Source: an optimization exercise on an open RTL-to-GDS flow (aim: small area and a short achievable clock period). Production flows keep margins and buffers that such runs may drop.
At most, simulation tests tie the RTL to the original design; equivalence was not proved.
Some runs may be left out. An edit can pass the tests and still lose a function that they never use.
No functional check of the RTL was part of run 2.
The clock port is modelled as an ideal driver; clocking choices that lean on that would not hold on a real chip.
Power and IR drop assume default switching activity.

<file path="flow/design.v">
`timescale 1ns / 1ps
module alu_top (
    input  logic        clk,
    input  logic [31:0] op1,
    input  logic [31:0] op2,
    input  logic [3:0]  alu_ctrl,
    output logic [31:0] alu_result,
    output logic        zero
    );
logic [31:0] op1_q;
logic [31:0] op2_q;
logic [3:0]  alu_ctrl_q;
logic [31:0] result_d;
logic        zero_d;
always_ff @(posedge clk)
begin
    op1_q      <= op1;
    op2_q      <= op2;
    alu_ctrl_q <= alu_ctrl;
    alu_result <= result_d;
    zero       <= zero_d;
end
alu computation (
    .op1(op1_q),
    .op2(op2_q),
    .alu_ctrl(alu_ctrl_q),
    .alu_result(result_d),
    .zero(zero_d)
    );
endmodule

`timescale 1ns / 1ps
module alu (
    input logic [31:0] op1,
    input logic [31:0] op2,
    input logic [3:0] alu_ctrl,
    output logic [31:0] alu_result,
    output logic zero
    );
logic [31:0]add_result;
logic [31:0]sub_result;
logic [31:0]and_result;
logic [31:0]or_result;
logic [31:0]xor_result;
logic [31:0]sll_result;
logic [31:0]srl_result;
logic [31:0]sra_result;
logic [31:0]slt_result;
logic [31:0]sltu_result;
assign add_result = op1 + op2 ;
assign sub_result = op1 - op2 ;
assign or_result  = op1 | op2 ; 
assign and_result = op1 & op2 ;
assign xor_result  = op1 ^ op2 ;
assign sll_result  = op1 << op2 ;
assign srl_result  = op1 >> op2 ;
assign sra_result  = $signed(op1) >>> op2 ;
assign slt_result  = ($signed(op1) < $signed(op2)) ? 1 : 0 ;
assign sltu_result  = (op1 < op2) ? 1 : 0 ;
always@(*)
begin
    case(alu_ctrl)
       4'b0000: alu_result = add_result ;
       4'b1000: alu_result = sub_result ;
       4'b0001: alu_result = sll_result ;
       4'b0010: alu_result = slt_result ;
       4'b0011: alu_result = sltu_result ;
       4'b0100: alu_result = xor_result ;
       4'b0101: alu_result = srl_result ;
       4'b1101: alu_result = sra_result ;
       4'b0110: alu_result = or_result ;
       4'b0111: alu_result = and_result ;
       default: alu_result = 32'b0 ;
    endcase
end
assign zero = (alu_result == 0)? 1 : 0 ;    
endmodule
</file>
<file path="flow/run.sh">
#!/bin/bash
# synth_recipe.tcl (not shown) runs the flow's synth.tcl, then flattens the netlist and writes it again
# the make line also repeats each setting of config.mk as NAME=value (left out here)
make -C /OpenROAD-flow-scripts/flow DESIGN_CONFIG=/design/flow/config.mk WORK_HOME=/design/flow/orfs CLKGATE_MAP_FILE= SYNTH_SCRIPT=/design/flow/synth_recipe.tcl finish
</file>
<file path="flow/config.mk">
export PLATFORM = sky130hd
export DESIGN_NAME = alu_top
export DESIGN_NICKNAME = alu_top
export VERILOG_FILES = /design/flow/design.v
export SDC_FILE = /design/flow/constraint.sdc
export NUM_CORES = 4
export LEC_CHECK = 0
export CAP_MARGIN = 20
export CORE_MARGIN = 2
export CORE_UTILIZATION = 40
export PLACE_DENSITY = 0.6
export SLEW_MARGIN = 20
</file>
<file path="flow/constraint.sdc">
create_clock -name core_clock -period 7.0 [get_ports {clk}]
set_input_delay 1.4000 -clock core_clock [delete_from_list [all_inputs] [get_ports {clk}]]
set_output_delay 1.4000 -clock core_clock [all_outputs]
set_load 0.01 [all_outputs]
</file>
### Signal metal coverage by tile, run 1

Scale: 2 px per um. The die is cut into 36 by 36 equal tiles; black is low, pale yellow is high, scaled to the fullest tile. Values are wire area over tile area, all layers added.
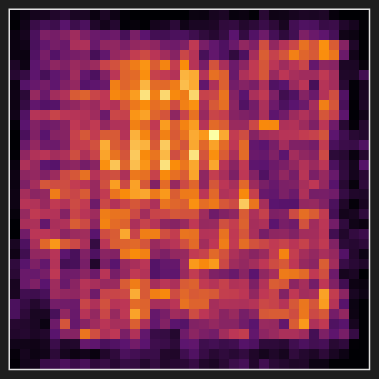
tiles over half the peak: 30%
nearly empty tiles: 3.8%
fullest tile: 0.91
mean over tiles: 0.34
densest ninth of the die: middle
Total GRT Usage: 40.0%
routed len/inst: 31.1 um

### IR drop map, run 1

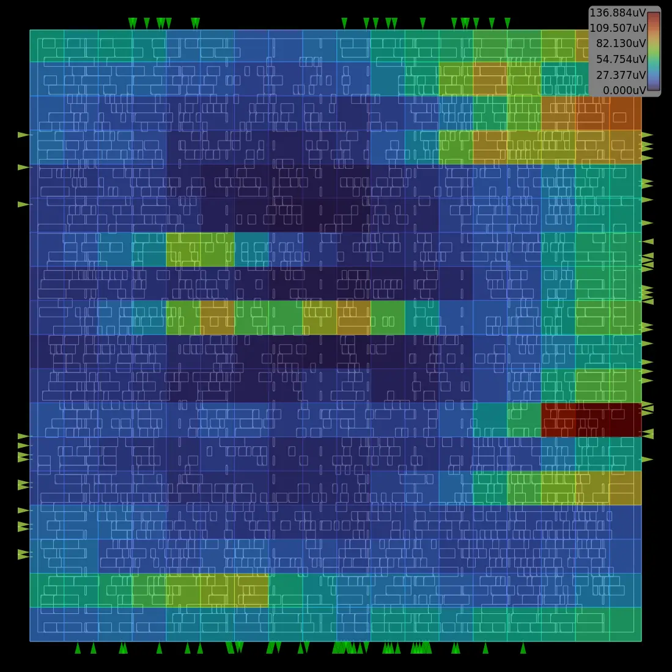
Power, Total: 2.22 mW
pwr dens: 158 nW/um2
P_sw: 0.883 mW
internal power: 1.33 mW

### Signal wires on met2, run 1

Scale: 3 px per um.
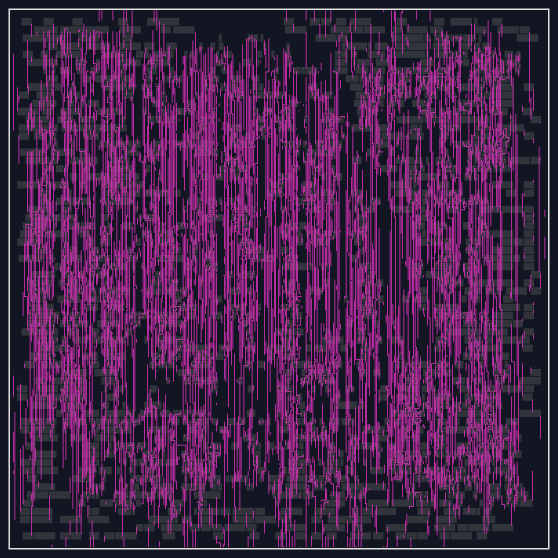
share of all routed wire: 43%
main direction: vertical
wire length on this layer: 27.9 mm
longest straight run: 81.9 um
nets with wire on the layer: 1,501

==> impl_metrics.tcl, run 1 <==
set metrics [dict create \
    path_class "reg2reg" \
    numCtsBuffers 9 \
    pwr-share-clk_pct 27.9 \
    period_share_pct 85.4 \
    syn_avg_cell_area_um2 7.54 \
    tns_ns 0 \
    nonClkBufAreaFrac_pct 10.3 \
    clock_sinks 101 \
    n_all_buffers 158 \
    fin_util_pct 46.2 \
    r2r-start "op2_q[2]" \
    layout_common_cells "157 x nor2_1, 133 x a21oi_1, 124 x nand2_1" \
    min_path_cells 3 \
    place_inst 2050 \
    hold_slack_ns 0.972 \
    syn_area_um2 12300 \
    cp.required_ns 7.32 \
    vias 14300 \
    comb_cell_power_mw 0.897 \
    hp-class "reg2reg" \
    post-place-ws_ns 1.34 \
    combPwrFrac_pct 40.5 \
    finalNetCount 1833 \
    yosysMostFrequentCell "nor2_1" \
    ys_types 87 \
    htree_levels 3 \
    p_leak_nw 5.52 \
    wirelength_um 64300 \
    worstHoldEndpoint "alu_result[29]" \
    place_area_um2 13700 \
    clock_buffers 11 \
    top_power_group "combinational logic" \
    dp_hpwl_um 50600 \
    worstPathArrival_ns 6.30 \
    cts-hold-fix-buffers 0 \
    status "finished clean" \
    synthArstFlopShare_pct 0 \
    yosysSeqAreaShare_pct 16.4 \
    crit_path_cell_trace "inv_2 -> ha_1 -> nor2_1 -> o221ai_1 -> a211oi_1 -> nor3_1 -> xnor2_1 -> o22ai_1 -> nand4b_1 -> or4b_2 -> or4_1 -> or4_1 -> or4b_1 -> nor3_2" \
    hold_viol 0 \
    seq_area_share_pct 14.5 \
    yosys-top-cells-area "dfxtp_1 16%, ha_1 9.9%, mux4_2 7.7%, a21oi_1 5.4%, nor2_1 4.8%" \
    cts_tree "done" \
    finalSetupViolCount 0 \
    seq_cell_count 101 \
    core_um2 30400 \
    root_buffer "clkbuf_16" \
    seqPwrFrac_pct 31.6 \
    p_sw_share_pct 39.8 \
    multi_input_area_um2 9360 \
    die_area_um2 32200 \
    largest_cell_class "multi-input combinational cells" \
    synth_area_leader_cell "dfxtp_1" \
    route.detailed.drc 0 \
    multi_input_cells 1297 \
    setup_slack_ns 1.02 \
    rows 64 \
    cp_slowest_cell "a211oi_1" \
    layout.clock.cell_area_share_pct 2.47 \
    routed.top_layer "met5" \
    r2r-end "zero" \
    synth-compound-area-share_pct 30.4 \
    synthAdderAreaFrac_pct 10.2 \
    min_from "alu_ctrl_q[2]" \
    synth_fp_nets 1799 \
    r2r_setup_slack_ns 1.02 \
    ys_warn_count 2 \
    synthFlopType "dfxtp_1" \
    slew_viol_final 0 \
    gp_congestion 1.09 \
    die_w_um 179 \
    wl_met3_um 7030 \
    synthMuxAreaShare_pct 14.4 \
    reg_top3 "alu_result x32, op1_q x32, op2_q x32" \
    rsz0062_at_grt "no" \
    seq-power_mw 0.701 \
    drt-initial-drc-count 2122 \
    multi_input_area_share_pct 66.6 \
    via_per_inst 6.94 \
    path_buf_inv 1 \
    grt_pass1_wl_um 92300 \
    syn2layout_area_growth_pct 14.3 \
    grt_pass1_vias 13200 \
]
### Sequential cells colored by netlist name, run 1

Scale: 2 px per um.
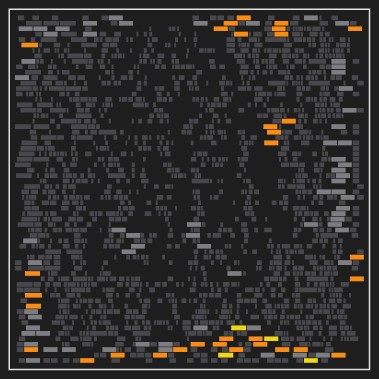

==> inputs of run 2 (changes only) <==
==> flow/design.v (replaced) <==
`timescale 1ns / 1ps
module alu_top (
    input  logic        clk,
    input  logic [31:0] op1,
    input  logic [31:0] op2,
    input  logic [3:0]  alu_ctrl,
    output logic [31:0] alu_result,
    output logic        zero
    );
logic [31:0] op1_q;
logic [31:0] op2_q;
logic [3:0]  alu_ctrl_q;
logic [31:0] result_d;
logic        zero_d;
always_ff @(posedge clk)
begin
    op1_q      <= op1;
    op2_q      <= op2;
    alu_ctrl_q <= alu_ctrl;
    alu_result <= result_d;
    zero       <= zero_d;
end
alu computation (
    .op1(op1_q),
    .op2(op2_q),
    .alu_ctrl(alu_ctrl_q),
    .alu_result(result_d),
    .zero(zero_d)
    );
endmodule

`timescale 1ns / 1ps
module alu (
    input  logic [31:0] op1,
    input  logic [31:0] op2,
    input  logic [3:0]  alu_ctrl,
    output logic [31:0] alu_result,
    output logic        zero
    );
logic c3, c2, c1, c0;
assign {c3, c2, c1, c0} = alu_ctrl;
logic sel_add, sel_lt, sel_xor, sel_or, sel_and, sel_sr, sel_sll;
assign sel_add = ~c2 & ~c1 & ~c0;                
assign sel_sll = ~c3 & ~c2 & ~c1 &  c0;          
assign sel_lt  = ~c3 & ~c2 &  c1;                
assign sel_xor = ~c3 &  c2 & ~c1 & ~c0;          
assign sel_sr  =        c2 & ~c1 &  c0;          
assign sel_or  = ~c3 &  c2 &  c1 & ~c0;          
assign sel_and = ~c3 &  c2 &  c1 &  c0;          
logic        sub;
logic [31:0] bx;
logic [32:0] sum;
assign sub = c3 | (c1 & ~c2);                     
assign bx  = op2 ^ {32{sub}};
assign sum = {1'b0, op1} + {1'b0, bx} + {32'b0, sub};
logic lt;
assign lt = ~sum[32] ^ (~c0 & (op1[31] ^ op2[31]));
logic [31:0] a_rev, x, r, r_rev;
logic [4:0]  sh;
logic        big, fill;
always_comb for (int i = 0; i < 32; i++) a_rev[i] = op1[31-i];
assign x    = c2 ? op1 : a_rev;                   
assign sh   = op2[4:0];
assign big  = |op2[31:5];
assign fill = c3 & op1[31];                       
always_comb begin
    r = x;
    if (sh[0]) r = {{1{fill}},  r[31:1]};
    if (sh[1]) r = {{2{fill}},  r[31:2]};
    if (sh[2]) r = {{4{fill}},  r[31:4]};
    if (sh[3]) r = {{8{fill}},  r[31:8]};
    if (sh[4]) r = {{16{fill}}, r[31:16]};
    if (big)   r = {32{fill}};
end
always_comb for (int i = 0; i < 32; i++) r_rev[i] = r[31-i];
assign alu_result = ({32{sel_add}} & sum[31:0])
                  | ({32{sel_xor}} & (op1 ^ op2))
                  | ({32{sel_or}}  & (op1 | op2))
                  | ({32{sel_and}} & (op1 & op2))
                  | ({32{sel_sr}}  & r)
                  | ({32{sel_sll}} & r_rev)
                  | {31'b0, sel_lt & lt};
assign zero = ~|alu_result;
endmodule
### Sequential cells colored by netlist name, run 2

Scale: 2 px per um.
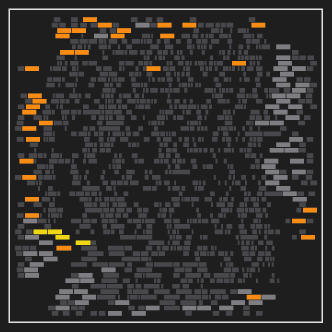
| color | signal | flops | where |
|---|---|---|---|
| yellow | alu_ctrl_q | 4 | bottom left |
| orange | op2_q | 32 | all over the die |
not colored: 65

### PDN straps and rails, run 2

Scale: 3 px per um. Pins as bars on the die edge.
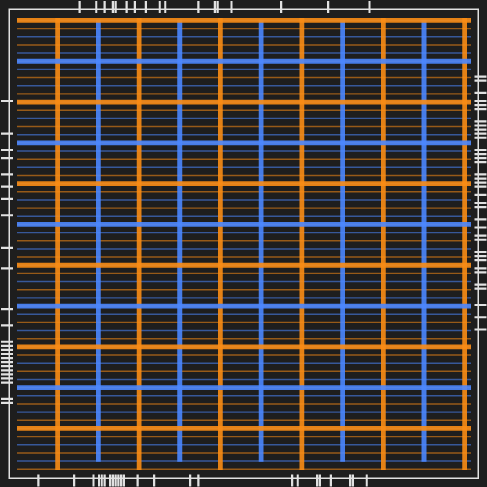
| color | net |
|---|---|
| orange | VSS |
| blue | VDD |
rows: 55
met4 straps: 11
die width: 156 um
core area: 22,600 um2
Worst IR Drop VDD: 0.132 mV

### The routed nets, run 2

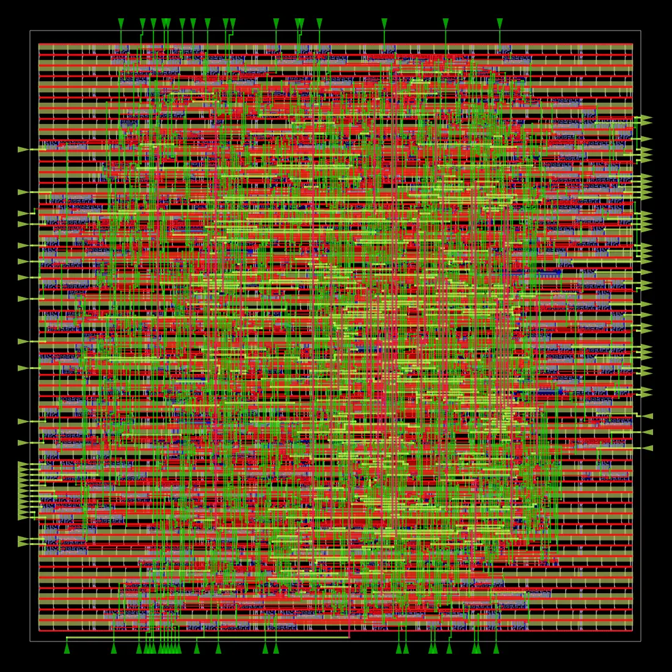
Total GRT Usage: 30.6%
routed wl met3: 3420 um
routed len/inst: 26.0 um
met2 WL post-DR: 15,500 um
via count: 9,053

==> impl_metrics.tcl, run 2 <==
set metrics [dict create \
    tns_ns 0 \
    synth_area_leader_cell "dfxtp_1" \
    synthMuxAreaShare_pct 14.8 \
    nonClkBufAreaFrac_pct 10.7 \
    drtAntennaViolNets 0 \
    synthFlopType "dfxtp_1" \
    crit_end "zero" \
    multi_input_area_um2 6650 \
    largest_cell_class "multi-input combinational cells" \
    grt-ovfl-total 0 \
    top_power_group "combinational logic" \
    seq-power_mw 0.681 \
    yosysMostFrequentCell "ha_1" \
    grt_pass1_vias 8411 \
    synth_fp_nets 1234 \
    yosysSeqAreaShare_pct 21.9 \
    min_from "op2_q[27]" \
    worstHoldEndpoint "alu_result[27]" \
    r2r_setup_slack_ns 2.06 \
    cp_slowest_cell "dfxtp_1" \
    netlist.area_leader.share_pct 21.9 \
    routed.top_layer "met4" \
    ys_warn_count 2 \
    yosys.area_share.simple_pct 13.6 \
    slew_headroom_pct 29.9 \
    multi_input_cells 823 \
    setup_slack_ns 2.06 \
    rsz0062_at_grt "no" \
    drt-initial-drc-count 1148 \
    r2r-end "zero" \
    worstPathMaxFanout 19 \
    seqPwrFrac_pct 34.1 \
    critPathLaunch "alu_ctrl_q[1]" \
    root_buffer "clkbuf_16" \
    synthArstFlopShare_pct 0 \
    min_path_cells 5 \
    critPathTopFamily "simple AND/OR/NAND/NOR gates" \
    wirelength_um 36800 \
    hold_slack_ns 0.859 \
    htree_levels 3 \
    reg_top3 "alu_result x32, op1_q x32, op2_q x32" \
    syn2layout_area_growth_pct 16.7 \
    slew_viol_final 0 \
    synthAdderAreaFrac_pct 14.2 \
    finalNetCount 1296 \
    numCtsBuffers 9 \
    cts_tree "done" \
    hold_viol 0 \
    cp.required_ns 7.27 \
    clock_sinks 101 \
    seq_cell_count 101 \
    n_all_buffers 119 \
    path_buf_inv 1 \
    period_share_pct 70.6 \
    synth-compound-area-share_pct 24.3 \
    place_area_um2 10400 \
    place_inst 1397 \
    power.clock.total_mw 0.551 \
    finalSetupViolCount 0 \
    via_per_inst 6.41 \
    yosys-top-cells-area "dfxtp_1 22%, ha_1 14%, mux4_2 7.8%, xnor2_1 4.2%, o21ai_0 3.5%" \
    layout.clock.cell_area_share_pct 2.94 \
    rows 55 \
    finalPower_mw 2.00 \
    internal_power_mw 1.24 \
    route.detailed.drc 0 \
    path_class "reg2reg" \
    seq_area_share_pct 18.8 \
    status "finished clean" \
    switching_power_mw 0.755 \
    cts-hold-fix-buffers 0 \
    p_per_area_nw_per_um2 186 \
    grt_pass1_wl_um 55300 \
    layout_common_cells "103 x ha_1, 101 x clkdlybuf4s50_1, 99 x dfxtp_1" \
    fin_util_pct 47.5 \
    p_leak_nw 4.46 \
    hp-class "reg2reg" \
    clk_pin_slew_ns 0.08 \
    comb_cell_power_mw 0.765 \
    gp_congestion 0.989 \
    wl_met1_um 16200 \
    crit_path_cell_trace "nor2b_1 -> nor2_4 -> buf_4 -> xnor2_1 -> ha_1 -> a21oi_1 -> o21ai_0 -> nor3_1 -> xnor2_1 -> a221oi_1 -> nand3_1 -> or4_1 -> nor4_1 -> and4b_1 -> nand4_1 -> nor4b_2" \
    syn_avg_cell_area_um2 8.69 \
    multi_input_area_share_pct 61.9 \
    r2r-start "alu_ctrl_q[1]" \
    p_sw_share_pct 37.8 \
    pwr-share-clk_pct 27.6 \
    worstPathArrival_ns 5.21 \
    ys_types 80 \
    clock_buffers 10 \
    crit_top_cell "xnor2_1" \
    combPwrFrac_pct 38.3 \
    dp_hpwl_um 28500 \
    post-place-ws_ns 2.14 \
    die_area_um2 24300 \
    syn_area_um2 9220 \
]
### IR drop map, run 2

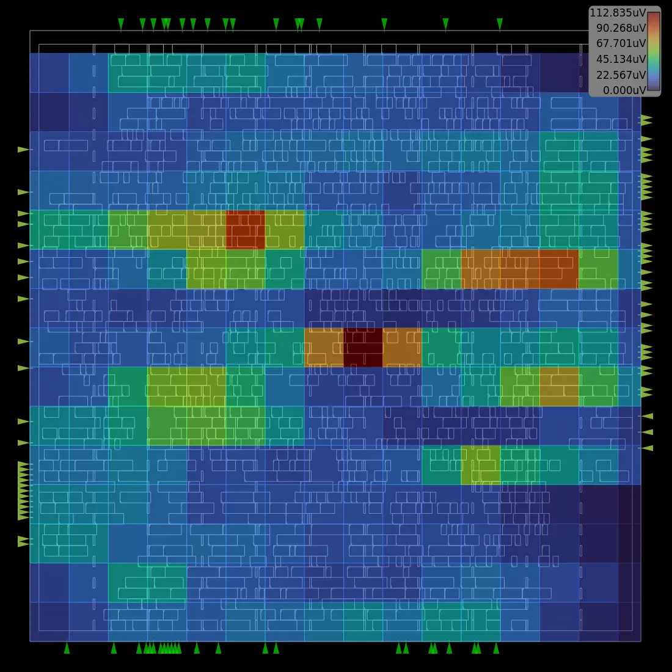

==> run 3: a larger rewrite; changed files in full <==
removed: flow/run.sh
==> flow/design.v <==
`timescale 1ns / 1ps
module alu_top (
    input  logic        clk,
    input  logic [31:0] op1,
    input  logic [31:0] op2,
    input  logic [3:0]  alu_ctrl,
    output logic [31:0] alu_result,
    output logic        zero
    );
logic [31:0] op1_q;
logic [31:0] op2_q;
logic [3:0]  alu_ctrl_q;
logic [31:0] result_d;
logic        zero_d;
always_ff @(posedge clk)
begin
    op1_q      <= op1;
    op2_q      <= op2;
    alu_ctrl_q <= alu_ctrl;
    alu_result <= result_d;
    zero       <= zero_d;
end
alu computation (
    .op1(op1_q),
    .op2(op2_q),
    .alu_ctrl(alu_ctrl_q),
    .alu_result(result_d),
    .zero(zero_d)
    );
endmodule

`timescale 1ns / 1ps
module alu (
    input  logic [31:0] op1,
    input  logic [31:0] op2,
    input  logic [3:0]  alu_ctrl,
    output logic [31:0] alu_result,
    output logic        zero
    );
logic c3, c2, c1, c0;
assign {c3, c2, c1, c0} = alu_ctrl;
logic       big;
logic [4:0] sh;
assign big = |op2[31:5];
assign sh  = op2[4:0] | {5{big}};
logic sel_add, sel_lt, sel_xor, sel_or, sel_and, sel_sr, sel_sll;
assign sel_add = ~c2 & ~c1 & ~c0;                        
assign sel_sll = ~c3 & ~c2 & ~c1 &  c0 & ~big;           
assign sel_lt  = ~c3 & ~c2 &  c1;                        
assign sel_xor = ~c3 &  c2 & ~c1 & ~c0;                  
assign sel_sr  =        c2 & ~c1 &  c0 & (c3 | ~big);    
assign sel_or  = ~c3 &  c2 &  c1 & ~c0;                  
assign sel_and = ~c3 &  c2 &  c1 &  c0;                  
logic        sub;
logic [31:0] bx, p, g;
assign sub = c3 | (c1 & ~c2);                             
assign bx  = op2 ^ {32{sub}};
assign p   = op1 ^ bx;
assign g   = op1 & bx;
logic [31:0] cin_v, sum;
logic        cout;
logic g0c;
assign g0c = g[0] | (p[0] & sub);
logic G1_1, P1_1;
assign G1_1 = g[1] | (p[1] & g0c);
assign P1_1 = p[1] & p[0];
logic G1_3, P1_3;
assign G1_3 = g[3] | (p[3] & g[2]);
assign P1_3 = p[3] & p[2];
logic G1_5, P1_5;
assign G1_5 = g[5] | (p[5] & g[4]);
assign P1_5 = p[5] & p[4];
logic G1_7, P1_7;
assign G1_7 = g[7] | (p[7] & g[6]);
assign P1_7 = p[7] & p[6];
logic G1_9, P1_9;
assign G1_9 = g[9] | (p[9] & g[8]);
assign P1_9 = p[9] & p[8];
logic G1_11, P1_11;
assign G1_11 = g[11] | (p[11] & g[10]);
assign P1_11 = p[11] & p[10];
logic G1_13, P1_13;
assign G1_13 = g[13] | (p[13] & g[12]);
assign P1_13 = p[13] & p[12];
logic G1_15, P1_15;
assign G1_15 = g[15] | (p[15] & g[14]);
assign P1_15 = p[15] & p[14];
logic G1_17, P1_17;
assign G1_17 = g[17] | (p[17] & g[16]);
assign P1_17 = p[17] & p[16];
logic G1_19, P1_19;
assign G1_19 = g[19] | (p[19] & g[18]);
assign P1_19 = p[19] & p[18];
logic G1_21, P1_21;
assign G1_21 = g[21] | (p[21] & g[20]);
assign P1_21 = p[21] & p[20];
logic G1_23, P1_23;
assign G1_23 = g[23] | (p[23] & g[22]);
assign P1_23 = p[23] & p[22];
logic G1_25, P1_25;
assign G1_25 = g[25] | (p[25] & g[24]);
assign P1_25 = p[25] & p[24];
logic G1_27, P1_27;
assign G1_27 = g[27] | (p[27] & g[26]);
assign P1_27 = p[27] & p[26];
logic G1_29, P1_29;
assign G1_29 = g[29] | (p[29] & g[28]);
assign P1_29 = p[29] & p[28];
logic G1_31, P1_31;
assign G1_31 = g[31] | (p[31] & g[30]);
assign P1_31 = p[31] & p[30];
logic G2_2, P2_2;
assign G2_2 = g[2] | (p[2] & G1_1);
assign P2_2 = p[2] & P1_1;
logic G2_3, P2_3;
assign G2_3 = G1_3 | (P1_3 & G1_1);
assign P2_3 = P1_3 & P1_1;
logic G2_6, P2_6;
assign G2_6 = g[6] | (p[6] & G1_5);
assign P2_6 = p[6] & P1_5;
logic G2_7, P2_7;
assign G2_7 = G1_7 | (P1_7 & G1_5);
assign P2_7 = P1_7 & P1_5;
logic G2_10, P2_10;
assign G2_10 = g[10] | (p[10] & G1_9);
assign P2_10 = p[10] & P1_9;
logic G2_11, P2_11;
assign G2_11 = G1_11 | (P1_11 & G1_9);
assign P2_11 = P1_11 & P1_9;
logic G2_14, P2_14;
assign G2_14 = g[14] | (p[14] & G1_13);
assign P2_14 = p[14] & P1_13;
logic G2_15, P2_15;
assign G2_15 = G1_15 | (P1_15 & G1_13);
assign P2_15 = P1_15 & P1_13;
logic G2_18, P2_18;
assign G2_18 = g[18] | (p[18] & G1_17);
assign P2_18 = p[18] & P1_17;
logic G2_19, P2_19;
assign G2_19 = G1_19 | (P1_19 & G1_17);
assign P2_19 = P1_19 & P1_17;
logic G2_22, P2_22;
assign G2_22 = g[22] | (p[22] & G1_21);
assign P2_22 = p[22] & P1_21;
logic G2_23, P2_23;
assign G2_23 = G1_23 | (P1_23 & G1_21);
assign P2_23 = P1_23 & P1_21;
logic G2_26, P2_26;
assign G2_26 = g[26] | (p[26] & G1_25);
assign P2_26 = p[26] & P1_25;
logic G2_27, P2_27;
assign G2_27 = G1_27 | (P1_27 & G1_25);
assign P2_27 = P1_27 & P1_25;
logic G2_30, P2_30;
assign G2_30 = g[30] | (p[30] & G1_29);
assign P2_30 = p[30] & P1_29;
logic G2_31, P2_31;
assign G2_31 = G1_31 | (P1_31 & G1_29);
assign P2_31 = P1_31 & P1_29;
logic G3_4, P3_4;
assign G3_4 = g[4] | (p[4] & G2_3);
assign P3_4 = p[4] & P2_3;
logic G3_5, P3_5;
assign G3_5 = G1_5 | (P1_5 & G2_3);
assign P3_5 = P1_5 & P2_3;
logic G3_6, P3_6;
assign G3_6 = G2_6 | (P2_6 & G2_3);
assign P3_6 = P2_6 & P2_3;
logic G3_7, P3_7;
assign G3_7 = G2_7 | (P2_7 & G2_3);
assign P3_7 = P2_7 & P2_3;
logic G3_12, P3_12;
assign G3_12 = g[12] | (p[12] & G2_11);
assign P3_12 = p[12] & P2_11;
logic G3_13, P3_13;
assign G3_13 = G1_13 | (P1_13 & G2_11);
assign P3_13 = P1_13 & P2_11;
logic G3_14, P3_14;
assign G3_14 = G2_14 | (P2_14 & G2_11);
assign P3_14 = P2_14 & P2_11;
logic G3_15, P3_15;
assign G3_15 = G2_15 | (P2_15 & G2_11);
assign P3_15 = P2_15 & P2_11;
logic G3_20, P3_20;
assign G3_20 = g[20] | (p[20] & G2_19);
assign P3_20 = p[20] & P2_19;
logic G3_21, P3_21;
assign G3_21 = G1_21 | (P1_21 & G2_19);
assign P3_21 = P1_21 & P2_19;
logic G3_22, P3_22;
assign G3_22 = G2_22 | (P2_22 & G2_19);
assign P3_22 = P2_22 & P2_19;
logic G3_23, P3_23;
assign G3_23 = G2_23 | (P2_23 & G2_19);
assign P3_23 = P2_23 & P2_19;
logic G3_28, P3_28;
assign G3_28 = g[28] | (p[28] & G2_27);
assign P3_28 = p[28] & P2_27;
logic G3_29, P3_29;
assign G3_29 = G1_29 | (P1_29 & G2_27);
assign P3_29 = P1_29 & P2_27;
logic G3_30, P3_30;
assign G3_30 = G2_30 | (P2_30 & G2_27);
assign P3_30 = P2_30 & P2_27;
logic G3_31, P3_31;
assign G3_31 = G2_31 | (P2_31 & G2_27);
assign P3_31 = P2_31 & P2_27;
logic G4_8, P4_8;
assign G4_8 = g[8] | (p[8] & G3_7);
assign P4_8 = p[8] & P3_7;
logic G4_9, P4_9;
assign G4_9 = G1_9 | (P1_9 & G3_7);
assign P4_9 = P1_9 & P3_7;
logic G4_10, P4_10;
assign G4_10 = G2_10 | (P2_10 & G3_7);
assign P4_10 = P2_10 & P3_7;
logic G4_11, P4_11;
assign G4_11 = G2_11 | (P2_11 & G3_7);
assign P4_11 = P2_11 & P3_7;
logic G4_12, P4_12;
assign G4_12 = G3_12 | (P3_12 & G3_7);
assign P4_12 = P3_12 & P3_7;
logic G4_13, P4_13;
assign G4_13 = G3_13 | (P3_13 & G3_7);
assign P4_13 = P3_13 & P3_7;
logic G4_14, P4_14;
assign G4_14 = G3_14 | (P3_14 & G3_7);
assign P4_14 = P3_14 & P3_7;
logic G4_15, P4_15;
assign G4_15 = G3_15 | (P3_15 & G3_7);
assign P4_15 = P3_15 & P3_7;
logic G4_24, P4_24;
assign G4_24 = g[24] | (p[24] & G3_23);
assign P4_24 = p[24] & P3_23;
logic G4_25, P4_25;
assign G4_25 = G1_25 | (P1_25 & G3_23);
assign P4_25 = P1_25 & P3_23;
logic G4_26, P4_26;
assign G4_26 = G2_26 | (P2_26 & G3_23);
assign P4_26 = P2_26 & P3_23;
logic G4_27, P4_27;
assign G4_27 = G2_27 | (P2_27 & G3_23);
assign P4_27 = P2_27 & P3_23;
logic G4_28, P4_28;
assign G4_28 = G3_28 | (P3_28 & G3_23);
assign P4_28 = P3_28 & P3_23;
logic G4_29, P4_29;
assign G4_29 = G3_29 | (P3_29 & G3_23);
assign P4_29 = P3_29 & P3_23;
logic G4_30, P4_30;
assign G4_30 = G3_30 | (P3_30 & G3_23);
assign P4_30 = P3_30 & P3_23;
logic G4_31, P4_31;
assign G4_31 = G3_31 | (P3_31 & G3_23);
assign P4_31 = P3_31 & P3_23;
logic G5_16, P5_16;
assign G5_16 = g[16] | (p[16] & G4_15);
assign P5_16 = p[16] & P4_15;
logic G5_17, P5_17;
assign G5_17 = G1_17 | (P1_17 & G4_15);
assign P5_17 = P1_17 & P4_15;
logic G5_18, P5_18;
assign G5_18 = G2_18 | (P2_18 & G4_15);
assign P5_18 = P2_18 & P4_15;
logic G5_19, P5_19;
assign G5_19 = G2_19 | (P2_19 & G4_15);
assign P5_19 = P2_19 & P4_15;
logic G5_20, P5_20;
assign G5_20 = G3_20 | (P3_20 & G4_15);
assign P5_20 = P3_20 & P4_15;
logic G5_21, P5_21;
assign G5_21 = G3_21 | (P3_21 & G4_15);
assign P5_21 = P3_21 & P4_15;
logic G5_22, P5_22;
assign G5_22 = G3_22 | (P3_22 & G4_15);
assign P5_22 = P3_22 & P4_15;
logic G5_23, P5_23;
assign G5_23 = G3_23 | (P3_23 & G4_15);
assign P5_23 = P3_23 & P4_15;
logic G5_24, P5_24;
assign G5_24 = G4_24 | (P4_24 & G4_15);
assign P5_24 = P4_24 & P4_15;
logic G5_25, P5_25;
assign G5_25 = G4_25 | (P4_25 & G4_15);
assign P5_25 = P4_25 & P4_15;
logic G5_26, P5_26;
assign G5_26 = G4_26 | (P4_26 & G4_15);
assign P5_26 = P4_26 & P4_15;
logic G5_27, P5_27;
assign G5_27 = G4_27 | (P4_27 & G4_15);
assign P5_27 = P4_27 & P4_15;
logic G5_28, P5_28;
assign G5_28 = G4_28 | (P4_28 & G4_15);
assign P5_28 = P4_28 & P4_15;
logic G5_29, P5_29;
assign G5_29 = G4_29 | (P4_29 & G4_15);
assign P5_29 = P4_29 & P4_15;
logic G5_30, P5_30;
assign G5_30 = G4_30 | (P4_30 & G4_15);
assign P5_30 = P4_30 & P4_15;
logic G5_31, P5_31;
assign G5_31 = G4_31 | (P4_31 & G4_15);
assign P5_31 = P4_31 & P4_15;
assign cin_v = {G5_30, G5_29, G5_28, G5_27, G5_26, G5_25, G5_24, G5_23, G5_22, G5_21, G5_20, G5_19, G5_18, G5_17, G5_16, G4_15, G4_14, G4_13, G4_12, G4_11, G4_10, G4_9, G4_8, G3_7, G3_6, G3_5, G3_4, G2_3, G2_2, G1_1, g0c, sub};
assign sum   = p ^ cin_v;
assign cout  = G5_31;
logic lt;
assign lt = ~cout ^ (~c0 & (op1[31] ^ op2[31]));
logic [31:0] a_rev, x, r, r_rev;
logic        fill;
for (genvar k = 0; k < 32; k++) begin : rv
    assign a_rev[k] = op1[31-k];
    assign r_rev[k] = r[31-k];
end
assign x    = c2 ? op1 : a_rev;                           
assign fill = c3 & op1[31];                               
always_comb begin
    r = x;
    if (sh[0]) r = {{1{fill}},  r[31:1]};
    if (sh[1]) r = {{2{fill}},  r[31:2]};
    if (sh[2]) r = {{4{fill}},  r[31:4]};
    if (sh[3]) r = {{8{fill}},  r[31:8]};
    if (sh[4]) r = {{16{fill}}, r[31:16]};
end
logic [31:0] res_other;
assign res_other  = ({32{sel_xor}} & p)
                  | ({32{sel_or}}  & (op1 | op2))
                  | ({32{sel_and}} & (op1 & op2))
                  | ({32{sel_sr}}  & r)
                  | ({32{sel_sll}} & r_rev);
assign alu_result = ({32{sel_add}} & sum) | res_other | {31'b0, sel_lt & lt};
assign zero = ~|alu_result;
endmodule
==> flow/flow/run.sh <==
#!/bin/bash
# Own layout flow: the standard ORFS flow (standard.sh) with two changes:
#  - ADDER_MAP_FILE empty: Yosys does not extract half/full adder cells before ABC,
#    so ABC maps the adder logic itself (smaller and faster here);
#  - port buffers are sky130_fd_sc_hd__buf_1 instead of ORFS's default choice.
# Every port still gets its buffer; synthesis, registers, clock and constraints
# are otherwise the standard flow's own.
set -euo pipefail
export ADDER_MAP_FILE=
export BUFFER_PORTS_ARGS="-buffer_cell sky130_fd_sc_hd__buf_1"
bash standard.sh > standard.log 2>&1
==> flow/standard.sh <==
#!/bin/bash
# synth_recipe.tcl (not shown) runs the flow's synth.tcl, then flattens the netlist and writes it again
# the make line also repeats each setting of config.mk as NAME=value (left out here)
make -C /OpenROAD-flow-scripts/flow DESIGN_CONFIG=/design/flow/config.mk WORK_HOME=/design/flow/orfs CLKGATE_MAP_FILE= SYNTH_SCRIPT=/design/flow/synth_recipe.tcl "${@:-finish}"
==> flow/config.mk <==
export PLATFORM = sky130hd
export DESIGN_NAME = alu_top
export DESIGN_NICKNAME = alu_top
export VERILOG_FILES = /design/flow/design.v
export SDC_FILE = /design/flow/constraint.sdc
export NUM_CORES = 4
export LEC_CHECK = 0
export ABC_AREA = 1
export CAP_MARGIN = 20
export CORE_MARGIN = 2
export CORE_UTILIZATION = 40
export PLACE_DENSITY = 0.6
export SETUP_SLACK_MARGIN = 4
export SLEW_MARGIN = 20
### IR drop map, run 3

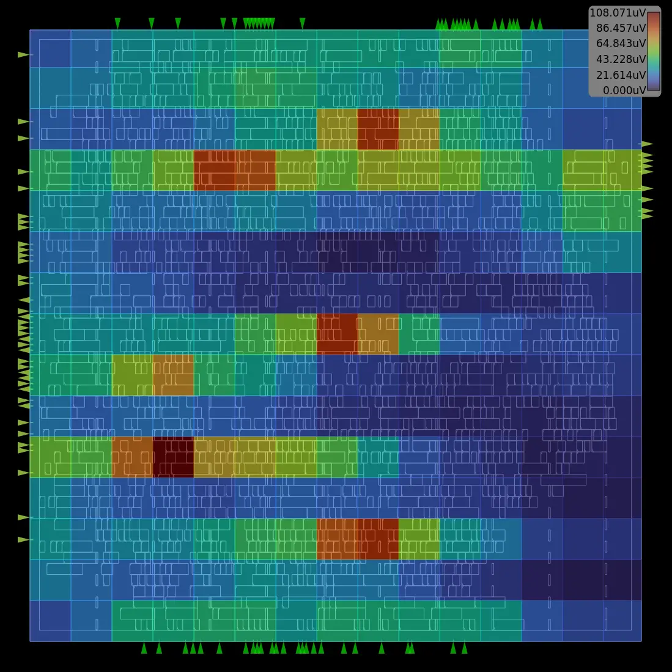
Power, Total: 1.79 mW
pwr dens: 160 nW/um2
P_sw: 0.697 mW

### PDN straps and rails, run 3

Scale: 3 px per um. Pins as bars on the die edge.
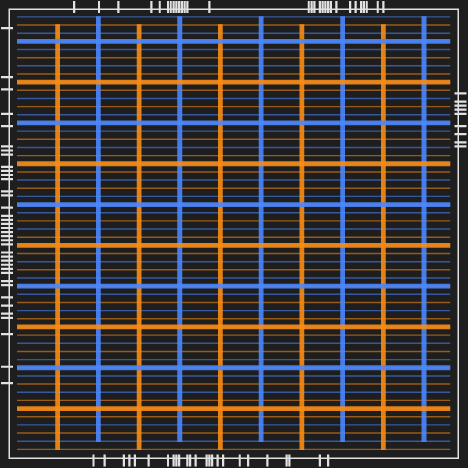
| color | net |
|---|---|
| orange | VSS |
| blue | VDD |
met1 rails: 54
rows: 53
met5 straps: 10
met4 straps: 10
signal pins: 102
core area: 20,800 um2
Die Height: 149 um
Worst IR Drop VDD: 0.159 mV
die width: 149 um

==> impl_metrics.tcl, run 3 <==
set metrics [dict create \
    drtAntennaViolNets 0 \
    drt-initial-drc-count 1516 \
    slew_viol_final 0 \
    place_inst 1865 \
    p_leak_nw 5.33 \
    n_all_buffers 188 \
    status "finished clean" \
    finalSetupViolCount 0 \
    clock_buffers 9 \
    tns_ns 0 \
    multi_input_area_um2 6440 \
    synthAdderAreaFrac_pct 0.119 \
    worstHoldEndpoint "alu_result[8]" \
    multi_input_cells 1201 \
    via_per_inst 5.81 \
    path_class "reg2reg" \
    pwr-share-clk_pct 30.4 \
    synth_fp_nets 1615 \
    hp-class "reg2reg" \
    clock_sinks 101 \
    seqPwrFrac_pct 36.7 \
    comb_cell_power_mw 0.590 \
    worstPathArrival_ns 3.31 \
    min_from "op2_q[8]" \
    combPwrFrac_pct 32.9 \
    syn_area_um2 8430 \
    synthArstFlopShare_pct 0 \
    top_power_group "sequential cells" \
    fin_util_pct 54.0 \
    place_area_um2 8960 \
    hold_slack_ns 0.750 \
    cp_slowest_cell "dfxtp_2" \
    die_area_um2 22300 \
    rows 53 \
    syn2layout_area_growth_pct 33.4 \
    p_sw_share_pct 38.8 \
    grt_pass1_wl_um 56300 \
    synthMuxAreaShare_pct 0 \
    syn_avg_cell_area_um2 5.45 \
    multi_input_area_share_pct 57.3 \
    gp_congestion 1.03 \
    crit_top_cell "nand2_1" \
    routed.top_layer "met4" \
    dp_hpwl_um 27000 \
    numCtsBuffers 9 \
    cts_tree "done" \
    power.clock.total_mw 0.546 \
    synthFlopType "dfxtp_1" \
    grt_pass1_vias 9889 \
    r2r-start "op2_q[26]" \
    seq-power_mw 0.659 \
    synth_area_leader_cell "dfxtp_1" \
    period_share_pct 43.1 \
    grt-ovfl-total 0 \
    yosys-top-cells-area "dfxtp_1 24%, nand2_1 23%, nand3_1 22%, inv_1 7.7%, o21ai_0 4.6%" \
]
### Signal metal coverage by tile, run 3

Scale: 2 px per um. The die is cut into 30 by 30 equal tiles; black is low, pale yellow is high, scaled to the fullest tile. Values are wire area over tile area, all layers added.
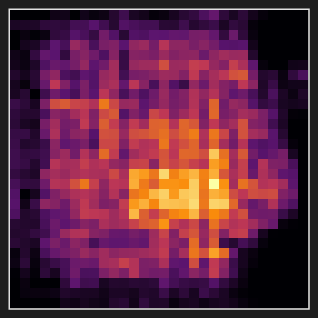
tiles over half the peak: 18%
densest ninth of the die: middle
fullest tile: 1.1
nearly empty tiles: 13%
mean over tiles: 0.31
Total GRT Usage: 33.5%
final wirelength: 39,600 um
routed len/inst: 20.1 um
via count: 11,400

### Sequential cells colored by netlist name, run 3

Scale: 2 px per um.
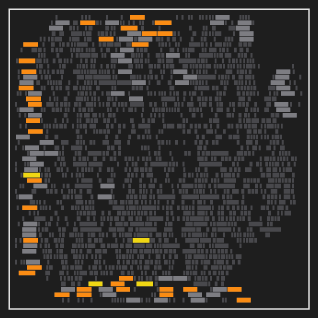

==> inputs of run 4 (changes only) <==
==> flow/run.sh (new file) <==
#!/bin/bash
# synth_recipe.tcl (not shown) runs the flow's synth.tcl, then flattens the netlist and writes it again
# the make line also repeats each setting of config.mk as NAME=value (left out here)
make -C /OpenROAD-flow-scripts/flow DESIGN_CONFIG=/design/flow/config.mk WORK_HOME=/design/flow/orfs CLKGATE_MAP_FILE= SYNTH_SCRIPT=/design/flow/synth_recipe.tcl finish
removed: flow/flow/run.sh
removed: flow/standard.sh
### Sequential cells colored by netlist name, run 4

Scale: 2 px per um.
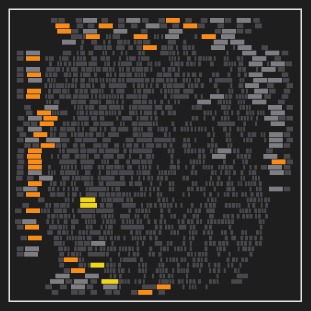
| color | signal | flops |
|---|---|---|
| yellow | alu_ctrl_q | 4 |
| orange | op2_q | 32 |
not colored: 65

### Signal wires on met2, run 4

Scale: 3 px per um.
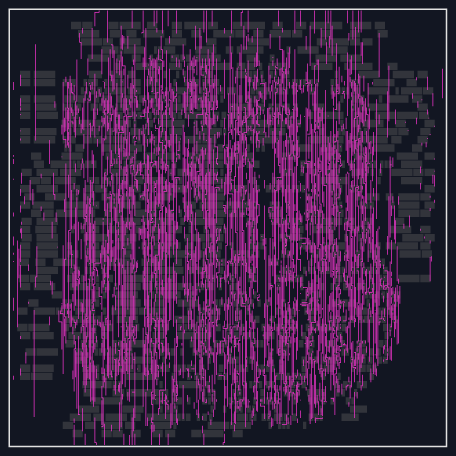
share of all routed wire: 43%
main direction: vertical

### The routed nets, run 4

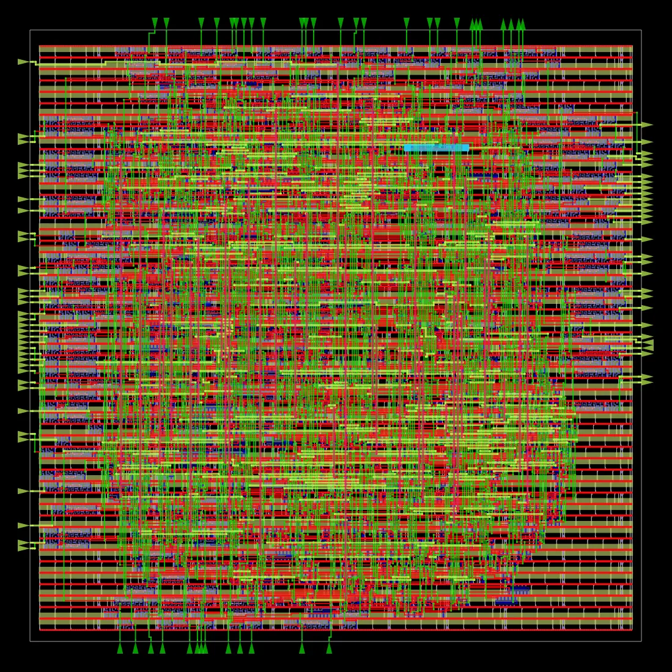
final wirelength: 32,300 um
routed len/inst: 19.2 um
WL met1: 13,500 um

==> impl_metrics.tcl, run 4 <==
set metrics [dict create \
    syn_area_um2 7980 \
    peakVddDrop_mv 0.156 \
    ios 102 \
    cts_tree "done" \
    critPathTopFamily "simple AND/OR/NAND/NOR gates" \
    critPathLaunch "alu_ctrl_q[2]" \
    crit_top_cell "nor2_1" \
    seqPwrFrac_pct 36.3 \
    die_h_um 145 \
    seq-power_mw 0.659 \
    place.port_buffers 101 \
    syn2layout_area_growth_pct 31.0 \
    routed.top_layer "met5" \
    worstPathMaxFanout 6 \
    power.clock.total_mw 0.538 \
    cp.required_ns 7.30 \
    multi_input_area_share_pct 54.3 \
    top_power_group "sequential cells" \
    place_area_um2 9160 \
    clock_skew_ns 0.0132 \
    root_buffer "clkbuf_16" \
    yosys-top-cells-area "dfxtp_1 25%, nand3_1 21%, nand2_1 16%, inv_1 5.8%, ha_1 5.5%" \
    clock_buffers 9 \
    die_area_um2 21100 \
    rows 51 \
    layout.clock.cell_area_share_pct 2.98 \
    synthFlopType "dfxtp_1" \
    hold_slack_ns 0.723 \
    status "finished clean" \
    grt_pass1_vias 8426 \
    r2r_setup_slack_ns 3.47 \
    initial_core_util_pct 40.9 \
    numCtsBuffers 9 \
    yosysSeqAreaShare_pct 25.3 \
    p_leak_nw 4.74 \
    multi_input_cells 1012 \
    core_um2 19500 \
    worst_r2r_path_depth 20 \
    min_from "op2_q[8]" \
    gp_congestion 1.01 \
    synth_top_family_by_area "simple AND/OR/NAND/NOR gates" \
    place_inst 1613 \
    multi_input_area_um2 5680 \
    grt.total_usage_pct 29.0 \
    netlist.area_leader.share_pct 25.3 \
    r2r-start "alu_ctrl_q[2]" \
    worstSkewPairLatency_ns 0.37 \
    htree_levels 3 \
    synth_fp_nets 1406 \
    cap_violations 0 \
    finalSetupViolCount 0 \
    drtAntennaViolNets 0 \
    finalPower_mw 1.82 \
    comb_cell_power_mw 0.619 \
    p_sw_share_pct 37.2 \
    tns_ns 0 \
    synthMuxAreaShare_pct 0 \
    n_all_buffers 157 \
    vias 9462 \
    r2r-end "zero" \
    period_share_pct 50.4 \
    synth_area_leader_cell "dfxtp_1" \
    syn_avg_cell_area_um2 6.15 \
    clk_pin_slew_ns 0.08 \
    via_per_inst 5.62 \
    synthAdderAreaFrac_pct 6.74 \
    cp_slowest_cell "ha_1" \
    fin_util_pct 53.5 \
    dp_hpwl_um 23100 \
    grt-ovfl-total 0 \
    hp-class "reg2reg" \
    worstHoldEndpoint "alu_result[8]" \
    synth_xor_area_share_pct 3.95 \
    die_w_um 145 \
    clock_sinks 101 \
    combPwrFrac_pct 34.1 \
    synth-compound-area-share_pct 10.2 \
    path_class "reg2reg" \
    cts-hold-fix-buffers 0 \
    pwr-share-clk_pct 29.6 \
    slew_viol_final 0 \
    worstPathArrival_ns 3.83 \
    nonClkBufAreaFrac_pct 14.9 \
    fin_crit_ns 3.53 \
    drt-initial-drc-count 1104 \
    p_per_area_nw_per_um2 174 \
    synthArstFlopShare_pct 0 \
    switching_power_mw 0.676 \
    grt_pass1_wl_um 47700 \
]
### PDN straps and rails, run 4

Scale: 3 px per um. Pins as bars on the die edge.
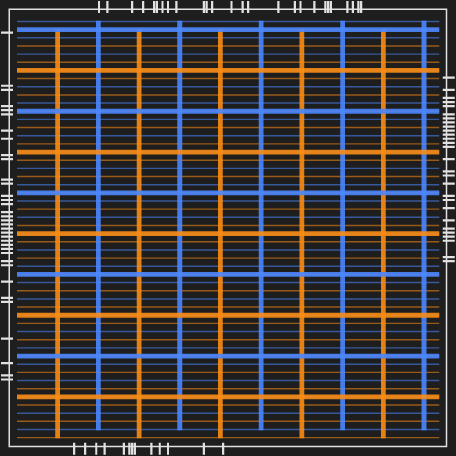

==> run 5: a larger rewrite; changed files in full <==
removed: flow/run.sh
==> flow/design.v <==
`timescale 1ns / 1ps
module alu_top (
    input  logic        clk,
    input  logic [31:0] op1,
    input  logic [31:0] op2,
    input  logic [3:0]  alu_ctrl,
    output logic [31:0] alu_result,
    output logic        zero
    );
logic [31:0] op1_q;
logic [31:0] op2_q;
logic [3:0]  alu_ctrl_q;
logic [31:0] result_d;
logic        zero_d;
always_ff @(posedge clk)
begin
    op1_q      <= op1;
    op2_q      <= op2;
    alu_ctrl_q <= alu_ctrl;
    alu_result <= result_d;
    zero       <= zero_d;
end
alu computation (
    .op1(op1_q),
    .op2(op2_q),
    .alu_ctrl(alu_ctrl_q),
    .alu_result(result_d),
    .zero(zero_d)
    );
endmodule

`timescale 1ns / 1ps
module alu (
    input  logic [31:0] op1,
    input  logic [31:0] op2,
    input  logic [3:0]  alu_ctrl,
    output logic [31:0] alu_result,
    output logic        zero
    );
logic c3, c2, c1, c0;
assign {c3, c2, c1, c0} = alu_ctrl;
logic       big;
logic [4:0] sh;
assign big = |op2[31:5];
assign sh  = op2[4:0];
logic sel_add, sel_lt, sel_xor, sel_or, sel_and, sel_sr, sel_sll, sra_big;
assign sel_add = ~c2 & ~c1 & ~c0;                        
assign sel_sll = ~c3 & ~c2 & ~c1 &  c0 & ~big;           
assign sel_lt  = ~c3 & ~c2 &  c1;                        
assign sel_xor = ~c3 &  c2 & ~c1 & ~c0;                  
assign sel_sr  =        c2 & ~c1 &  c0 & ~big;           
assign sel_or  = ~c3 &  c2 &  c1 & ~c0;                  
assign sel_and = ~c3 &  c2 &  c1 &  c0;                  
assign sra_big =  c3 &  c2 & ~c1 &  c0 & big & op1[31];  
logic        sub;
logic [31:0] bx, p, g;
assign sub = c3 | (c1 & ~c2);                             
assign bx  = op2 ^ {32{sub}};
assign p   = op1 ^ bx;
assign g   = op1 & bx;
logic [31:0] cin_v, sum;
logic        cout;
logic g0c;
assign g0c = g[0] | (p[0] & sub);
logic G1_1, P1_1;
assign G1_1 = g[1] | (p[1] & g0c);
assign P1_1 = p[1] & p[0];
logic G1_3, P1_3;
assign G1_3 = g[3] | (p[3] & g[2]);
assign P1_3 = p[3] & p[2];
logic G1_5, P1_5;
assign G1_5 = g[5] | (p[5] & g[4]);
assign P1_5 = p[5] & p[4];
logic G1_7, P1_7;
assign G1_7 = g[7] | (p[7] & g[6]);
assign P1_7 = p[7] & p[6];
logic G1_9, P1_9;
assign G1_9 = g[9] | (p[9] & g[8]);
assign P1_9 = p[9] & p[8];
logic G1_11, P1_11;
assign G1_11 = g[11] | (p[11] & g[10]);
assign P1_11 = p[11] & p[10];
logic G1_13, P1_13;
assign G1_13 = g[13] | (p[13] & g[12]);
assign P1_13 = p[13] & p[12];
logic G1_15, P1_15;
assign G1_15 = g[15] | (p[15] & g[14]);
assign P1_15 = p[15] & p[14];
logic G1_17, P1_17;
assign G1_17 = g[17] | (p[17] & g[16]);
assign P1_17 = p[17] & p[16];
logic G1_19, P1_19;
assign G1_19 = g[19] | (p[19] & g[18]);
assign P1_19 = p[19] & p[18];
logic G1_21, P1_21;
assign G1_21 = g[21] | (p[21] & g[20]);
assign P1_21 = p[21] & p[20];
logic G1_23, P1_23;
assign G1_23 = g[23] | (p[23] & g[22]);
assign P1_23 = p[23] & p[22];
logic G1_25, P1_25;
assign G1_25 = g[25] | (p[25] & g[24]);
assign P1_25 = p[25] & p[24];
logic G1_27, P1_27;
assign G1_27 = g[27] | (p[27] & g[26]);
assign P1_27 = p[27] & p[26];
logic G1_29, P1_29;
assign G1_29 = g[29] | (p[29] & g[28]);
assign P1_29 = p[29] & p[28];
logic G1_31, P1_31;
assign G1_31 = g[31] | (p[31] & g[30]);
assign P1_31 = p[31] & p[30];
logic G2_3, P2_3;
assign G2_3 = G1_3 | (P1_3 & G1_1);
assign P2_3 = P1_3 & P1_1;
logic G2_7, P2_7;
assign G2_7 = G1_7 | (P1_7 & G1_5);
assign P2_7 = P1_7 & P1_5;
logic G2_11, P2_11;
assign G2_11 = G1_11 | (P1_11 & G1_9);
assign P2_11 = P1_11 & P1_9;
logic G2_15, P2_15;
assign G2_15 = G1_15 | (P1_15 & G1_13);
assign P2_15 = P1_15 & P1_13;
logic G2_19, P2_19;
assign G2_19 = G1_19 | (P1_19 & G1_17);
assign P2_19 = P1_19 & P1_17;
logic G2_23, P2_23;
assign G2_23 = G1_23 | (P1_23 & G1_21);
assign P2_23 = P1_23 & P1_21;
logic G2_27, P2_27;
assign G2_27 = G1_27 | (P1_27 & G1_25);
assign P2_27 = P1_27 & P1_25;
logic G2_31, P2_31;
assign G2_31 = G1_31 | (P1_31 & G1_29);
assign P2_31 = P1_31 & P1_29;
logic G3_7, P3_7;
assign G3_7 = G2_7 | (P2_7 & G2_3);
assign P3_7 = P2_7 & P2_3;
logic G3_15, P3_15;
assign G3_15 = G2_15 | (P2_15 & G2_11);
assign P3_15 = P2_15 & P2_11;
logic G3_23, P3_23;
assign G3_23 = G2_23 | (P2_23 & G2_19);
assign P3_23 = P2_23 & P2_19;
logic G3_31, P3_31;
assign G3_31 = G2_31 | (P2_31 & G2_27);
assign P3_31 = P2_31 & P2_27;
logic G4_15, P4_15;
assign G4_15 = G3_15 | (P3_15 & G3_7);
assign P4_15 = P3_15 & P3_7;
logic G4_31, P4_31;
assign G4_31 = G3_31 | (P3_31 & G3_23);
assign P4_31 = P3_31 & P3_23;
logic G5_31, P5_31;
assign G5_31 = G4_31 | (P4_31 & G4_15);
assign P5_31 = P4_31 & P4_15;
logic G6_23, P6_23;
assign G6_23 = G3_23 | (P3_23 & G4_15);
assign P6_23 = P3_23 & P4_15;
logic G7_11, P7_11;
assign G7_11 = G2_11 | (P2_11 & G3_7);
assign P7_11 = P2_11 & P3_7;
logic G7_19, P7_19;
assign G7_19 = G2_19 | (P2_19 & G4_15);
assign P7_19 = P2_19 & P4_15;
logic G7_27, P7_27;
assign G7_27 = G2_27 | (P2_27 & G6_23);
assign P7_27 = P2_27 & P6_23;
logic G8_5, P8_5;
assign G8_5 = G1_5 | (P1_5 & G2_3);
assign P8_5 = P1_5 & P2_3;
logic G8_9, P8_9;
assign G8_9 = G1_9 | (P1_9 & G3_7);
assign P8_9 = P1_9 & P3_7;
logic G8_13, P8_13;
assign G8_13 = G1_13 | (P1_13 & G7_11);
assign P8_13 = P1_13 & P7_11;
logic G8_17, P8_17;
assign G8_17 = G1_17 | (P1_17 & G4_15);
assign P8_17 = P1_17 & P4_15;
logic G8_21, P8_21;
assign G8_21 = G1_21 | (P1_21 & G7_19);
assign P8_21 = P1_21 & P7_19;
logic G8_25, P8_25;
assign G8_25 = G1_25 | (P1_25 & G6_23);
assign P8_25 = P1_25 & P6_23;
logic G8_29, P8_29;
assign G8_29 = G1_29 | (P1_29 & G7_27);
assign P8_29 = P1_29 & P7_27;
logic G9_2, P9_2;
assign G9_2 = g[2] | (p[2] & G1_1);
assign P9_2 = p[2] & P1_1;
logic G9_4, P9_4;
assign G9_4 = g[4] | (p[4] & G2_3);
assign P9_4 = p[4] & P2_3;
logic G9_6, P9_6;
assign G9_6 = g[6] | (p[6] & G8_5);
assign P9_6 = p[6] & P8_5;
logic G9_8, P9_8;
assign G9_8 = g[8] | (p[8] & G3_7);
assign P9_8 = p[8] & P3_7;
logic G9_10, P9_10;
assign G9_10 = g[10] | (p[10] & G8_9);
assign P9_10 = p[10] & P8_9;
logic G9_12, P9_12;
assign G9_12 = g[12] | (p[12] & G7_11);
assign P9_12 = p[12] & P7_11;
logic G9_14, P9_14;
assign G9_14 = g[14] | (p[14] & G8_13);
assign P9_14 = p[14] & P8_13;
logic G9_16, P9_16;
assign G9_16 = g[16] | (p[16] & G4_15);
assign P9_16 = p[16] & P4_15;
logic G9_18, P9_18;
assign G9_18 = g[18] | (p[18] & G8_17);
assign P9_18 = p[18] & P8_17;
logic G9_20, P9_20;
assign G9_20 = g[20] | (p[20] & G7_19);
assign P9_20 = p[20] & P7_19;
logic G9_22, P9_22;
assign G9_22 = g[22] | (p[22] & G8_21);
assign P9_22 = p[22] & P8_21;
logic G9_24, P9_24;
assign G9_24 = g[24] | (p[24] & G6_23);
assign P9_24 = p[24] & P6_23;
logic G9_26, P9_26;
assign G9_26 = g[26] | (p[26] & G8_25);
assign P9_26 = p[26] & P8_25;
logic G9_28, P9_28;
assign G9_28 = g[28] | (p[28] & G7_27);
assign P9_28 = p[28] & P7_27;
logic G9_30, P9_30;
assign G9_30 = g[30] | (p[30] & G8_29);
assign P9_30 = p[30] & P8_29;
assign cin_v = {G9_30, G8_29, G9_28, G7_27, G9_26, G8_25, G9_24, G6_23, G9_22, G8_21, G9_20, G7_19, G9_18, G8_17, G9_16, G4_15, G9_14, G8_13, G9_12, G7_11, G9_10, G8_9, G9_8, G3_7, G9_6, G8_5, G9_4, G2_3, G9_2, G1_1, g0c, sub};
assign sum   = p ^ cin_v;
assign cout  = G5_31;
logic lt;
assign lt = ~cout ^ (~c0 & (op1[31] ^ op2[31]));
logic [31:0] a_rev, x, r, r_rev;
logic        fill;
for (genvar k = 0; k < 32; k++) begin : rv
    assign a_rev[k] = op1[31-k];
    assign r_rev[k] = r[31-k];
end
assign x    = c2 ? op1 : a_rev;                           
assign fill = c3 & op1[31];                               
always_comb begin
    r = x;
    if (sh[0]) r = {{1{fill}},  r[31:1]};
    if (sh[1]) r = {{2{fill}},  r[31:2]};
    if (sh[2]) r = {{4{fill}},  r[31:4]};
    if (sh[3]) r = {{8{fill}},  r[31:8]};
    if (sh[4]) r = {{16{fill}}, r[31:16]};
end
logic [31:0] res_other;
assign res_other  = ({32{sel_xor}} & p)
                  | ({32{sel_or}}  & (op1 | op2))
                  | ({32{sel_and}} & (op1 & op2))
                  | ({32{sel_sr}}  & r)
                  | ({32{sel_sll}} & r_rev)
                  | {32{sra_big}};
assign alu_result = ({32{sel_add}} & sum) | res_other | {31'b0, sel_lt & lt};
assign zero = ~|alu_result;
endmodule
==> flow/flow/run.sh <==
#!/bin/bash
# Own layout flow: the standard ORFS flow (standard.sh), run in two parts,
# with these changes:
#  - ADDER_MAP_FILE empty: Yosys does not extract half/full adder cells before
#    ABC, so ABC maps the adder logic itself (smaller and faster here);
#  - port buffers are sky130_fd_sc_hd__buf_1 instead of ORFS's default choice
#    (every port still gets its buffer);
set -euo pipefail
export ADDER_MAP_FILE=
export BUFFER_PORTS_ARGS="-buffer_cell sky130_fd_sc_hd__buf_1"
SETUP_SLACK_MARGIN=4 bash standard.sh cts > standard_cts.log 2>&1
SETUP_SLACK_MARGIN=3.8 bash standard.sh finish > standard_finish.log 2>&1
==> flow/standard.sh <==
#!/bin/bash
# synth_recipe.tcl (not shown) runs the flow's synth.tcl, then flattens the netlist and writes it again
# the make line also repeats each setting of config.mk as NAME=value (left out here)
make -C /OpenROAD-flow-scripts/flow DESIGN_CONFIG=/design/flow/config.mk WORK_HOME=/design/flow/orfs CLKGATE_MAP_FILE= SYNTH_SCRIPT=/design/flow/synth_recipe.tcl "${@:-finish}"
==> flow/config.mk <==
export PLATFORM = sky130hd
export DESIGN_NAME = alu_top
export DESIGN_NICKNAME = alu_top
export VERILOG_FILES = /design/flow/design.v
export SDC_FILE = /design/flow/constraint.sdc
export NUM_CORES = 4
export LEC_CHECK = 0
export ABC_AREA = 1
export CAP_MARGIN = 20
export CORE_MARGIN = 2
export CORE_UTILIZATION = 40
export PLACE_DENSITY = 0.6
export SLEW_MARGIN = 20
### PDN straps and rails, run 5

Scale: 3 px per um. Pins as bars on the die edge.
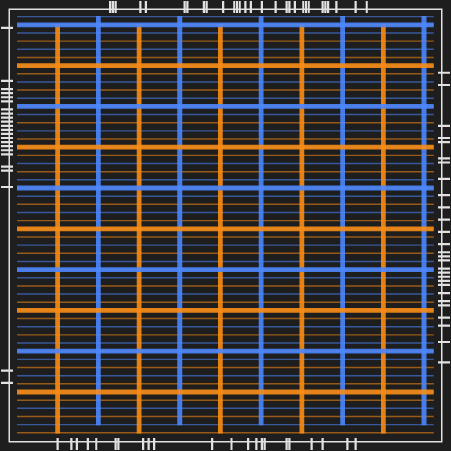
| color | net |
|---|---|
| orange | VSS |
| blue | VDD |
met1 rails: 52
rows: 51
met4 straps: 10
signal pins: 102
core area: 19,300 um2
Die Height: 144 um
die width: 144 um
Worst IR Drop VDD: 0.103 mV

### The routed nets, run 5

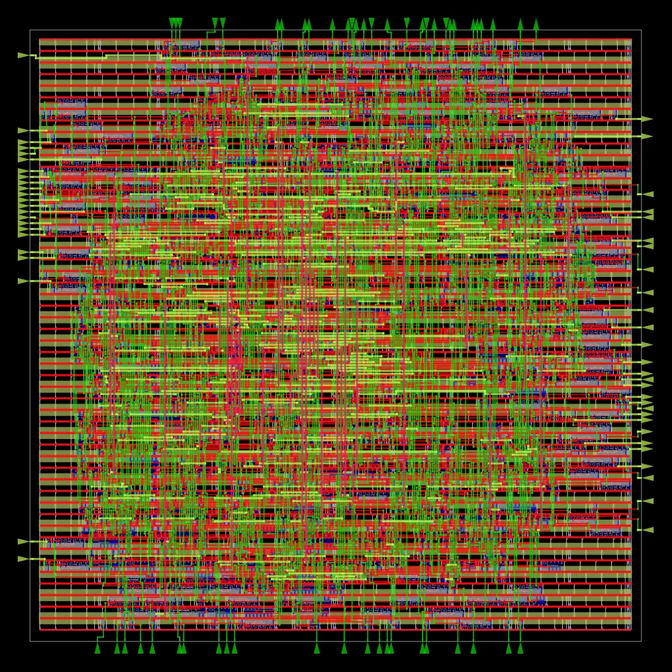
Total GRT Usage: 31.0%
via count: 9,628

### Sequential cells colored by netlist name, run 5

Scale: 2 px per um.
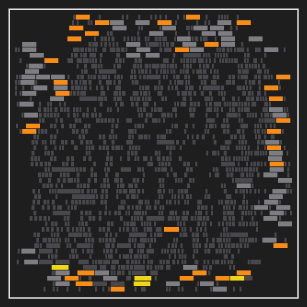
| color | signal | flops |
|---|---|---|
| yellow | alu_ctrl_q | 4 |
| orange | op2_q | 32 |
not colored: 65

==> impl_metrics.tcl, run 5 <==
set metrics [dict create \
    slew_viol_final 0 \
    clock_sinks 101 \
    worstPathArrival_ns 3.32 \
    seq_cell_count 101 \
    p_leak_nw 4.54 \
    synth_area_leader_cell "dfxtp_1" \
    min_path_cells 3 \
    routed.top_layer "met4" \
    ios 102 \
    antenna_found_initial 0 \
    syn2layout_area_growth_pct 20.0 \
    finalNetCount 1515 \
    place.port_buffers 101 \
    root_buffer "clkbuf_16" \
    rows 51 \
    combPwrFrac_pct 33.5 \
    netlist.area_leader.share_pct 25.9 \
    synthArstFlopShare_pct 0 \
    internal_power_mw 1.05 \
    yosys-top-cells-area "dfxtp_1 26%, nand3_1 20%, nand2_1 19%, inv_1 6.2%, a21oi_1 4.4%" \
    r2r-start "op2_q[31]" \
    cp.required_ns 7.27 \
    worstPathMaxFanout 20 \
    post_cts_buffers 11 \
    status "finished clean" \
    grt_pass1_wl_um 48300 \
    synthMuxAreaShare_pct 0 \
    via_per_inst 5.61 \
    tap_cells 265 \
    finalPower_mw 1.71 \
    clock_buffers 10 \
    hold_slack_ns 0.741 \
    diodes 0 \
    r2r-end "zero" \
    synth-compound-area-share_pct 13.4 \
    tns_ns 0 \
    final-seq-area_um2 2040 \
    path_class "reg2reg" \
    seq-power_mw 0.656 \
    cap_violations 0 \
    period_share_pct 43.5 \
    synth_fp_nets 1420 \
    drt-initial-drc-count 1085 \
    rsz0062_at_grt "no" \
    crit_top_cell "nor2_1" \
    wirelength_um 32300 \
    synthAdderAreaFrac_pct 0.257 \
    synth_top_family_by_area "simple AND/OR/NAND/NOR gates" \
    multi_input_area_share_pct 56.0 \
    finalSetupViolCount 0 \
    r2r_setup_slack_ns 3.95 \
    ys_ff_latch 101 \
    top_power_group "sequential cells" \
    synthFlopType "dfxtp_1" \
    layout.clock.cell_area_share_pct 2.95 \
    worstHoldEndpoint "alu_result[0]" \
    critPathTopFamily "simple AND/OR/NAND/NOR gates" \
    gp_congestion 0.974 \
    critPathLaunch "op2_q[31]" \
    cts-hold-fix-buffers 0 \
    seqPwrFrac_pct 38.4 \
    dp_hpwl_um 23000 \
    nonClkBufAreaFrac_pct 9.50 \
    cp-end-kind "register" \
    grt-ovfl-total 0 \
    fmax_mhz 328 \
    htree_levels 3 \
    comb_cell_power_mw 0.573 \
    yosysSeqAreaShare_pct 25.9 \
    switching_power_mw 0.658 \
    cts_tree "done" \
    syn_avg_cell_area_um2 5.77 \
    place_area_um2 8370 \
    clk_pin_slew_ns 0.08 \
    drtAntennaViolNets 0 \
    multi_input_cells 1054 \
    initial_core_util_pct 40.5 \
    place_inst 1671 \
    wl_per_cell_um 18.8 \
    wl_met1_um 13500 \
    p_sw_share_pct 38.5 \
    clock_skew_ns 0.0129 \
    hp-class "reg2reg" \
    tightest_slew_ns 0.830 \
    cp_slowest_cell "dfxtp_1" \
    syn_area_um2 7800 \
    grt_pass1_vias 8515 \
    die_area_um2 20600 \
    fin_util_pct 48.6 \
    worst_r2r_path_depth 20 \
    cts_resized 59 \
    power.clock.total_mw 0.480 \
    wl_met3_um 3110 \
    worstSkewPairLatency_ns 0.37 \
    nonClockInverterCount 139 \
    multi_input_area_um2 5250 \
    numCtsBuffers 9 \
    n_all_buffers 141 \
    fin_crit_ns 3.05 \
    synth_xor_area_share_pct 2.02 \
    stdcell_area_um2 9360 \
    min_from "alu_ctrl_q[3]" \
    p_per_area_nw_per_um2 182 \
    pwr-share-clk_pct 28.1 \
]
### IR drop map, run 5

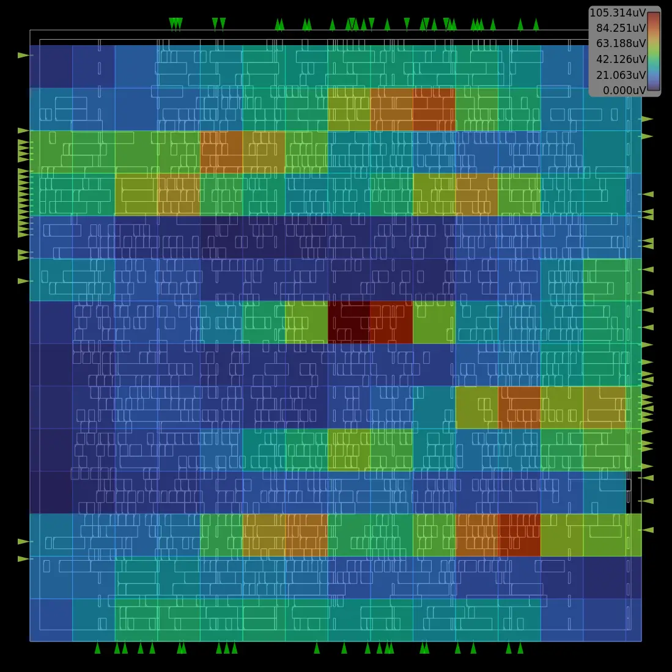

==> inputs of run 6 (changes only) <==
--- a/flow/design.v
+++ b/flow/design.v
@@ -54,7 +54,7 @@
 assign sra_big =  c3 &  c2 & ~c1 &  c0 & big & op1[31];  
 logic        sub;
 logic [31:0] bx, p, g;
-assign sub = c3 | (c1 & ~c2);                             
+assign sub = c3 | c1;                                    
 assign bx  = op2 ^ {32{sub}};
 assign p   = op1 ^ bx;
 assign g   = op1 & bx;
### IR drop map, run 6

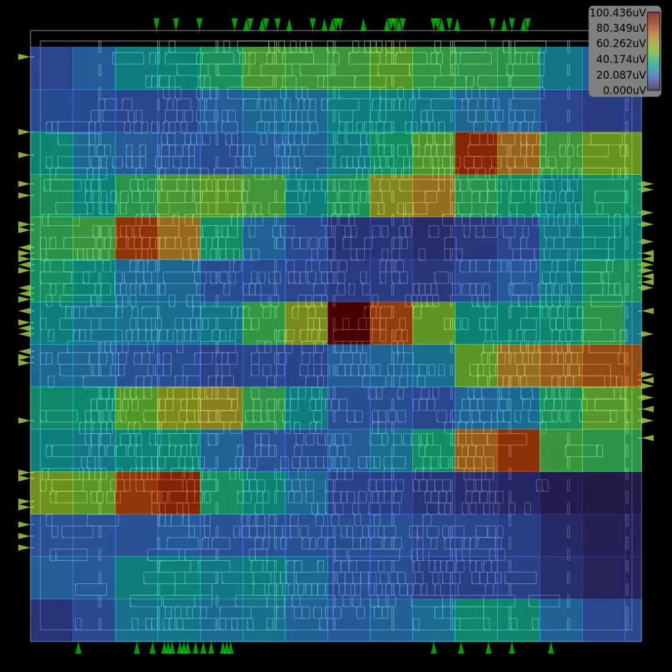
P_sw: 0.639 mW
internal power: 1.04 mW
Power, Total: 1.68 mW
pwr dens: 186 nW/um2

### Signal wires on met2, run 6

Scale: 3 px per um.
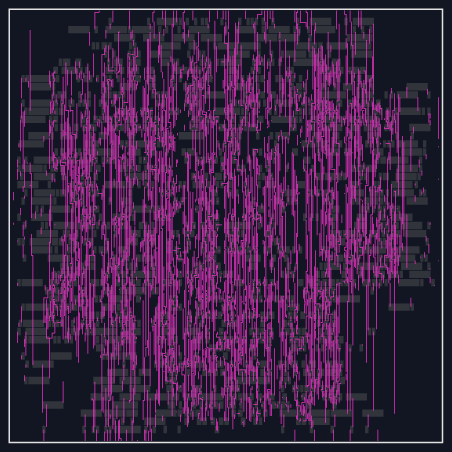
wire length on this layer: 14,000 um
share of all routed wire: 44%

==> impl_metrics.tcl, run 6 <==
set metrics [dict create \
    status "finished clean" \
    slew_viol_final 0 \
    min_path_cells 2 \
    clk_pin_slew_ns 0.07 \
    yosys-top-cells-area "dfxtp_1 26%, nand2_1 19%, nand3_1 19%, inv_1 6.2%, a21oi_1 4.6%" \
    place_inst 1669 \
    peakVddDrop_mv 0.115 \
    wirelength_um 32100 \
    power.clock.total_mw 0.493 \
    hp-class "reg2reg" \
    cts_resized 48 \
    nonClkBufAreaFrac_pct 8.30 \
    htree_levels 3 \
    min_from "alu_ctrl_q[1]" \
    worstPathArrival_ns 3.36 \
    cp.required_ns 7.30 \
    cts-hold-fix-buffers 0 \
    syn_avg_cell_area_um2 5.79 \
    synthMuxAreaShare_pct 0 \
    period_share_pct 43.7 \
    seq-power_mw 0.653 \
    cap_violations 0 \
    routed.top_layer "met4" \
    rsz0062_at_grt "no" \
    die_area_um2 20700 \
    synthArstFlopShare_pct 0 \
    synthAdderAreaFrac_pct 0 \
    syn_area_um2 7830 \
    worst_r2r_path_depth 20 \
    wl_per_cell_um 18.8 \
    die_h_um 144 \
    grt_pass1_wl_um 48400 \
    synth_xor_area_share_pct 1.89 \
    vias 9537 \
    combPwrFrac_pct 31.7 \
    multi_input_area_share_pct 56.3 \
    cts_tree "done" \
    fin_util_pct 46.7 \
    p_leak_nw 4.42 \
    synth_area_leader_cell "dfxtp_1" \
    yosysSeqAreaShare_pct 25.8 \
    tap_cells 265 \
    top_power_group "sequential cells" \
    root_buffer "clkbuf_16" \
    r2r-start "op2_q[13]" \
    ys_ff_latch 101 \
    synth_top_family_by_area "simple AND/OR/NAND/NOR gates" \
    fin_crit_ns 3.06 \
    worstPathMaxFanout 18 \
    n_all_buffers 134 \
    grt-ovfl-total 0 \
    crit_top_cell "nand2_1" \
    finalSetupViolCount 0 \
    critPathLaunch "op2_q[13]" \
    r2r_setup_slack_ns 3.94 \
    grt_pass1_vias 8660 \
    cp-end-kind "register" \
    seqPwrFrac_pct 38.9 \
    synth_fp_nets 1422 \
    multi_input_area_um2 5080 \
    nonClockInverterCount 138 \
    wl_met3_um 2890 \
    r2r-end "zero" \
    gp_congestion 1.03 \
    initial_core_util_pct 40.5 \
    wl_met1_um 13300 \
    pwr-share-clk_pct 29.4 \
    synthFlopType "dfxtp_1" \
    numCtsBuffers 9 \
    worstSkewPairLatency_ns 0.37 \
    post_cts_buffers 8 \
    tns_ns 0 \
    final-seq-area_um2 2040 \
    multi_input_cells 1050 \
    synth-compound-area-share_pct 14.2 \
    place.port_buffers 101 \
    ios 102 \
    die_w_um 144 \
    worstHoldEndpoint "alu_result[0]" \
    drtAntennaViolNets 0 \
    clock_skew_ns 0.00795 \
    hold_slack_ns 0.700 \
    comb_cell_power_mw 0.533 \
    seq_cell_count 101 \
    clock_buffers 10 \
    netlist.area_leader.share_pct 25.8 \
    dp_hpwl_um 23800 \
    diodes 0 \
    via_per_inst 5.60 \
    drt-initial-drc-count 999 \
    tightest_slew_ns 0.647 \
    stdcell_area_um2 9030 \
    core_um2 19300 \
    clock_sinks 101 \
]
### Signal metal coverage by tile, run 6

Scale: 2 px per um. The die is cut into 29 by 29 equal tiles; black is low, pale yellow is high, scaled to the fullest tile. Values are wire area over tile area, all layers added.
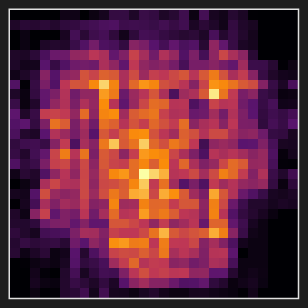
nearly empty tiles: 9.6%
fullest tile: 0.85
densest ninth of the die: middle
tiles over half the peak: 24%

### PDN straps and rails, run 6

Scale: 3 px per um. Pins as bars on the die edge.
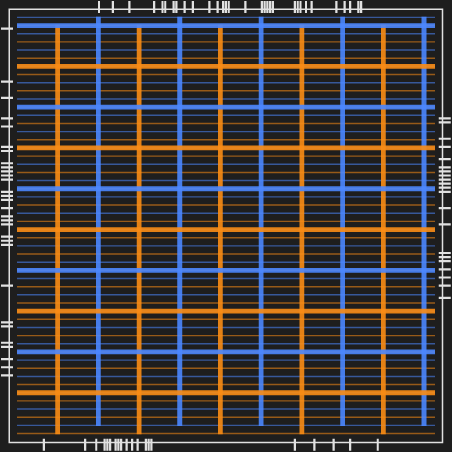

==> inputs of run 7 (changes only) <==
--- a/flow/design.v
+++ b/flow/design.v
@@ -262,5 +262,18 @@
                   | ({32{sel_sll}} & r_rev)
                   | {32{sra_big}};
 assign alu_result = ({32{sel_add}} & sum) | res_other | {31'b0, sel_lt & lt};
-assign zero = ~|alu_result;
+logic [31:0] zk, keep;
+logic        zero_add, zero_sh, zero_lg;
+assign zk       = {op1[30:0] | bx[30:0], sub};
+assign zero_add = &(p ~^ zk);
+for (genvar k = 0; k < 32; k++) begin : th
+    assign keep[k] = (k >= sh);
+end
+assign zero_sh  = ~|(x & keep);
+assign zero_lg  = ~|(({32{sel_xor}} & p) | ({32{sel_or}} & (op1 | op2)) | ({32{sel_and}} & (op1 & op2)));
+assign zero     = sel_add ? zero_add
+                : sel_lt  ? ~lt
+                : (sel_sr | sel_sll) ? zero_sh
+                : sra_big ? 1'b0
+                : zero_lg;
 endmodule
--- a/flow/flow/run.sh
+++ b/flow/flow/run.sh
@@ -8,5 +8,5 @@
 set -euo pipefail
 export ADDER_MAP_FILE=
 export BUFFER_PORTS_ARGS="-buffer_cell sky130_fd_sc_hd__buf_1"
-SETUP_SLACK_MARGIN=4 bash standard.sh cts > standard_cts.log 2>&1
-SETUP_SLACK_MARGIN=3.8 bash standard.sh finish > standard_finish.log 2>&1
+SETUP_SLACK_MARGIN=4.5 bash standard.sh cts > standard_cts.log 2>&1
+SETUP_SLACK_MARGIN=4.3 bash standard.sh finish > standard_finish.log 2>&1
### PDN straps and rails, run 7

Scale: 3 px per um. Pins as bars on the die edge.
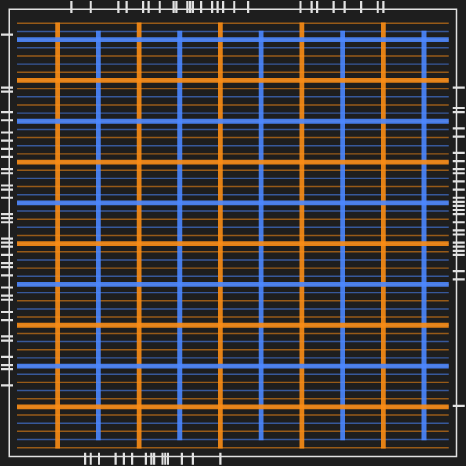
| color | net |
|---|---|
| blue | VDD |
| orange | VSS |
rows: 52
met5 straps: 10
met4 straps: 10
met1 rails: 53
Worst IR Drop VDD: 0.118 mV
die width: 149 um

### IR drop map, run 7

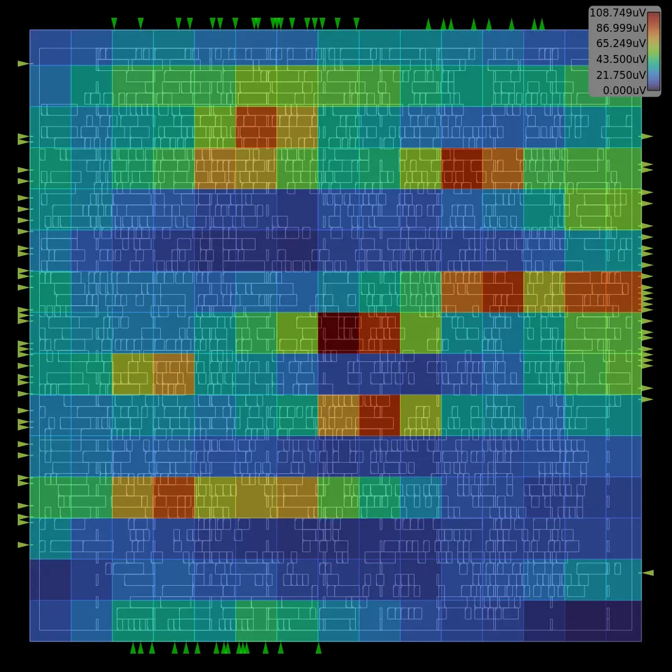
pwr dens: 180 nW/um2
internal power: 1.13 mW

### Signal wires on met2, run 7

Scale: 3 px per um.
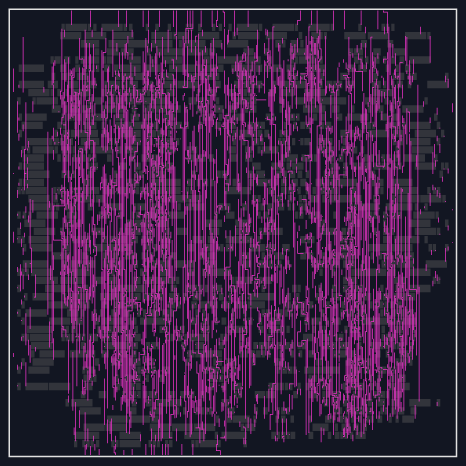
longest straight run: 71.2 um
share of all routed wire: 39%
wire length on this layer: 15,300 um

==> impl_metrics.tcl, run 7 <==
set metrics [dict create \
    multi_input_area_share_pct 57.7 \
    vias 10400 \
    synth_area_leader_cell "dfxtp_1" \
    combPwrFrac_pct 37.1 \
    via_per_inst 5.87 \
    syn_area_um2 8360 \
    clock_buffers 9 \
    stdcell_area_um2 10500 \
    numCtsBuffers 9 \
    clk_pin_slew_ns 0.08 \
    rsz0062_at_grt "yes" \
    root_buffer "clkbuf_16" \
    place_inst 1696 \
    yosys-top-cells-area "dfxtp_1 24%, nand2_1 17%, o21ai_0 10%, inv_1 5.3%, a21oi_1 4.4%" \
    synth_xor_area_share_pct 2.62 \
    grt_pass1_vias 9106 \
    dp_hpwl_um 29000 \
    cts_resized 133 \
    syn_avg_cell_area_um2 6.08 \
    cap_violations 0 \
    finalSetupViolCount 0 \
    wirelength_um 39400 \
    initial_core_util_pct 41.1 \
    power.clock.total_mw 0.535 \
    place.port_buffers 101 \
    period_share_pct 37.7 \
    tightest_slew_ns 0.741 \
    p_leak_nw 4.63 \
    multi_input_cells 1076 \
    status "finished clean" \
    grt-ovfl-total 0 \
    comb_cell_power_mw 0.702 \
    worstSkewPairLatency_ns 0.37 \
    hp-class "reg2reg" \
    slew_viol_final 0 \
    nonClockInverterCount 135 \
    r2r-end "alu_result[21]" \
    seq_cell_count 101 \
    n_all_buffers 171 \
    drt-initial-drc-count 1351 \
    fin_crit_ns 2.64 \
    tap_cells 270 \
    ios 102 \
    drtAntennaViolNets 0 \
]
### Signal metal coverage by tile, run 7

Scale: 2 px per um. The die is cut into 30 by 30 equal tiles; black is low, pale yellow is high, scaled to the fullest tile. Values are wire area over tile area, all layers added.
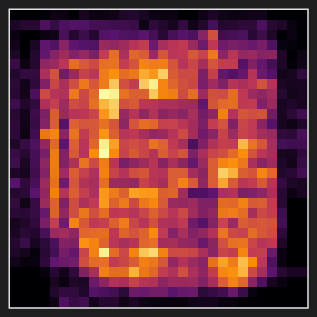

==> inputs of run 8 (changes only) <==
--- a/flow/design.v
+++ b/flow/design.v
@@ -262,18 +262,5 @@
                   | ({32{sel_sll}} & r_rev)
                   | {32{sra_big}};
 assign alu_result = ({32{sel_add}} & sum) | res_other | {31'b0, sel_lt & lt};
-logic [31:0] zk, keep;
-logic        zero_add, zero_sh, zero_lg;
-assign zk       = {op1[30:0] | bx[30:0], sub};
-assign zero_add = &(p ~^ zk);
-for (genvar k = 0; k < 32; k++) begin : th
-    assign keep[k] = (k >= sh);
-end
-assign zero_sh  = ~|(x & keep);
-assign zero_lg  = ~|(({32{sel_xor}} & p) | ({32{sel_or}} & (op1 | op2)) | ({32{sel_and}} & (op1 & op2)));
-assign zero     = sel_add ? zero_add
-                : sel_lt  ? ~lt
-                : (sel_sr | sel_sll) ? zero_sh
-                : sra_big ? 1'b0
-                : zero_lg;
+assign zero = ~|alu_result;
 endmodule
--- a/flow/flow/run.sh
+++ b/flow/flow/run.sh
@@ -8,5 +8,8 @@
 set -euo pipefail
 export ADDER_MAP_FILE=
 export BUFFER_PORTS_ARGS="-buffer_cell sky130_fd_sc_hd__buf_1"
-SETUP_SLACK_MARGIN=4.5 bash standard.sh cts > standard_cts.log 2>&1
-SETUP_SLACK_MARGIN=4.3 bash standard.sh finish > standard_finish.log 2>&1
+export POST_CTS_TCL="$PWD/flow/post_cts.tcl"
+export SKIP_CTS_REPAIR_TIMING=1
+export SKEW_CELLS="sky130_fd_sc_hd__clkbuf_2 sky130_fd_sc_hd__clkbuf_4"
+SETUP_SLACK_MARGIN=4.3 bash standard.sh cts > standard_cts.log 2>&1
+SETUP_SLACK_MARGIN=4.1 bash standard.sh finish > standard_finish.log 2>&1
==> flow/flow/post_cts.tcl (new file) <==
# Useful skew for the ALU's register-to-register paths. After CTS, each leaf
# clock net that reaches result registers (alu_result, zero) drives them
# through a short chain of clock buffers, so their clock arrives later than the
# operand registers'. This helps the operand -> result paths inside the design
# only: the result -> output port paths see the later clock and get slower.
# CTS's own timing repair is skipped (SKIP_CTS_REPAIR_TIMING=1) and run here,
# after the change, as cts.tcl would have.
set block [ord::get_db_block]
set db [ord::get_db]
set cells $::env(SKEW_CELLS)
set groups [dict create]
foreach inst [$block getInsts] {
  set name [$inst getName]
  if {[string match "alu_result*" $name] || [string match "zero*" $name]} {
    set it [$inst findITerm CLK]
    if {$it == "NULL"} continue
    dict lappend groups [[$it getNet] getName] $it
  }
}
set k 0
dict for {netname iterms} $groups {
  set src [$block findNet $netname]
  set sx 0; set sy 0
  foreach it $iterms {
    set loc [[$it getInst] getLocation]
    set sx [expr $sx + [lindex $loc 0]]; set sy [expr $sy + [lindex $loc 1]]
  }
  set n [llength $iterms]
  set x [expr int($sx / $n)]; set y [expr int($sy / $n)]
  set j 0
  foreach c $cells {
    set dst [odb::dbNet_create $block "clk_skew_${k}_${j}"]
    $dst setSigType CLOCK
    set b [odb::dbInst_create $block [$db findMaster $c] "clk_skew_buf_${k}_${j}"]
    [$b findITerm A] connect $src
    [$b findITerm X] connect $dst
    $b setLocation $x $y
    $b setPlacementStatus PLACED
    set src $dst
    incr j
  }
  foreach it $iterms { $it disconnect; $it connect $src }
  puts "skew: leaf $netname -> $n result registers through [llength $cells] buffer(s)"
  incr k
}
global_connect
detailed_placement
estimate_parasitics -placement
repair_timing_helper
detailed_placement
check_placement -verbose
estimate_parasitics -placement
report_worst_slack
### Signal metal coverage by tile, run 8

Scale: 2 px per um. The die is cut into 29 by 29 equal tiles; black is low, pale yellow is high, scaled to the fullest tile. Values are wire area over tile area, all layers added.
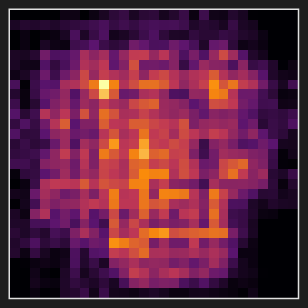
densest ninth of the die: middle
fullest tile: 0.96
mean over tiles: 0.27
tiles over half the peak: 16%
nearly empty tiles: 10%
Total GRT Usage: 31.6%
routed len/inst: 18.9 um

### Sequential cells colored by netlist name, run 8

Scale: 2 px per um.
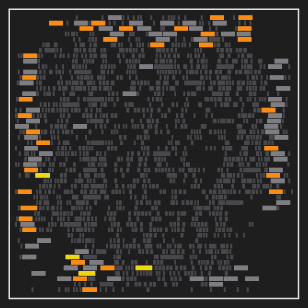
| color | signal | flops | where |
|---|---|---|---|
| orange | op2_q | 32 | all over the die |
| yellow | alu_ctrl_q | 4 | bottom left |

### The routed nets, run 8

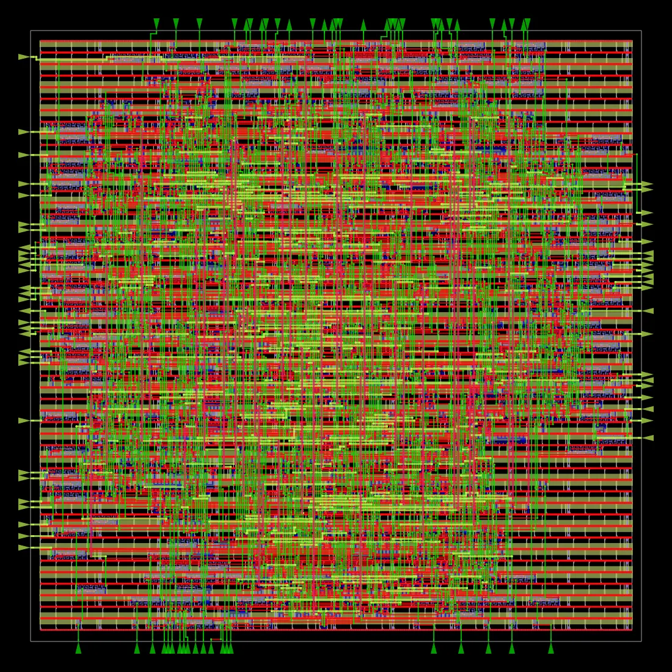
uppermost layer routed: met4
WL met1: 13,100 um
routed wl met3: 3040 um
met2 WL post-DR: 14,300 um

==> impl_metrics.tcl, run 8 <==
set metrics [dict create \
    worst_r2r_path_depth 18 \
    drtAntennaViolNets 0 \
    synth_top_family_by_area "simple AND/OR/NAND/NOR gates" \
    die_w_um 144 \
    min_from "alu_ctrl_q[1]" \
    internal_power_mw 1.12 \
    dp_hpwl_um 23800 \
    synth_xor_area_share_pct 1.89 \
    grt-ovfl-total 0 \
    cpPeakStageDelay_ns 0.40 \
    hold_slack_ns 0.469 \
    cp_slowest_cell "dfxtp_1" \
    fin_cells 1717 \
    r2r_setup_slack_ns 4.22 \
    synth_area_leader_cell "dfxtp_1" \
    via_per_inst 5.60 \
    drt-initial-drc-count 1001 \
    ys_warn_count 2 \
    crit_end "zero" \
    place_area_um2 8360 \
    slew_viol_final 0 \
    fmax_mhz 360 \
    grt-busiest-layer "met2" \
    synth_fp_nets 1422 \
    vias 9607 \
    finalNetCount 1516 \
    critPathLaunch "alu_ctrl_q[0]" \
    cap_violations 0 \
    seq-power_mw 0.654 \
    largest_cell_class "multi-input combinational cells" \
    switching_power_mw 0.677 \
    multi_input_cells 1050 \
    finalSetupViolCount 0 \
    grt_max_degree 44 \
    multi_input_area_share_pct 55.8 \
    post-place-ws_ns 3.15 \
    use_met3_pct 7.13 \
    worstSkewPairLatency_ns 0.61 \
    pwr-share-clk_pct 33.3 \
    stdcell_area_um2 9210 \
    hp-class "reg2reg" \
    tap_cells 265 \
    place.port_buffers 101 \
    layout_commonest_cell "nand2_1" \
    cts_tree "done" \
    peakVddDrop_mv 0.136 \
    netlist.area_leader.share_pct 25.8 \
    cp-end-kind "register" \
    combPwrFrac_pct 30.2 \
    p_per_area_nw_per_um2 195 \
    critPathTopFamily "simple AND/OR/NAND/NOR gates" \
    wirelength_um 32500 \
    ios 102 \
    synthAdderAreaFrac_pct 0 \
    status "finished clean" \
    reg_top3 "alu_result x32, op1_q x32, op2_q x32" \
    place_inst 1669 \
    tns_ns 0 \
    crit_path_cell_trace "buf_6 -> inv_1 -> buf_4 -> o21ai_0 -> o21ai_0 -> a21oi_2 -> nand2_1 -> nor2_1 -> nand2_1 -> nor2_4 -> nand2_1 -> nor2_1 -> nand2_1 -> nor2_2 -> nand2_1 -> nor2_1 -> nand3_1 -> nor2_1" \
    period_share_pct 39.7 \
    fin_crit_ns 2.78 \
    comb_cell_power_mw 0.542 \
    nonClockInverterCount 138 \
    yosys-top-cells-area "dfxtp_1 26%, nand2_1 19%, nand3_1 19%, inv_1 6.2%, a21oi_1 4.6%" \
    fillCellCount 2096 \
    seqPwrFrac_pct 36.5 \
    initial_core_util_pct 40.5 \
    synthTopCellsByCount "400 x nand2_1, 295 x nand3_1, 129 x inv_1, 101 x dfxtp_1, 81 x nor2_1" \
    cp.required_ns 7.54 \
    tightest_slew_ns 0.631 \
    clk_pin_slew_ns 0.08 \
    min_path_cells 2 \
    r2r-end "zero" \
    rsz0062_at_grt "no" \
    clock_skew_ns 0.260 \
    layout_common_cells "394 x nand2_1, 290 x nand3_1, 122 x inv_1" \
    drive_gt1_share_pct 11.2 \
    path_class "reg2reg" \
    crit_cells 18 \
    syn_avg_cell_area_um2 5.79 \
    seq_cell_count 101 \
    p_leak_nw 4.51 \
    clock_sinks 101 \
    power.clock.total_mw 0.597 \
    syn_area_um2 7830 \
    grt_pass1_vias 8813 \
]
### IR drop map, run 8

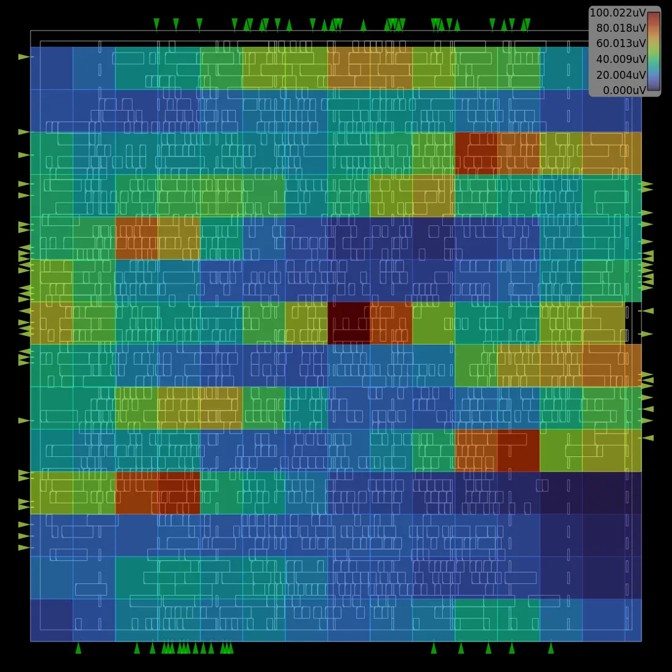

==> inputs of run 9 (changes only) <==
--- a/flow/design.v
+++ b/flow/design.v
@@ -262,5 +262,18 @@
                   | ({32{sel_sll}} & r_rev)
                   | {32{sra_big}};
 assign alu_result = ({32{sel_add}} & sum) | res_other | {31'b0, sel_lt & lt};
-assign zero = ~|alu_result;
+logic [31:0] zk, keep;
+logic        zero_add, zero_sh, zero_lg;
+assign zk       = {op1[30:0] | bx[30:0], sub};
+assign zero_add = &(p ~^ zk);
+for (genvar k = 0; k < 32; k++) begin : th
+    assign keep[k] = (k >= sh);
+end
+assign zero_sh  = ~|(x & keep);
+assign zero_lg  = ~|(({32{sel_xor}} & p) | ({32{sel_or}} & (op1 | op2)) | ({32{sel_and}} & (op1 & op2)));
+assign zero     = sel_add ? zero_add
+                : sel_lt  ? ~lt
+                : (sel_sr | sel_sll) ? zero_sh
+                : sra_big ? 1'b0
+                : zero_lg;
 endmodule
--- a/flow/flow/run.sh
+++ b/flow/flow/run.sh
@@ -11,5 +11,6 @@
 export POST_CTS_TCL="$PWD/flow/post_cts.tcl"
 export SKIP_CTS_REPAIR_TIMING=1
 export SKEW_CELLS="sky130_fd_sc_hd__clkbuf_2 sky130_fd_sc_hd__clkbuf_4"
-SETUP_SLACK_MARGIN=4.3 bash standard.sh cts > standard_cts.log 2>&1
-SETUP_SLACK_MARGIN=4.1 bash standard.sh finish > standard_finish.log 2>&1
+export SKEW_MAX_FANOUT=6
+SETUP_SLACK_MARGIN=4.6 bash standard.sh cts > standard_cts.log 2>&1
+SETUP_SLACK_MARGIN=4.4 bash standard.sh finish > standard_finish.log 2>&1
--- a/flow/flow/post_cts.tcl
+++ b/flow/flow/post_cts.tcl
@@ -27,8 +27,11 @@
   }
   set n [llength $iterms]
   set x [expr int($sx / $n)]; set y [expr int($sy / $n)]
+  # all but the last buffer are shared by the leaf's result registers; the
+  # last one drives at most SKEW_MAX_FANOUT of them (nearest by x), to keep
+  # the clock pins' slew low
   set j 0
-  foreach c $cells {
+  foreach c [lrange $cells 0 end-1] {
     set dst [odb::dbNet_create $block "clk_skew_${k}_${j}"]
     $dst setSigType CLOCK
     set b [odb::dbInst_create $block [$db findMaster $c] "clk_skew_buf_${k}_${j}"]
@@ -39,8 +42,28 @@
     set src $dst
     incr j
   }
-  foreach it $iterms { $it disconnect; $it connect $src }
-  puts "skew: leaf $netname -> $n result registers through [llength $cells] buffer(s)"
+  set sorted [lsort -command {apply {{a b} {expr {[lindex [[$a getInst] getLocation] 0] - [lindex [[$b getInst] getLocation] 0]}}}} $iterms]
+  set maxf $::env(SKEW_MAX_FANOUT)
+  set nchunk [expr {($n + $maxf - 1) / $maxf}]
+  set per [expr {($n + $nchunk - 1) / $nchunk}]
+  for {set ci 0} {$ci < $nchunk} {incr ci} {
+    set chunk [lrange $sorted [expr {$ci * $per}] [expr {($ci + 1) * $per - 1}]]
+    if {[llength $chunk] == 0} continue
+    set cx 0; set cy 0
+    foreach it $chunk {
+      set loc [[$it getInst] getLocation]
+      set cx [expr $cx + [lindex $loc 0]]; set cy [expr $cy + [lindex $loc 1]]
+    }
+    set dst [odb::dbNet_create $block "clk_skew_${k}_${j}_${ci}"]
+    $dst setSigType CLOCK
+    set b [odb::dbInst_create $block [$db findMaster [lindex $cells end]] "clk_skew_buf_${k}_${j}_${ci}"]
+    [$b findITerm A] connect $src
+    [$b findITerm X] connect $dst
+    $b setLocation [expr int($cx / [llength $chunk])] [expr int($cy / [llength $chunk])]
+    $b setPlacementStatus PLACED
+    foreach it $chunk { $it disconnect; $it connect $dst }
+  }
+  puts "skew: leaf $netname -> $n result registers through [llength $cells] buffer(s), $nchunk last-stage buffer(s)"
   incr k
 }
 global_connect
### IR drop map, run 9

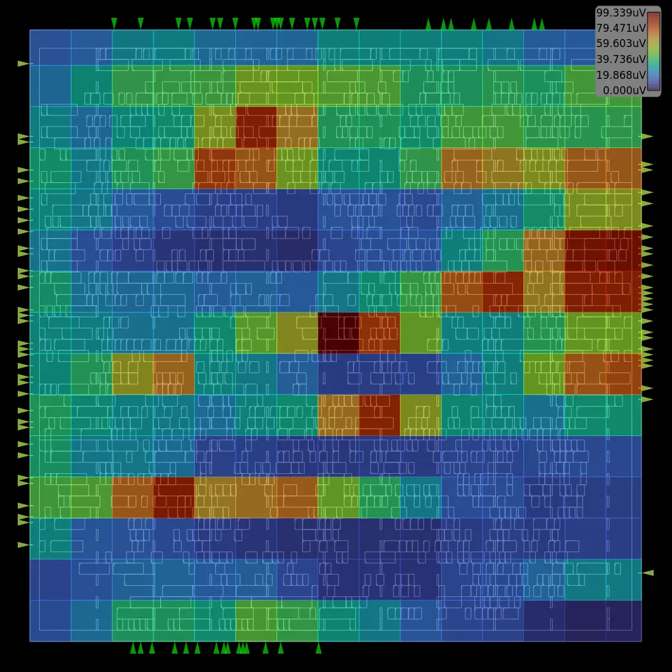
pwr dens: 196 nW/um2
P_sw: 0.740 mW
internal power: 1.15 mW
Power, Total: 1.89 mW

### The routed nets, run 9

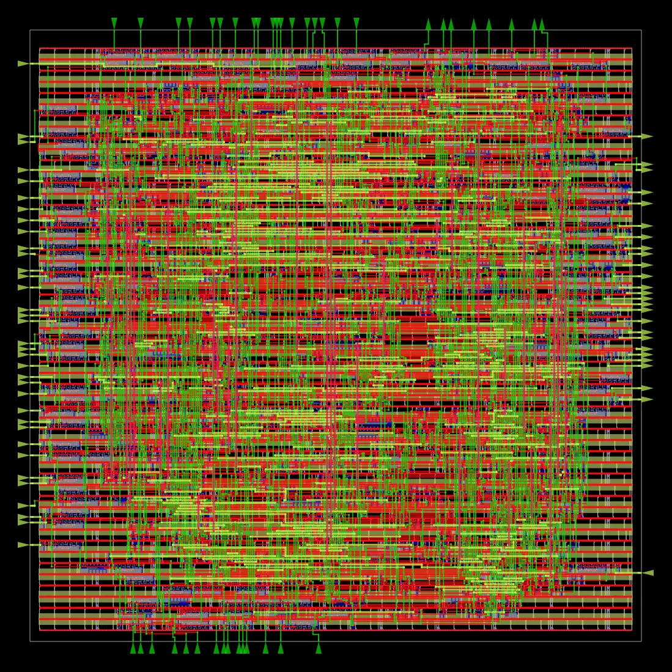
final wirelength: 37,100 um
routed wl met3: 4530 um
WL met1: 16,900 um
met2 WL post-DR: 14,300 um

### Signal wires on met2, run 9

Scale: 3 px per um.
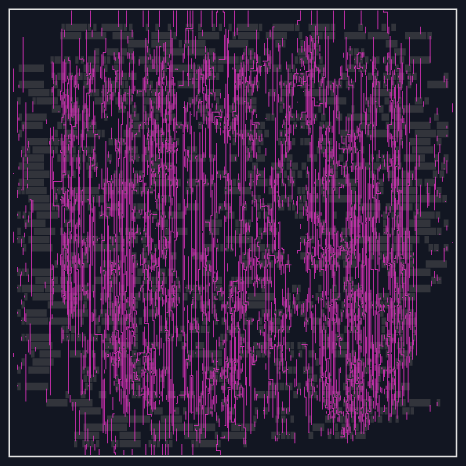
nets with wire on the layer: 1,186
wire length on this layer: 14,300 um
via count: 10,000
M2 GR Usage: 45.9%

==> impl_metrics.tcl, run 9 <==
set metrics [dict create \
    status "finished clean" \
    place_area_um2 8890 \
    hold_slack_ns 0.500 \
    synth_area_leader_cell "dfxtp_1" \
    place_inst 1696 \
    cts_tree "done" \
    die_w_um 149 \
    seqPwrFrac_pct 34.6 \
    grt-ovfl-total 0 \
    place.port_buffers 101 \
    multi_input_cells 1076 \
    peakVddDrop_mv 0.118 \
    layout_common_cells "384 x nand2_1, 151 x o21ai_0, 117 x inv_1" \
    ys_warn_count 2 \
    clock_skew_ns 0.306 \
    worstSkewPairLatency_ns 0.65 \
    synthAdderAreaFrac_pct 0.120 \
    tap_cells 270 \
    yosysMostFrequentCell "nand2_1" \
    wl_per_cell_um 21.4 \
    combPwrFrac_pct 32.9 \
    cp-end-kind "output port" \
    grt-busiest-layer "met1" \
    drtAntennaViolNets 0 \
    top_power_group "sequential cells" \
    netlist.area_leader.share_pct 24.2 \
    ios 102 \
    synth_top_family_by_area "simple AND/OR/NAND/NOR gates" \
    finalNetCount 1526 \
    post-place-ws_ns 3.05 \
    yosys.area_share.simple_pct 36.7 \
    routed.top_layer "met4" \
    cpPeakStageDelay_ns 0.33 \
    cp.required_ns 5.60 \
    p_leak_nw 4.38 \
    r2r_setup_slack_ns 4.52 \
    fmax_mhz 402 \
    comb_cell_power_mw 0.621 \
    final-seq-area_um2 2040 \
    cp_slowest_cell "dfxtp_2" \
    fin_cells 1732 \
    tightest_slew_ns 0.719 \
    stdcell_area_um2 9650 \
    min_path_cells 5 \
    crit_path_cell_trace "buf_6" \
    period_share_pct 35.6 \
    grt_max_degree 63 \
    syn_area_um2 8360 \
    via_per_inst 5.80 \
    seq_cell_count 101 \
    largest_cell_class "multi-input combinational cells" \
    clock_sinks 101 \
    r2r-end "alu_result[31]" \
    hp-class "reg2reg" \
    initial_core_util_pct 41.1 \
    critPathLaunch "alu_result[11]" \
    dp_hpwl_um 29000 \
    drive_gt1_share_pct 15.4 \
    nonClockInverterCount 135 \
    critPathTopFamily "flip-flops" \
    fin_crit_ns 2.49 \
    layout_commonest_cell "nand2_1" \
    crit_cells 1 \
    multi_input_area_um2 5620 \
    slew_viol_final 0 \
    worst_r2r_path_depth 23 \
    route.detailed.drc 0 \
    tns_ns 0 \
    power.clock.total_mw 0.614 \
    reg_top3 "alu_result x32, op1_q x32, op2_q x32" \
    syn_avg_cell_area_um2 6.08 \
    grt.total_usage_pct 33.8 \
    clk_pin_slew_ns 0.07 \
    crit_end "alu_result[11]" \
    synth_xor_area_share_pct 2.62 \
    min_from "op1_q[14]" \
    pwr-share-clk_pct 32.5 \
    drt-initial-drc-count 1417 \
    multi_input_area_share_pct 58.2 \
    rsz0062_at_grt "yes" \
    synth_fp_nets 1444 \
    fillCellCount 2217 \
    antenna_found_initial 0 \
    synthTopCellsByCount "386 x nand2_1, 172 x o21ai_0, 119 x inv_1, 101 x dfxtp_1, 92 x nor2_1" \
]
### Sequential cells colored by netlist name, run 9

Scale: 2 px per um.
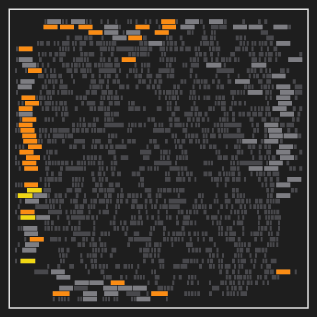

==> inputs of run 10 (changes only) <==
--- a/flow/flow/run.sh
+++ b/flow/flow/run.sh
@@ -12,5 +12,5 @@
 export SKIP_CTS_REPAIR_TIMING=1
 export SKEW_CELLS="sky130_fd_sc_hd__clkbuf_2 sky130_fd_sc_hd__clkbuf_4"
 export SKEW_MAX_FANOUT=6
-SETUP_SLACK_MARGIN=4.6 bash standard.sh cts > standard_cts.log 2>&1
-SETUP_SLACK_MARGIN=4.4 bash standard.sh finish > standard_finish.log 2>&1
+SETUP_SLACK_MARGIN=4.5 bash standard.sh cts > standard_cts.log 2>&1
+SETUP_SLACK_MARGIN=4.3 bash standard.sh finish > standard_finish.log 2>&1
### Sequential cells colored by netlist name, run 10

Scale: 2 px per um.
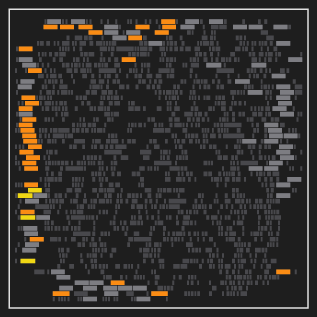
| color | signal | flops |
|---|---|---|
| yellow | alu_ctrl_q | 4 |
| orange | op2_q | 32 |
not colored: 65
sequential share of cell area: 21.4%
P_seq: 0.653 mW
FF/Latch Area: 2040 um2
Final Util: 46.7%

### IR drop map, run 10

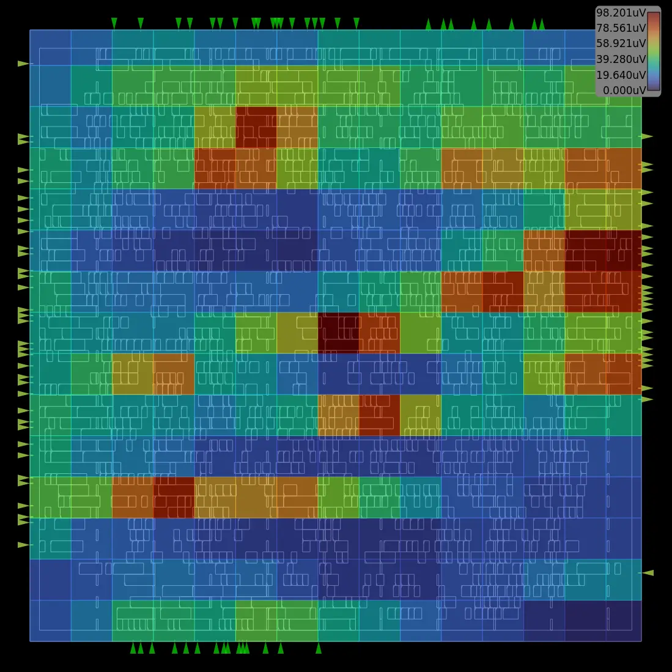
P_sw: 0.735 mW
pwr dens: 197 nW/um2
internal power: 1.14 mW
Power, Total: 1.87 mW

### The routed nets, run 10

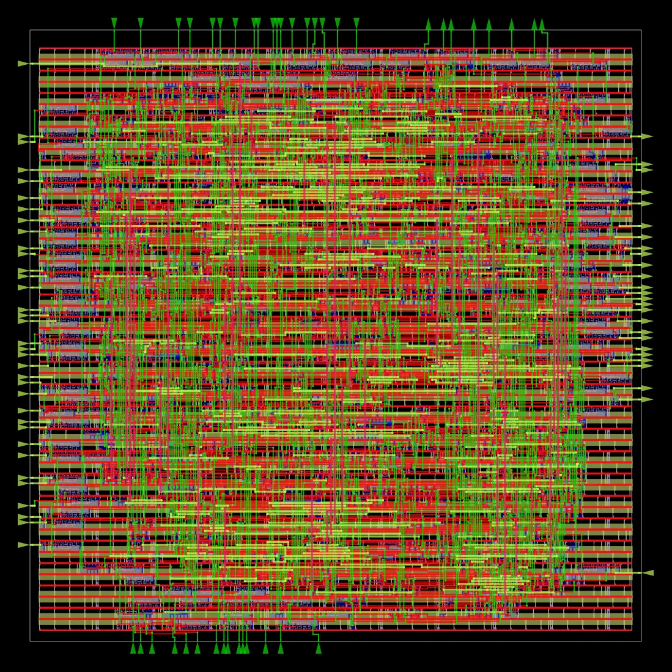
met2 WL post-DR: 14,100 um
Total GRT Usage: 33.3%

==> impl_metrics.tcl, run 10 <==
set metrics [dict create \
    status "finished clean" \
    worstSkewPairLatency_ns 0.65 \
    slew_viol_final 0 \
    min_from "op1_q[14]" \
    layout_commonest_cell "nand2_1" \
    crit_end "alu_result[21]" \
    peakVddDrop_mv 0.116 \
    r2r-start "alu_ctrl_q[2]" \
    synthAdderAreaFrac_pct 0.120 \
    route.detailed.drc 0 \
    wl_per_cell_um 21.4 \
    p_leak_nw 4.26 \
    use_met2_pct 45.2 \
    syn_avg_cell_area_um2 6.08 \
    die_w_um 149 \
    seq_cell_count 101 \
    place_inst 1696 \
    clk_pin_slew_ns 0.07 \
    hold_slack_ns 0.497 \
    cp-end-kind "register" \
    grt-ovfl-total 0 \
    stdcell_area_um2 9510 \
    dp_hpwl_um 29000 \
    initial_core_util_pct 41.1 \
    drtAntennaViolNets 0 \
    place.port_buffers 101 \
    grt_max_degree 63 \
    multi_input_cells 1076 \
    clock_sinks 101 \
    cpPeakStageDelay_ns 0.61 \
    use_met1_pct 49.8 \
    period_share_pct 38.3 \
    diodes 0 \
    ys_types 57 \
    seqPwrFrac_pct 34.8 \
    crit_cells 11 \
    via_per_inst 5.77 \
    ys_ff_latch 101 \
    post-place-ws_ns 3.05 \
    cts_tree "done" \
    tns_ns 0 \
    syn_area_um2 8360 \
    r2r-end "alu_result[21]" \
    grt-busiest-layer "met1" \
    fmax_mhz 373 \
    synth_xor_area_share_pct 2.62 \
    cp_slowest_cell "o21ai_0" \
    finalNetCount 1523 \
    combPwrFrac_pct 32.6 \
    fillCellCount 2230 \
    gp_congestion 1.01 \
    yosysMostFrequentCell "nand2_1" \
    worstPathMaxFanout 62 \
    antenna_found_initial 0 \
    place_area_um2 8890 \
    yosys.area_share.simple_pct 36.7 \
    wl_met1_um 16900 \
    vias 9972 \
    power.clock.total_mw 0.611 \
    wirelength_um 37000 \
    use_met3_pct 8.50 \
    comb_cell_power_mw 0.611 \
    routed.top_layer "met4" \
    layout_common_cells "386 x nand2_1, 158 x o21ai_0, 118 x inv_1" \
    rsz0062_at_grt "no" \
    reg_top3 "alu_result x32, op1_q x32, op2_q x32" \
    netlist.area_leader.share_pct 24.2 \
    largest_cell_class "multi-input combinational cells" \
    synth_top_family_by_area "simple AND/OR/NAND/NOR gates" \
    crit_path_cell_trace "buf_8 -> inv_2 -> o21ai_0 -> mux2i_1 -> o21ai_0 -> o21ai_0 -> o22ai_1 -> a21oi_1 -> o21ai_0 -> a21oi_1 -> o21ai_0" \
    critPathTopFamily "compound AO/OA/AOI/OAI gates" \
    multi_input_area_share_pct 58.8 \
    cp.required_ns 7.56 \
    core_um2 20400 \
    clock_skew_ns 0.311 \
    fin_cells 1729 \
    drive_gt1_share_pct 13.2 \
    multi_input_area_um2 5590 \
    ys_warn_count 2 \
    synth_fp_nets 1444 \
    worst_r2r_path_depth 11 \
    drt-pass1-iter-count 5 \
    drt-initial-drc-count 1427 \
    critPathLaunch "alu_ctrl_q[2]" \
    tightest_slew_ns 0.999 \
    r2r_setup_slack_ns 4.32 \
    wl_met3_um 4420 \
    synthTopCellsByCount "386 x nand2_1, 172 x o21ai_0, 119 x inv_1, 101 x dfxtp_1, 92 x nor2_1" \
    min_path_cells 5 \
    ios 102 \
    pwr-share-clk_pct 32.6 \
    fin_crit_ns 2.68 \
    top_power_group "sequential cells" \
    hp-class "reg2reg" \
    tap_cells 270 \
    nonClockInverterCount 135 \
    synth_area_leader_cell "dfxtp_1" \
    synthFlopType "dfxtp_1" \
    crit_top_cell "o21ai_0" \
]
### Signal metal coverage by tile, run 10

Scale: 2 px per um. The die is cut into 30 by 30 equal tiles; black is low, pale yellow is high, scaled to the fullest tile. Values are wire area over tile area, all layers added.
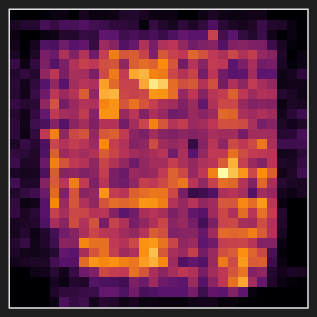

==> inputs of run 11 (changes only) <==
==> flow/flow/run.sh (replaced) <==
#!/bin/bash
# Own layout flow: the standard ORFS flow (standard.sh), run in two parts,
# with these changes:
#  - ADDER_MAP_FILE empty: Yosys does not extract half/full adder cells before
#    ABC, so ABC maps the adder logic itself (smaller and faster here);
#  - port buffers are sky130_fd_sc_hd__buf_1 instead of ORFS's default choice
#    (every port still gets its buffer);
#  - CTS inserts no dummy loads (CTS_ARGS: ORFS's default arguments plus
#    -dont_use_dummy_load).
# Synthesis script, registers, clock and constraints are otherwise the standard flow's own.
# Each make step writes its own log under orfs/logs; standard.sh's output goes
# to standard_cts.log and standard_finish.log here.
set -euo pipefail
export ADDER_MAP_FILE=
export BUFFER_PORTS_ARGS="-buffer_cell sky130_fd_sc_hd__buf_1"
export POST_CTS_TCL="$PWD/flow/post_cts.tcl"
export SKIP_CTS_REPAIR_TIMING=1
export CTS_ARGS="-sink_clustering_enable -repair_clock_nets -dont_use_dummy_load"
export SKEW_CELLS="sky130_fd_sc_hd__clkbuf_2 sky130_fd_sc_hd__clkbuf_4"
export SKEW_MAX_FANOUT=6
SETUP_SLACK_MARGIN=4.6 bash standard.sh cts > standard_cts.log 2>&1
SETUP_SLACK_MARGIN=4.4 bash standard.sh finish > standard_finish.log 2>&1
--- a/flow/config.mk
+++ b/flow/config.mk
@@ -8,6 +8,6 @@
 export ABC_AREA = 1
 export CAP_MARGIN = 20
 export CORE_MARGIN = 2
-export CORE_UTILIZATION = 40
-export PLACE_DENSITY = 0.6
+export CORE_UTILIZATION = 55
+export PLACE_DENSITY = 0.7
 export SLEW_MARGIN = 20
### Signal metal coverage by tile, run 11

Scale: 3 px per um. The die is cut into 25 by 25 equal tiles; black is low, pale yellow is high, scaled to the fullest tile. Values are wire area over tile area, all layers added.
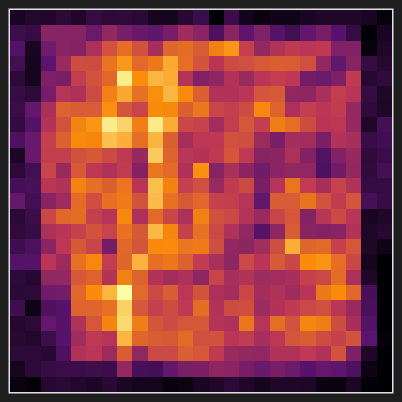
fullest tile: 0.94
tiles over half the peak: 42%
nearly empty tiles: 2.2%
densest ninth of the die: middle
routed len/inst: 22.1 um
via count: 10,500

### IR drop map, run 11

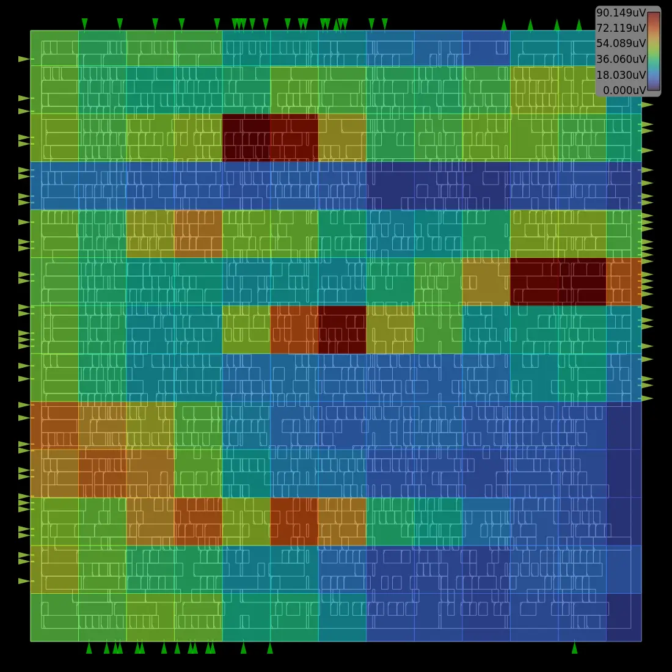
internal power: 1.10 mW
pwr dens: 189 nW/um2
P_sw: 0.703 mW
Power, Total: 1.80 mW

==> impl_metrics.tcl, run 11 <==
set metrics [dict create \
    tightest_slew_ns 0.925 \
    tap_cells 188 \
    cp.required_ns 7.51 \
    synth_top_family_by_area "simple AND/OR/NAND/NOR gates" \
    stdcell_area_um2 9550 \
    route.detailed.drc 0 \
    critPathLaunch "alu_ctrl_q[2]" \
    fin_crit_ns 2.71 \
    synthFlopType "dfxtp_1" \
    fmax_mhz 369 \
    post-place-ws_ns 2.98 \
    period_share_pct 38.7 \
    layout_commonest_cell "nand2_1" \
    pwr-share-clk_pct 28.6 \
    drtAntennaViolNets 0 \
    dr_wl_met2_um 14000 \
    yosysMostFrequentCell "nand2_1" \
    hp-class "reg2reg" \
    drive_gt1_share_pct 15.3 \
    status "finished clean" \
    yosys.area_share.simple_pct 36.7 \
    top_power_group "sequential cells" \
    worst_r2r_path_depth 10 \
    worstPathMaxFanout 17 \
    clock_sinks 101 \
    syn_avg_cell_area_um2 6.08 \
    seqPwrFrac_pct 36.5 \
    place_inst 1611 \
    r2r-start "alu_ctrl_q[2]" \
    use_met3_pct 14.9 \
    dp_hpwl_um 27100 \
    synth_area_leader_cell "dfxtp_1" \
    r2r-end "alu_result[12]" \
    critPathTopFamily "compound AO/OA/AOI/OAI gates" \
    fillCellCount 1478 \
    cp_slowest_cell "o21ai_0" \
    clock_skew_ns 0.284 \
    min_from "op1_q[14]" \
    largest_cell_class "multi-input combinational cells" \
    cts_tree "done" \
    worstSkewPairLatency_ns 0.61 \
    synthTopCellsByCount "386 x nand2_1, 172 x o21ai_0, 119 x inv_1, 101 x dfxtp_1, 92 x nor2_1" \
    synthAdderAreaFrac_pct 0.120 \
    seq_area_share_pct 21.5 \
    final-seq-area_um2 2050 \
    p_leak_nw 4.37 \
    grt-busiest-layer "met1" \
    crit_top_cell "o21ai_0" \
    netlist.area_leader.share_pct 24.2 \
    ys_types 57 \
    cp-end-kind "register" \
]
### The routed nets, run 11

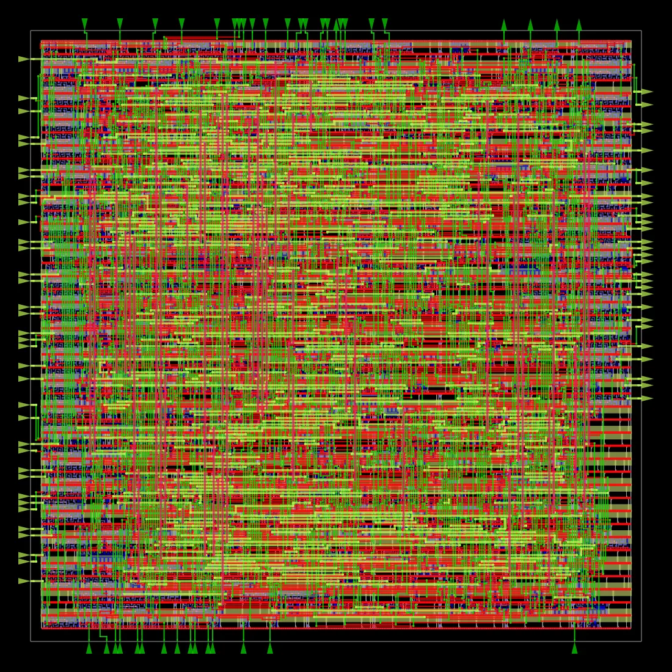
routed wl met3: 5560 um
WL met1: 14,800 um
final wirelength: 36,200 um

### Sequential cells colored by netlist name, run 11

Scale: 3 px per um.
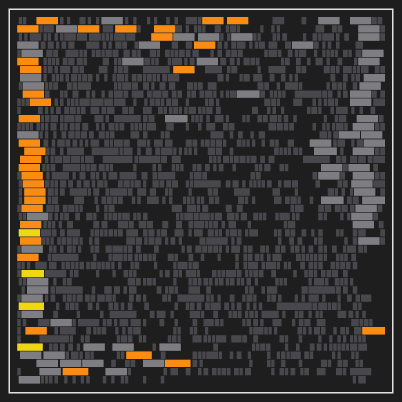

==> inputs of run 12 (changes only) <==
--- a/flow/flow/run.sh
+++ b/flow/flow/run.sh
@@ -18,5 +18,7 @@
 export CTS_ARGS="-sink_clustering_enable -repair_clock_nets -dont_use_dummy_load"
 export SKEW_CELLS="sky130_fd_sc_hd__clkbuf_2 sky130_fd_sc_hd__clkbuf_4"
 export SKEW_MAX_FANOUT=6
-SETUP_SLACK_MARGIN=4.6 bash standard.sh cts > standard_cts.log 2>&1
-SETUP_SLACK_MARGIN=4.4 bash standard.sh finish > standard_finish.log 2>&1
+export SKEW_EARLY=3
+export SKEW_EARLY_CELL=sky130_fd_sc_hd__clkbuf_16
+SETUP_SLACK_MARGIN=4.65 bash standard.sh cts > standard_cts.log 2>&1
+SETUP_SLACK_MARGIN=4.55 bash standard.sh finish > standard_finish.log 2>&1
--- a/flow/flow/post_cts.tcl
+++ b/flow/flow/post_cts.tcl
@@ -66,6 +66,43 @@
   puts "skew: leaf $netname -> $n result registers through [llength $cells] buffer(s), $nchunk last-stage buffer(s)"
   incr k
 }
+# Optionally the operand registers (op1_q, op2_q, alu_ctrl_q) are taken off
+# the CTS tree and driven by SKEW_EARLY clock buffers straight from the clock
+# port's net, so their clock arrives earlier: again this helps only the
+# operand -> result paths; the input port -> operand paths get less time.
+if {[info exists ::env(SKEW_EARLY)] && $::env(SKEW_EARLY) > 0} {
+  set ops {}
+  foreach inst [$block getInsts] {
+    set name [$inst getName]
+    if {[string match "op1_q*" $name] || [string match "op2_q*" $name] || [string match "alu_ctrl_q*" $name]} {
+      lappend ops [$inst findITerm CLK]
+    }
+  }
+  set portnet [$block findNet clk]
+  set ne $::env(SKEW_EARLY)
+  # split by y into ne bands
+  set sorted [lsort -command {apply {{a b} {expr {[lindex [[$a getInst] getLocation] 1] - [lindex [[$b getInst] getLocation] 1]}}}} $ops]
+  set n [llength $sorted]
+  set per [expr {($n + $ne - 1) / $ne}]
+  for {set ci 0} {$ci < $ne} {incr ci} {
+    set chunk [lrange $sorted [expr {$ci * $per}] [expr {($ci + 1) * $per - 1}]]
+    if {[llength $chunk] == 0} continue
+    set cx 0; set cy 0
+    foreach it $chunk {
+      set loc [[$it getInst] getLocation]
+      set cx [expr $cx + [lindex $loc 0]]; set cy [expr $cy + [lindex $loc 1]]
+    }
+    set dst [odb::dbNet_create $block "clk_early_${ci}"]
+    $dst setSigType CLOCK
+    set b [odb::dbInst_create $block [$db findMaster $::env(SKEW_EARLY_CELL)] "clk_early_buf_${ci}"]
+    [$b findITerm A] connect $portnet
+    [$b findITerm X] connect $dst
+    $b setLocation [expr int($cx / [llength $chunk])] [expr int($cy / [llength $chunk])]
+    $b setPlacementStatus PLACED
+    foreach it $chunk { $it disconnect; $it connect $dst }
+  }
+  puts "skew: $n operand registers on $ne early clock buffer(s)"
+}
 global_connect
 detailed_placement
 estimate_parasitics -placement
### Sequential cells colored by netlist name, run 12

Scale: 3 px per um.
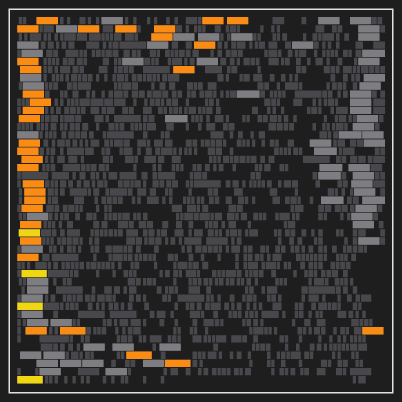
| color | signal | flops |
|---|---|---|
| orange | op2_q | 32 |
| yellow | alu_ctrl_q | 4 |

### IR drop map, run 12

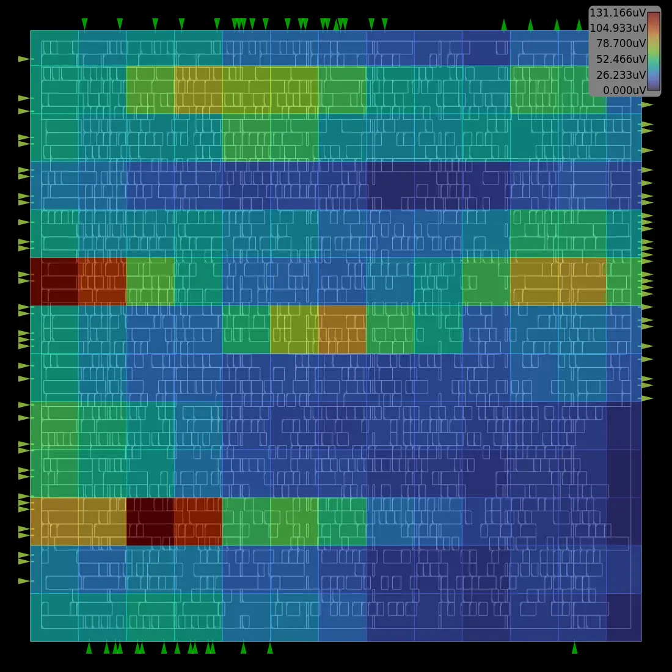
P_sw: 0.691 mW
Power, Total: 1.86 mW
pwr dens: 194 nW/um2
internal power: 1.17 mW

### Signal wires on met2, run 12

Scale: 4 px per um.
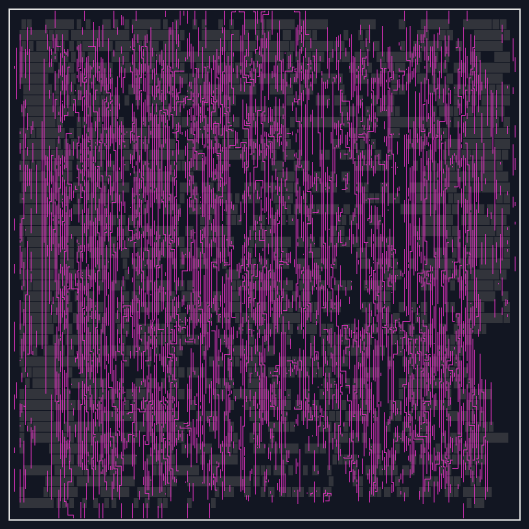
wire length on this layer: 13,800 um
longest straight run: 56.8 um
via count: 10,400
M2 GR Usage: 57.6%

==> impl_metrics.tcl, run 12 <==
set metrics [dict create \
    period_share_pct 35.4 \
    fillCellCount 1464 \
    synthAdderAreaFrac_pct 0.120 \
    place_inst 1611 \
    worstPathMaxFanout 1 \
    wl_met1_um 14300 \
    synthFlopType "dfxtp_1" \
    finalSetupViolCount 0 \
    gp_congestion 1.03 \
    min_from "op1_q[14]" \
    hold_viol 0 \
    status "finished clean" \
    cp-end-kind "output port" \
    final-seq-area_um2 2060 \
    dp_hpwl_um 27100 \
    ys_types 57 \
    worst_r2r_path_depth 11 \
    critPathTopFamily "flip-flops" \
    stdcell_area_um2 9580 \
    worstSkewPairLatency_ns 0.60 \
    hp-class "reg2reg" \
    dr_wl_met2_um 13800 \
    grt-busiest-layer "met1" \
    drive_gt1_share_pct 15.3 \
    netlist.area_leader.share_pct 24.2 \
    rows 45 \
    route.detailed.drc 0 \
    setup_slack_ns 4.53 \
    p_leak_nw 4.38 \
    yosys.area_share.simple_pct 36.7 \
    tightest_slew_ns 0.714 \
    pwr-share-clk_pct 31.0 \
    cts_tree "done" \
    seq_area_share_pct 21.5 \
    ys_warn_count 2 \
    syn_avg_cell_area_um2 6.08 \
    cp_slowest_cell "dfxtp_2" \
    path_class "reg2out" \
    tap_cells 188 \
    wirelength_um 35900 \
    synthTopCellsByCount "386 x nand2_1, 172 x o21ai_0, 119 x inv_1, 101 x dfxtp_1, 92 x nor2_1" \
    seqPwrFrac_pct 35.4 \
    clock_sinks 101 \
    syn2layout_area_growth_pct 14.5 \
    synth_area_leader_cell "dfxtp_1" \
    post-place-ws_ns 2.98 \
    synth_top_family_by_area "simple AND/OR/NAND/NOR gates" \
    fmax_mhz 404 \
    wl_met3_um 5780 \
    layout_commonest_cell "nand2_1" \
    worstHoldEndpoint "alu_result[15]" \
    drtAntennaViolNets 0 \
    wl_per_cell_um 21.8 \
    clock_skew_ns 0.463 \
    use_met3_pct 14.9 \
    cp.required_ns 5.60 \
    largest_cell_class "multi-input combinational cells" \
    fin_crit_ns 2.47 \
    yosysMostFrequentCell "nand2_1" \
    r2r-start "alu_ctrl_q[2]" \
    power.clock.total_mw 0.576 \
    r2r-end "alu_result[12]" \
    critPathLaunch "alu_result[11]" \
    top_power_group "sequential cells" \
]

## Gallery

The routed nets.
shot_01.png
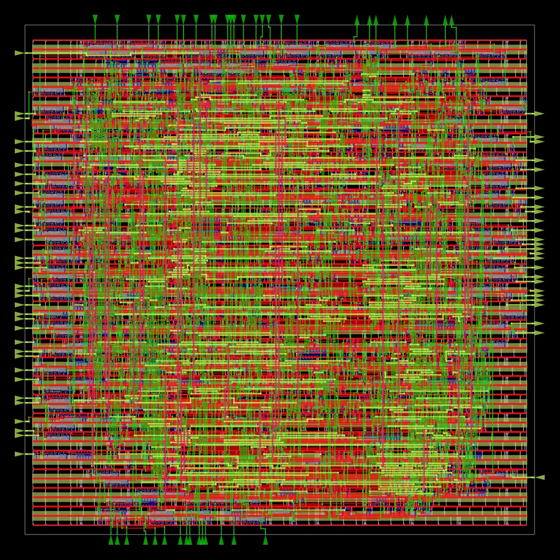
shot_02.png
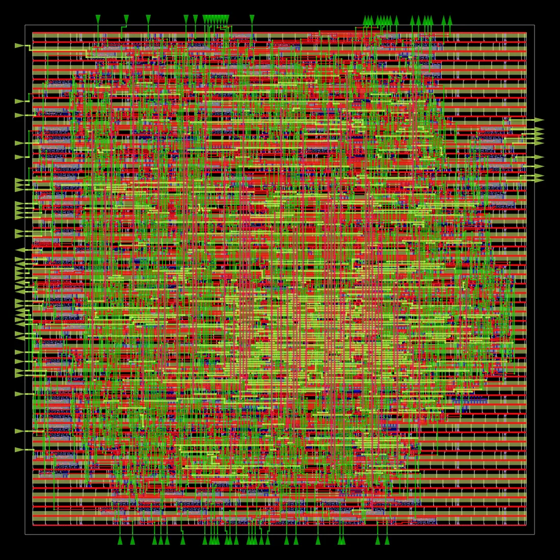
shot_03.png
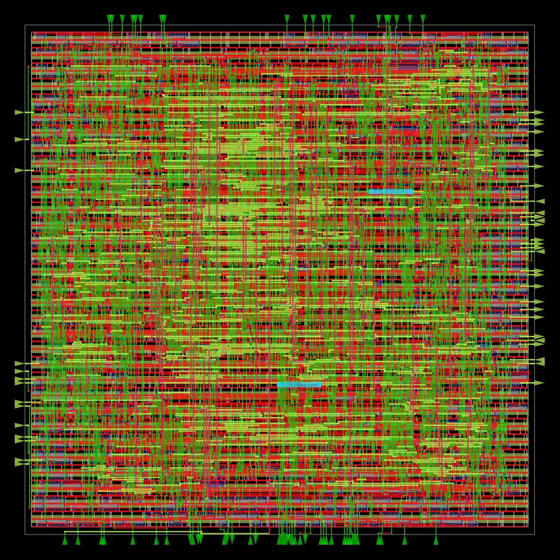
shot_04.png
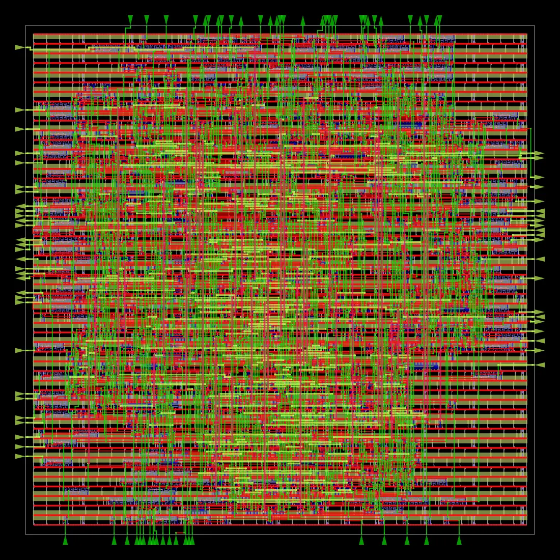
shot_05.png
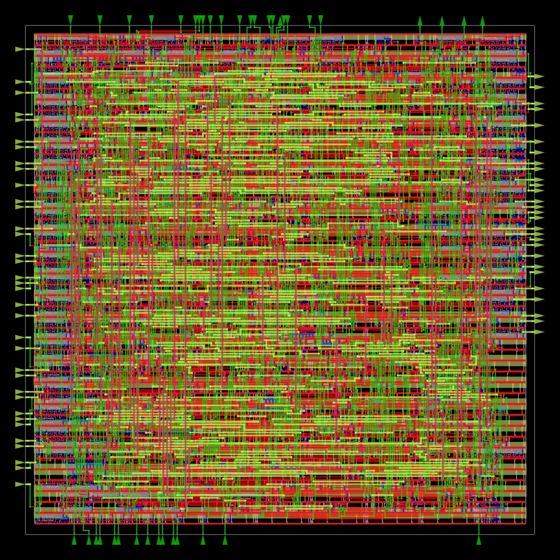
run 6 -> shot_04.png
run 12 -> shot_05.png
run 7 -> shot_01.png
run 1 -> shot_03.png
run 3 -> shot_02.png


==> notes/layouts.md <==
Pictures saved along the way, in no particular order.

Signal metal coverage by tile.
panel A
Scale: 2 px per um. The die is cut into 29 by 29 equal tiles; black is low, pale yellow is high, scaled to the fullest tile. Values are wire area over tile area, all layers added.
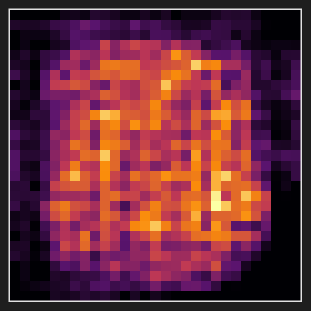
panel B
Scale: 2 px per um. The die is cut into 30 by 30 equal tiles; black is low, pale yellow is high, scaled to the fullest tile. Values are wire area over tile area, all layers added.
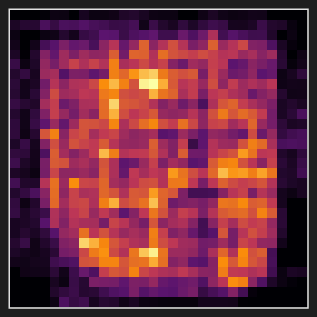
panel C
Scale: 2 px per um. The die is cut into 29 by 29 equal tiles; black is low, pale yellow is high, scaled to the fullest tile. Values are wire area over tile area, all layers added.
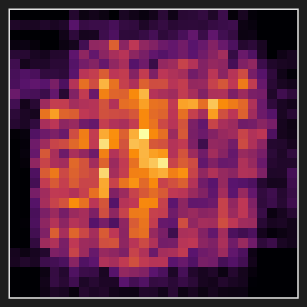
panel D
Scale: 2 px per um. The die is cut into 31 by 31 equal tiles; black is low, pale yellow is high, scaled to the fullest tile. Values are wire area over tile area, all layers added.
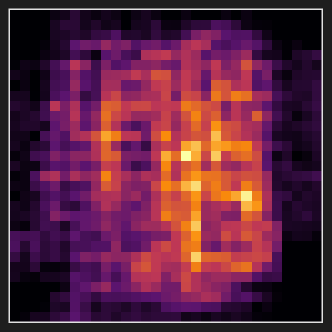
panel E
Scale: 3 px per um. The die is cut into 25 by 25 equal tiles; black is low, pale yellow is high, scaled to the fullest tile. Values are wire area over tile area, all layers added.
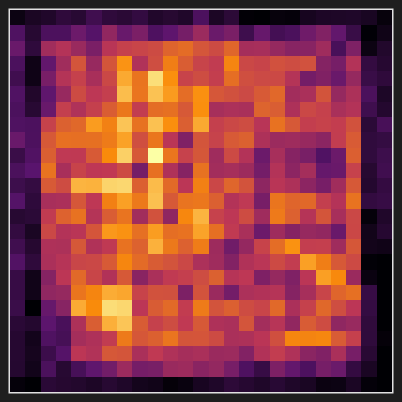
- run 4 = panel A
- run 2 = panel D
- run 5 = panel C
- run 9 = panel B
- run 12 = panel E
- smallest die: panel E

Key to panel E:
fullest tile: 0.95
nearly empty tiles: 3.5%
mean over tiles: 0.40
tiles over half the peak: 43%

[port drivers added, routing unchanged]
How much do the figures lean on ideal ports? The routed layouts below were timed once more, with nothing changed but the port constraints. Step 1, drivers: a clkbuf_16 drives clk and a buf_2 each remaining input, both assumed. Step 2, shift: input delay + t, output delay - t, t = (earliest + latest rising clock arrival at the registers) / 2. This alone moves slack from input paths to output paths. Three values: ideal ports, drivers, drivers and shift; two values: the first two.
| run | t (ns) | setup WS [ns] | clock arrival spread, ns | pins driven straight from the clock port |
|---|---|---|---|---|
| run 1 | 0.439 | 1.019 / 1.019 / 1.019 | 0.011 / 0.011 | 1 |
| run 2 | 0.404 | 2.057 / 2.057 / 2.057 | 0.019 / 0.019 | 1 |
| run 3 | 0.408 | 3.987 / 3.987 / 3.987 | 0.010 / 0.010 | 1 |
| run 4 | 0.407 | 3.473 / 3.473 / 3.473 | 0.013 / 0.014 | 1 |
| run 5 | 0.408 | 3.954 / 3.954 / 3.954 | 0.013 / 0.013 | 1 |
| run 6 | 0.409 | 3.939 / 3.939 / 3.939 | 0.008 / 0.008 | 1 |
| run 7 | 0.415 | 4.361 / 4.361 / 4.361 | 0.014 / 0.014 | 1 |
| run 8 | 0.525 | 4.219 / 4.219 / 4.219 | 0.260 / 0.260 | 1 |
| run 9 | 0.542 | 4.511 / 4.463 / 4.523 | 0.306 / 0.306 | 1 |
| run 10 | 0.541 | 4.317 / 4.317 / 4.317 | 0.311 / 0.311 | 1 |
| run 11 | 0.516 | 4.289 / 4.289 / 4.289 | 0.284 / 0.283 | 1 |
| run 12 | 0.459 | 4.525 / 4.438 / 4.604 | 0.463 / 0.464 | 4 |
Clock arrivals are far apart in run 9, run 10 and run 12, so t is only a midpoint there and step 2 fits no single register.
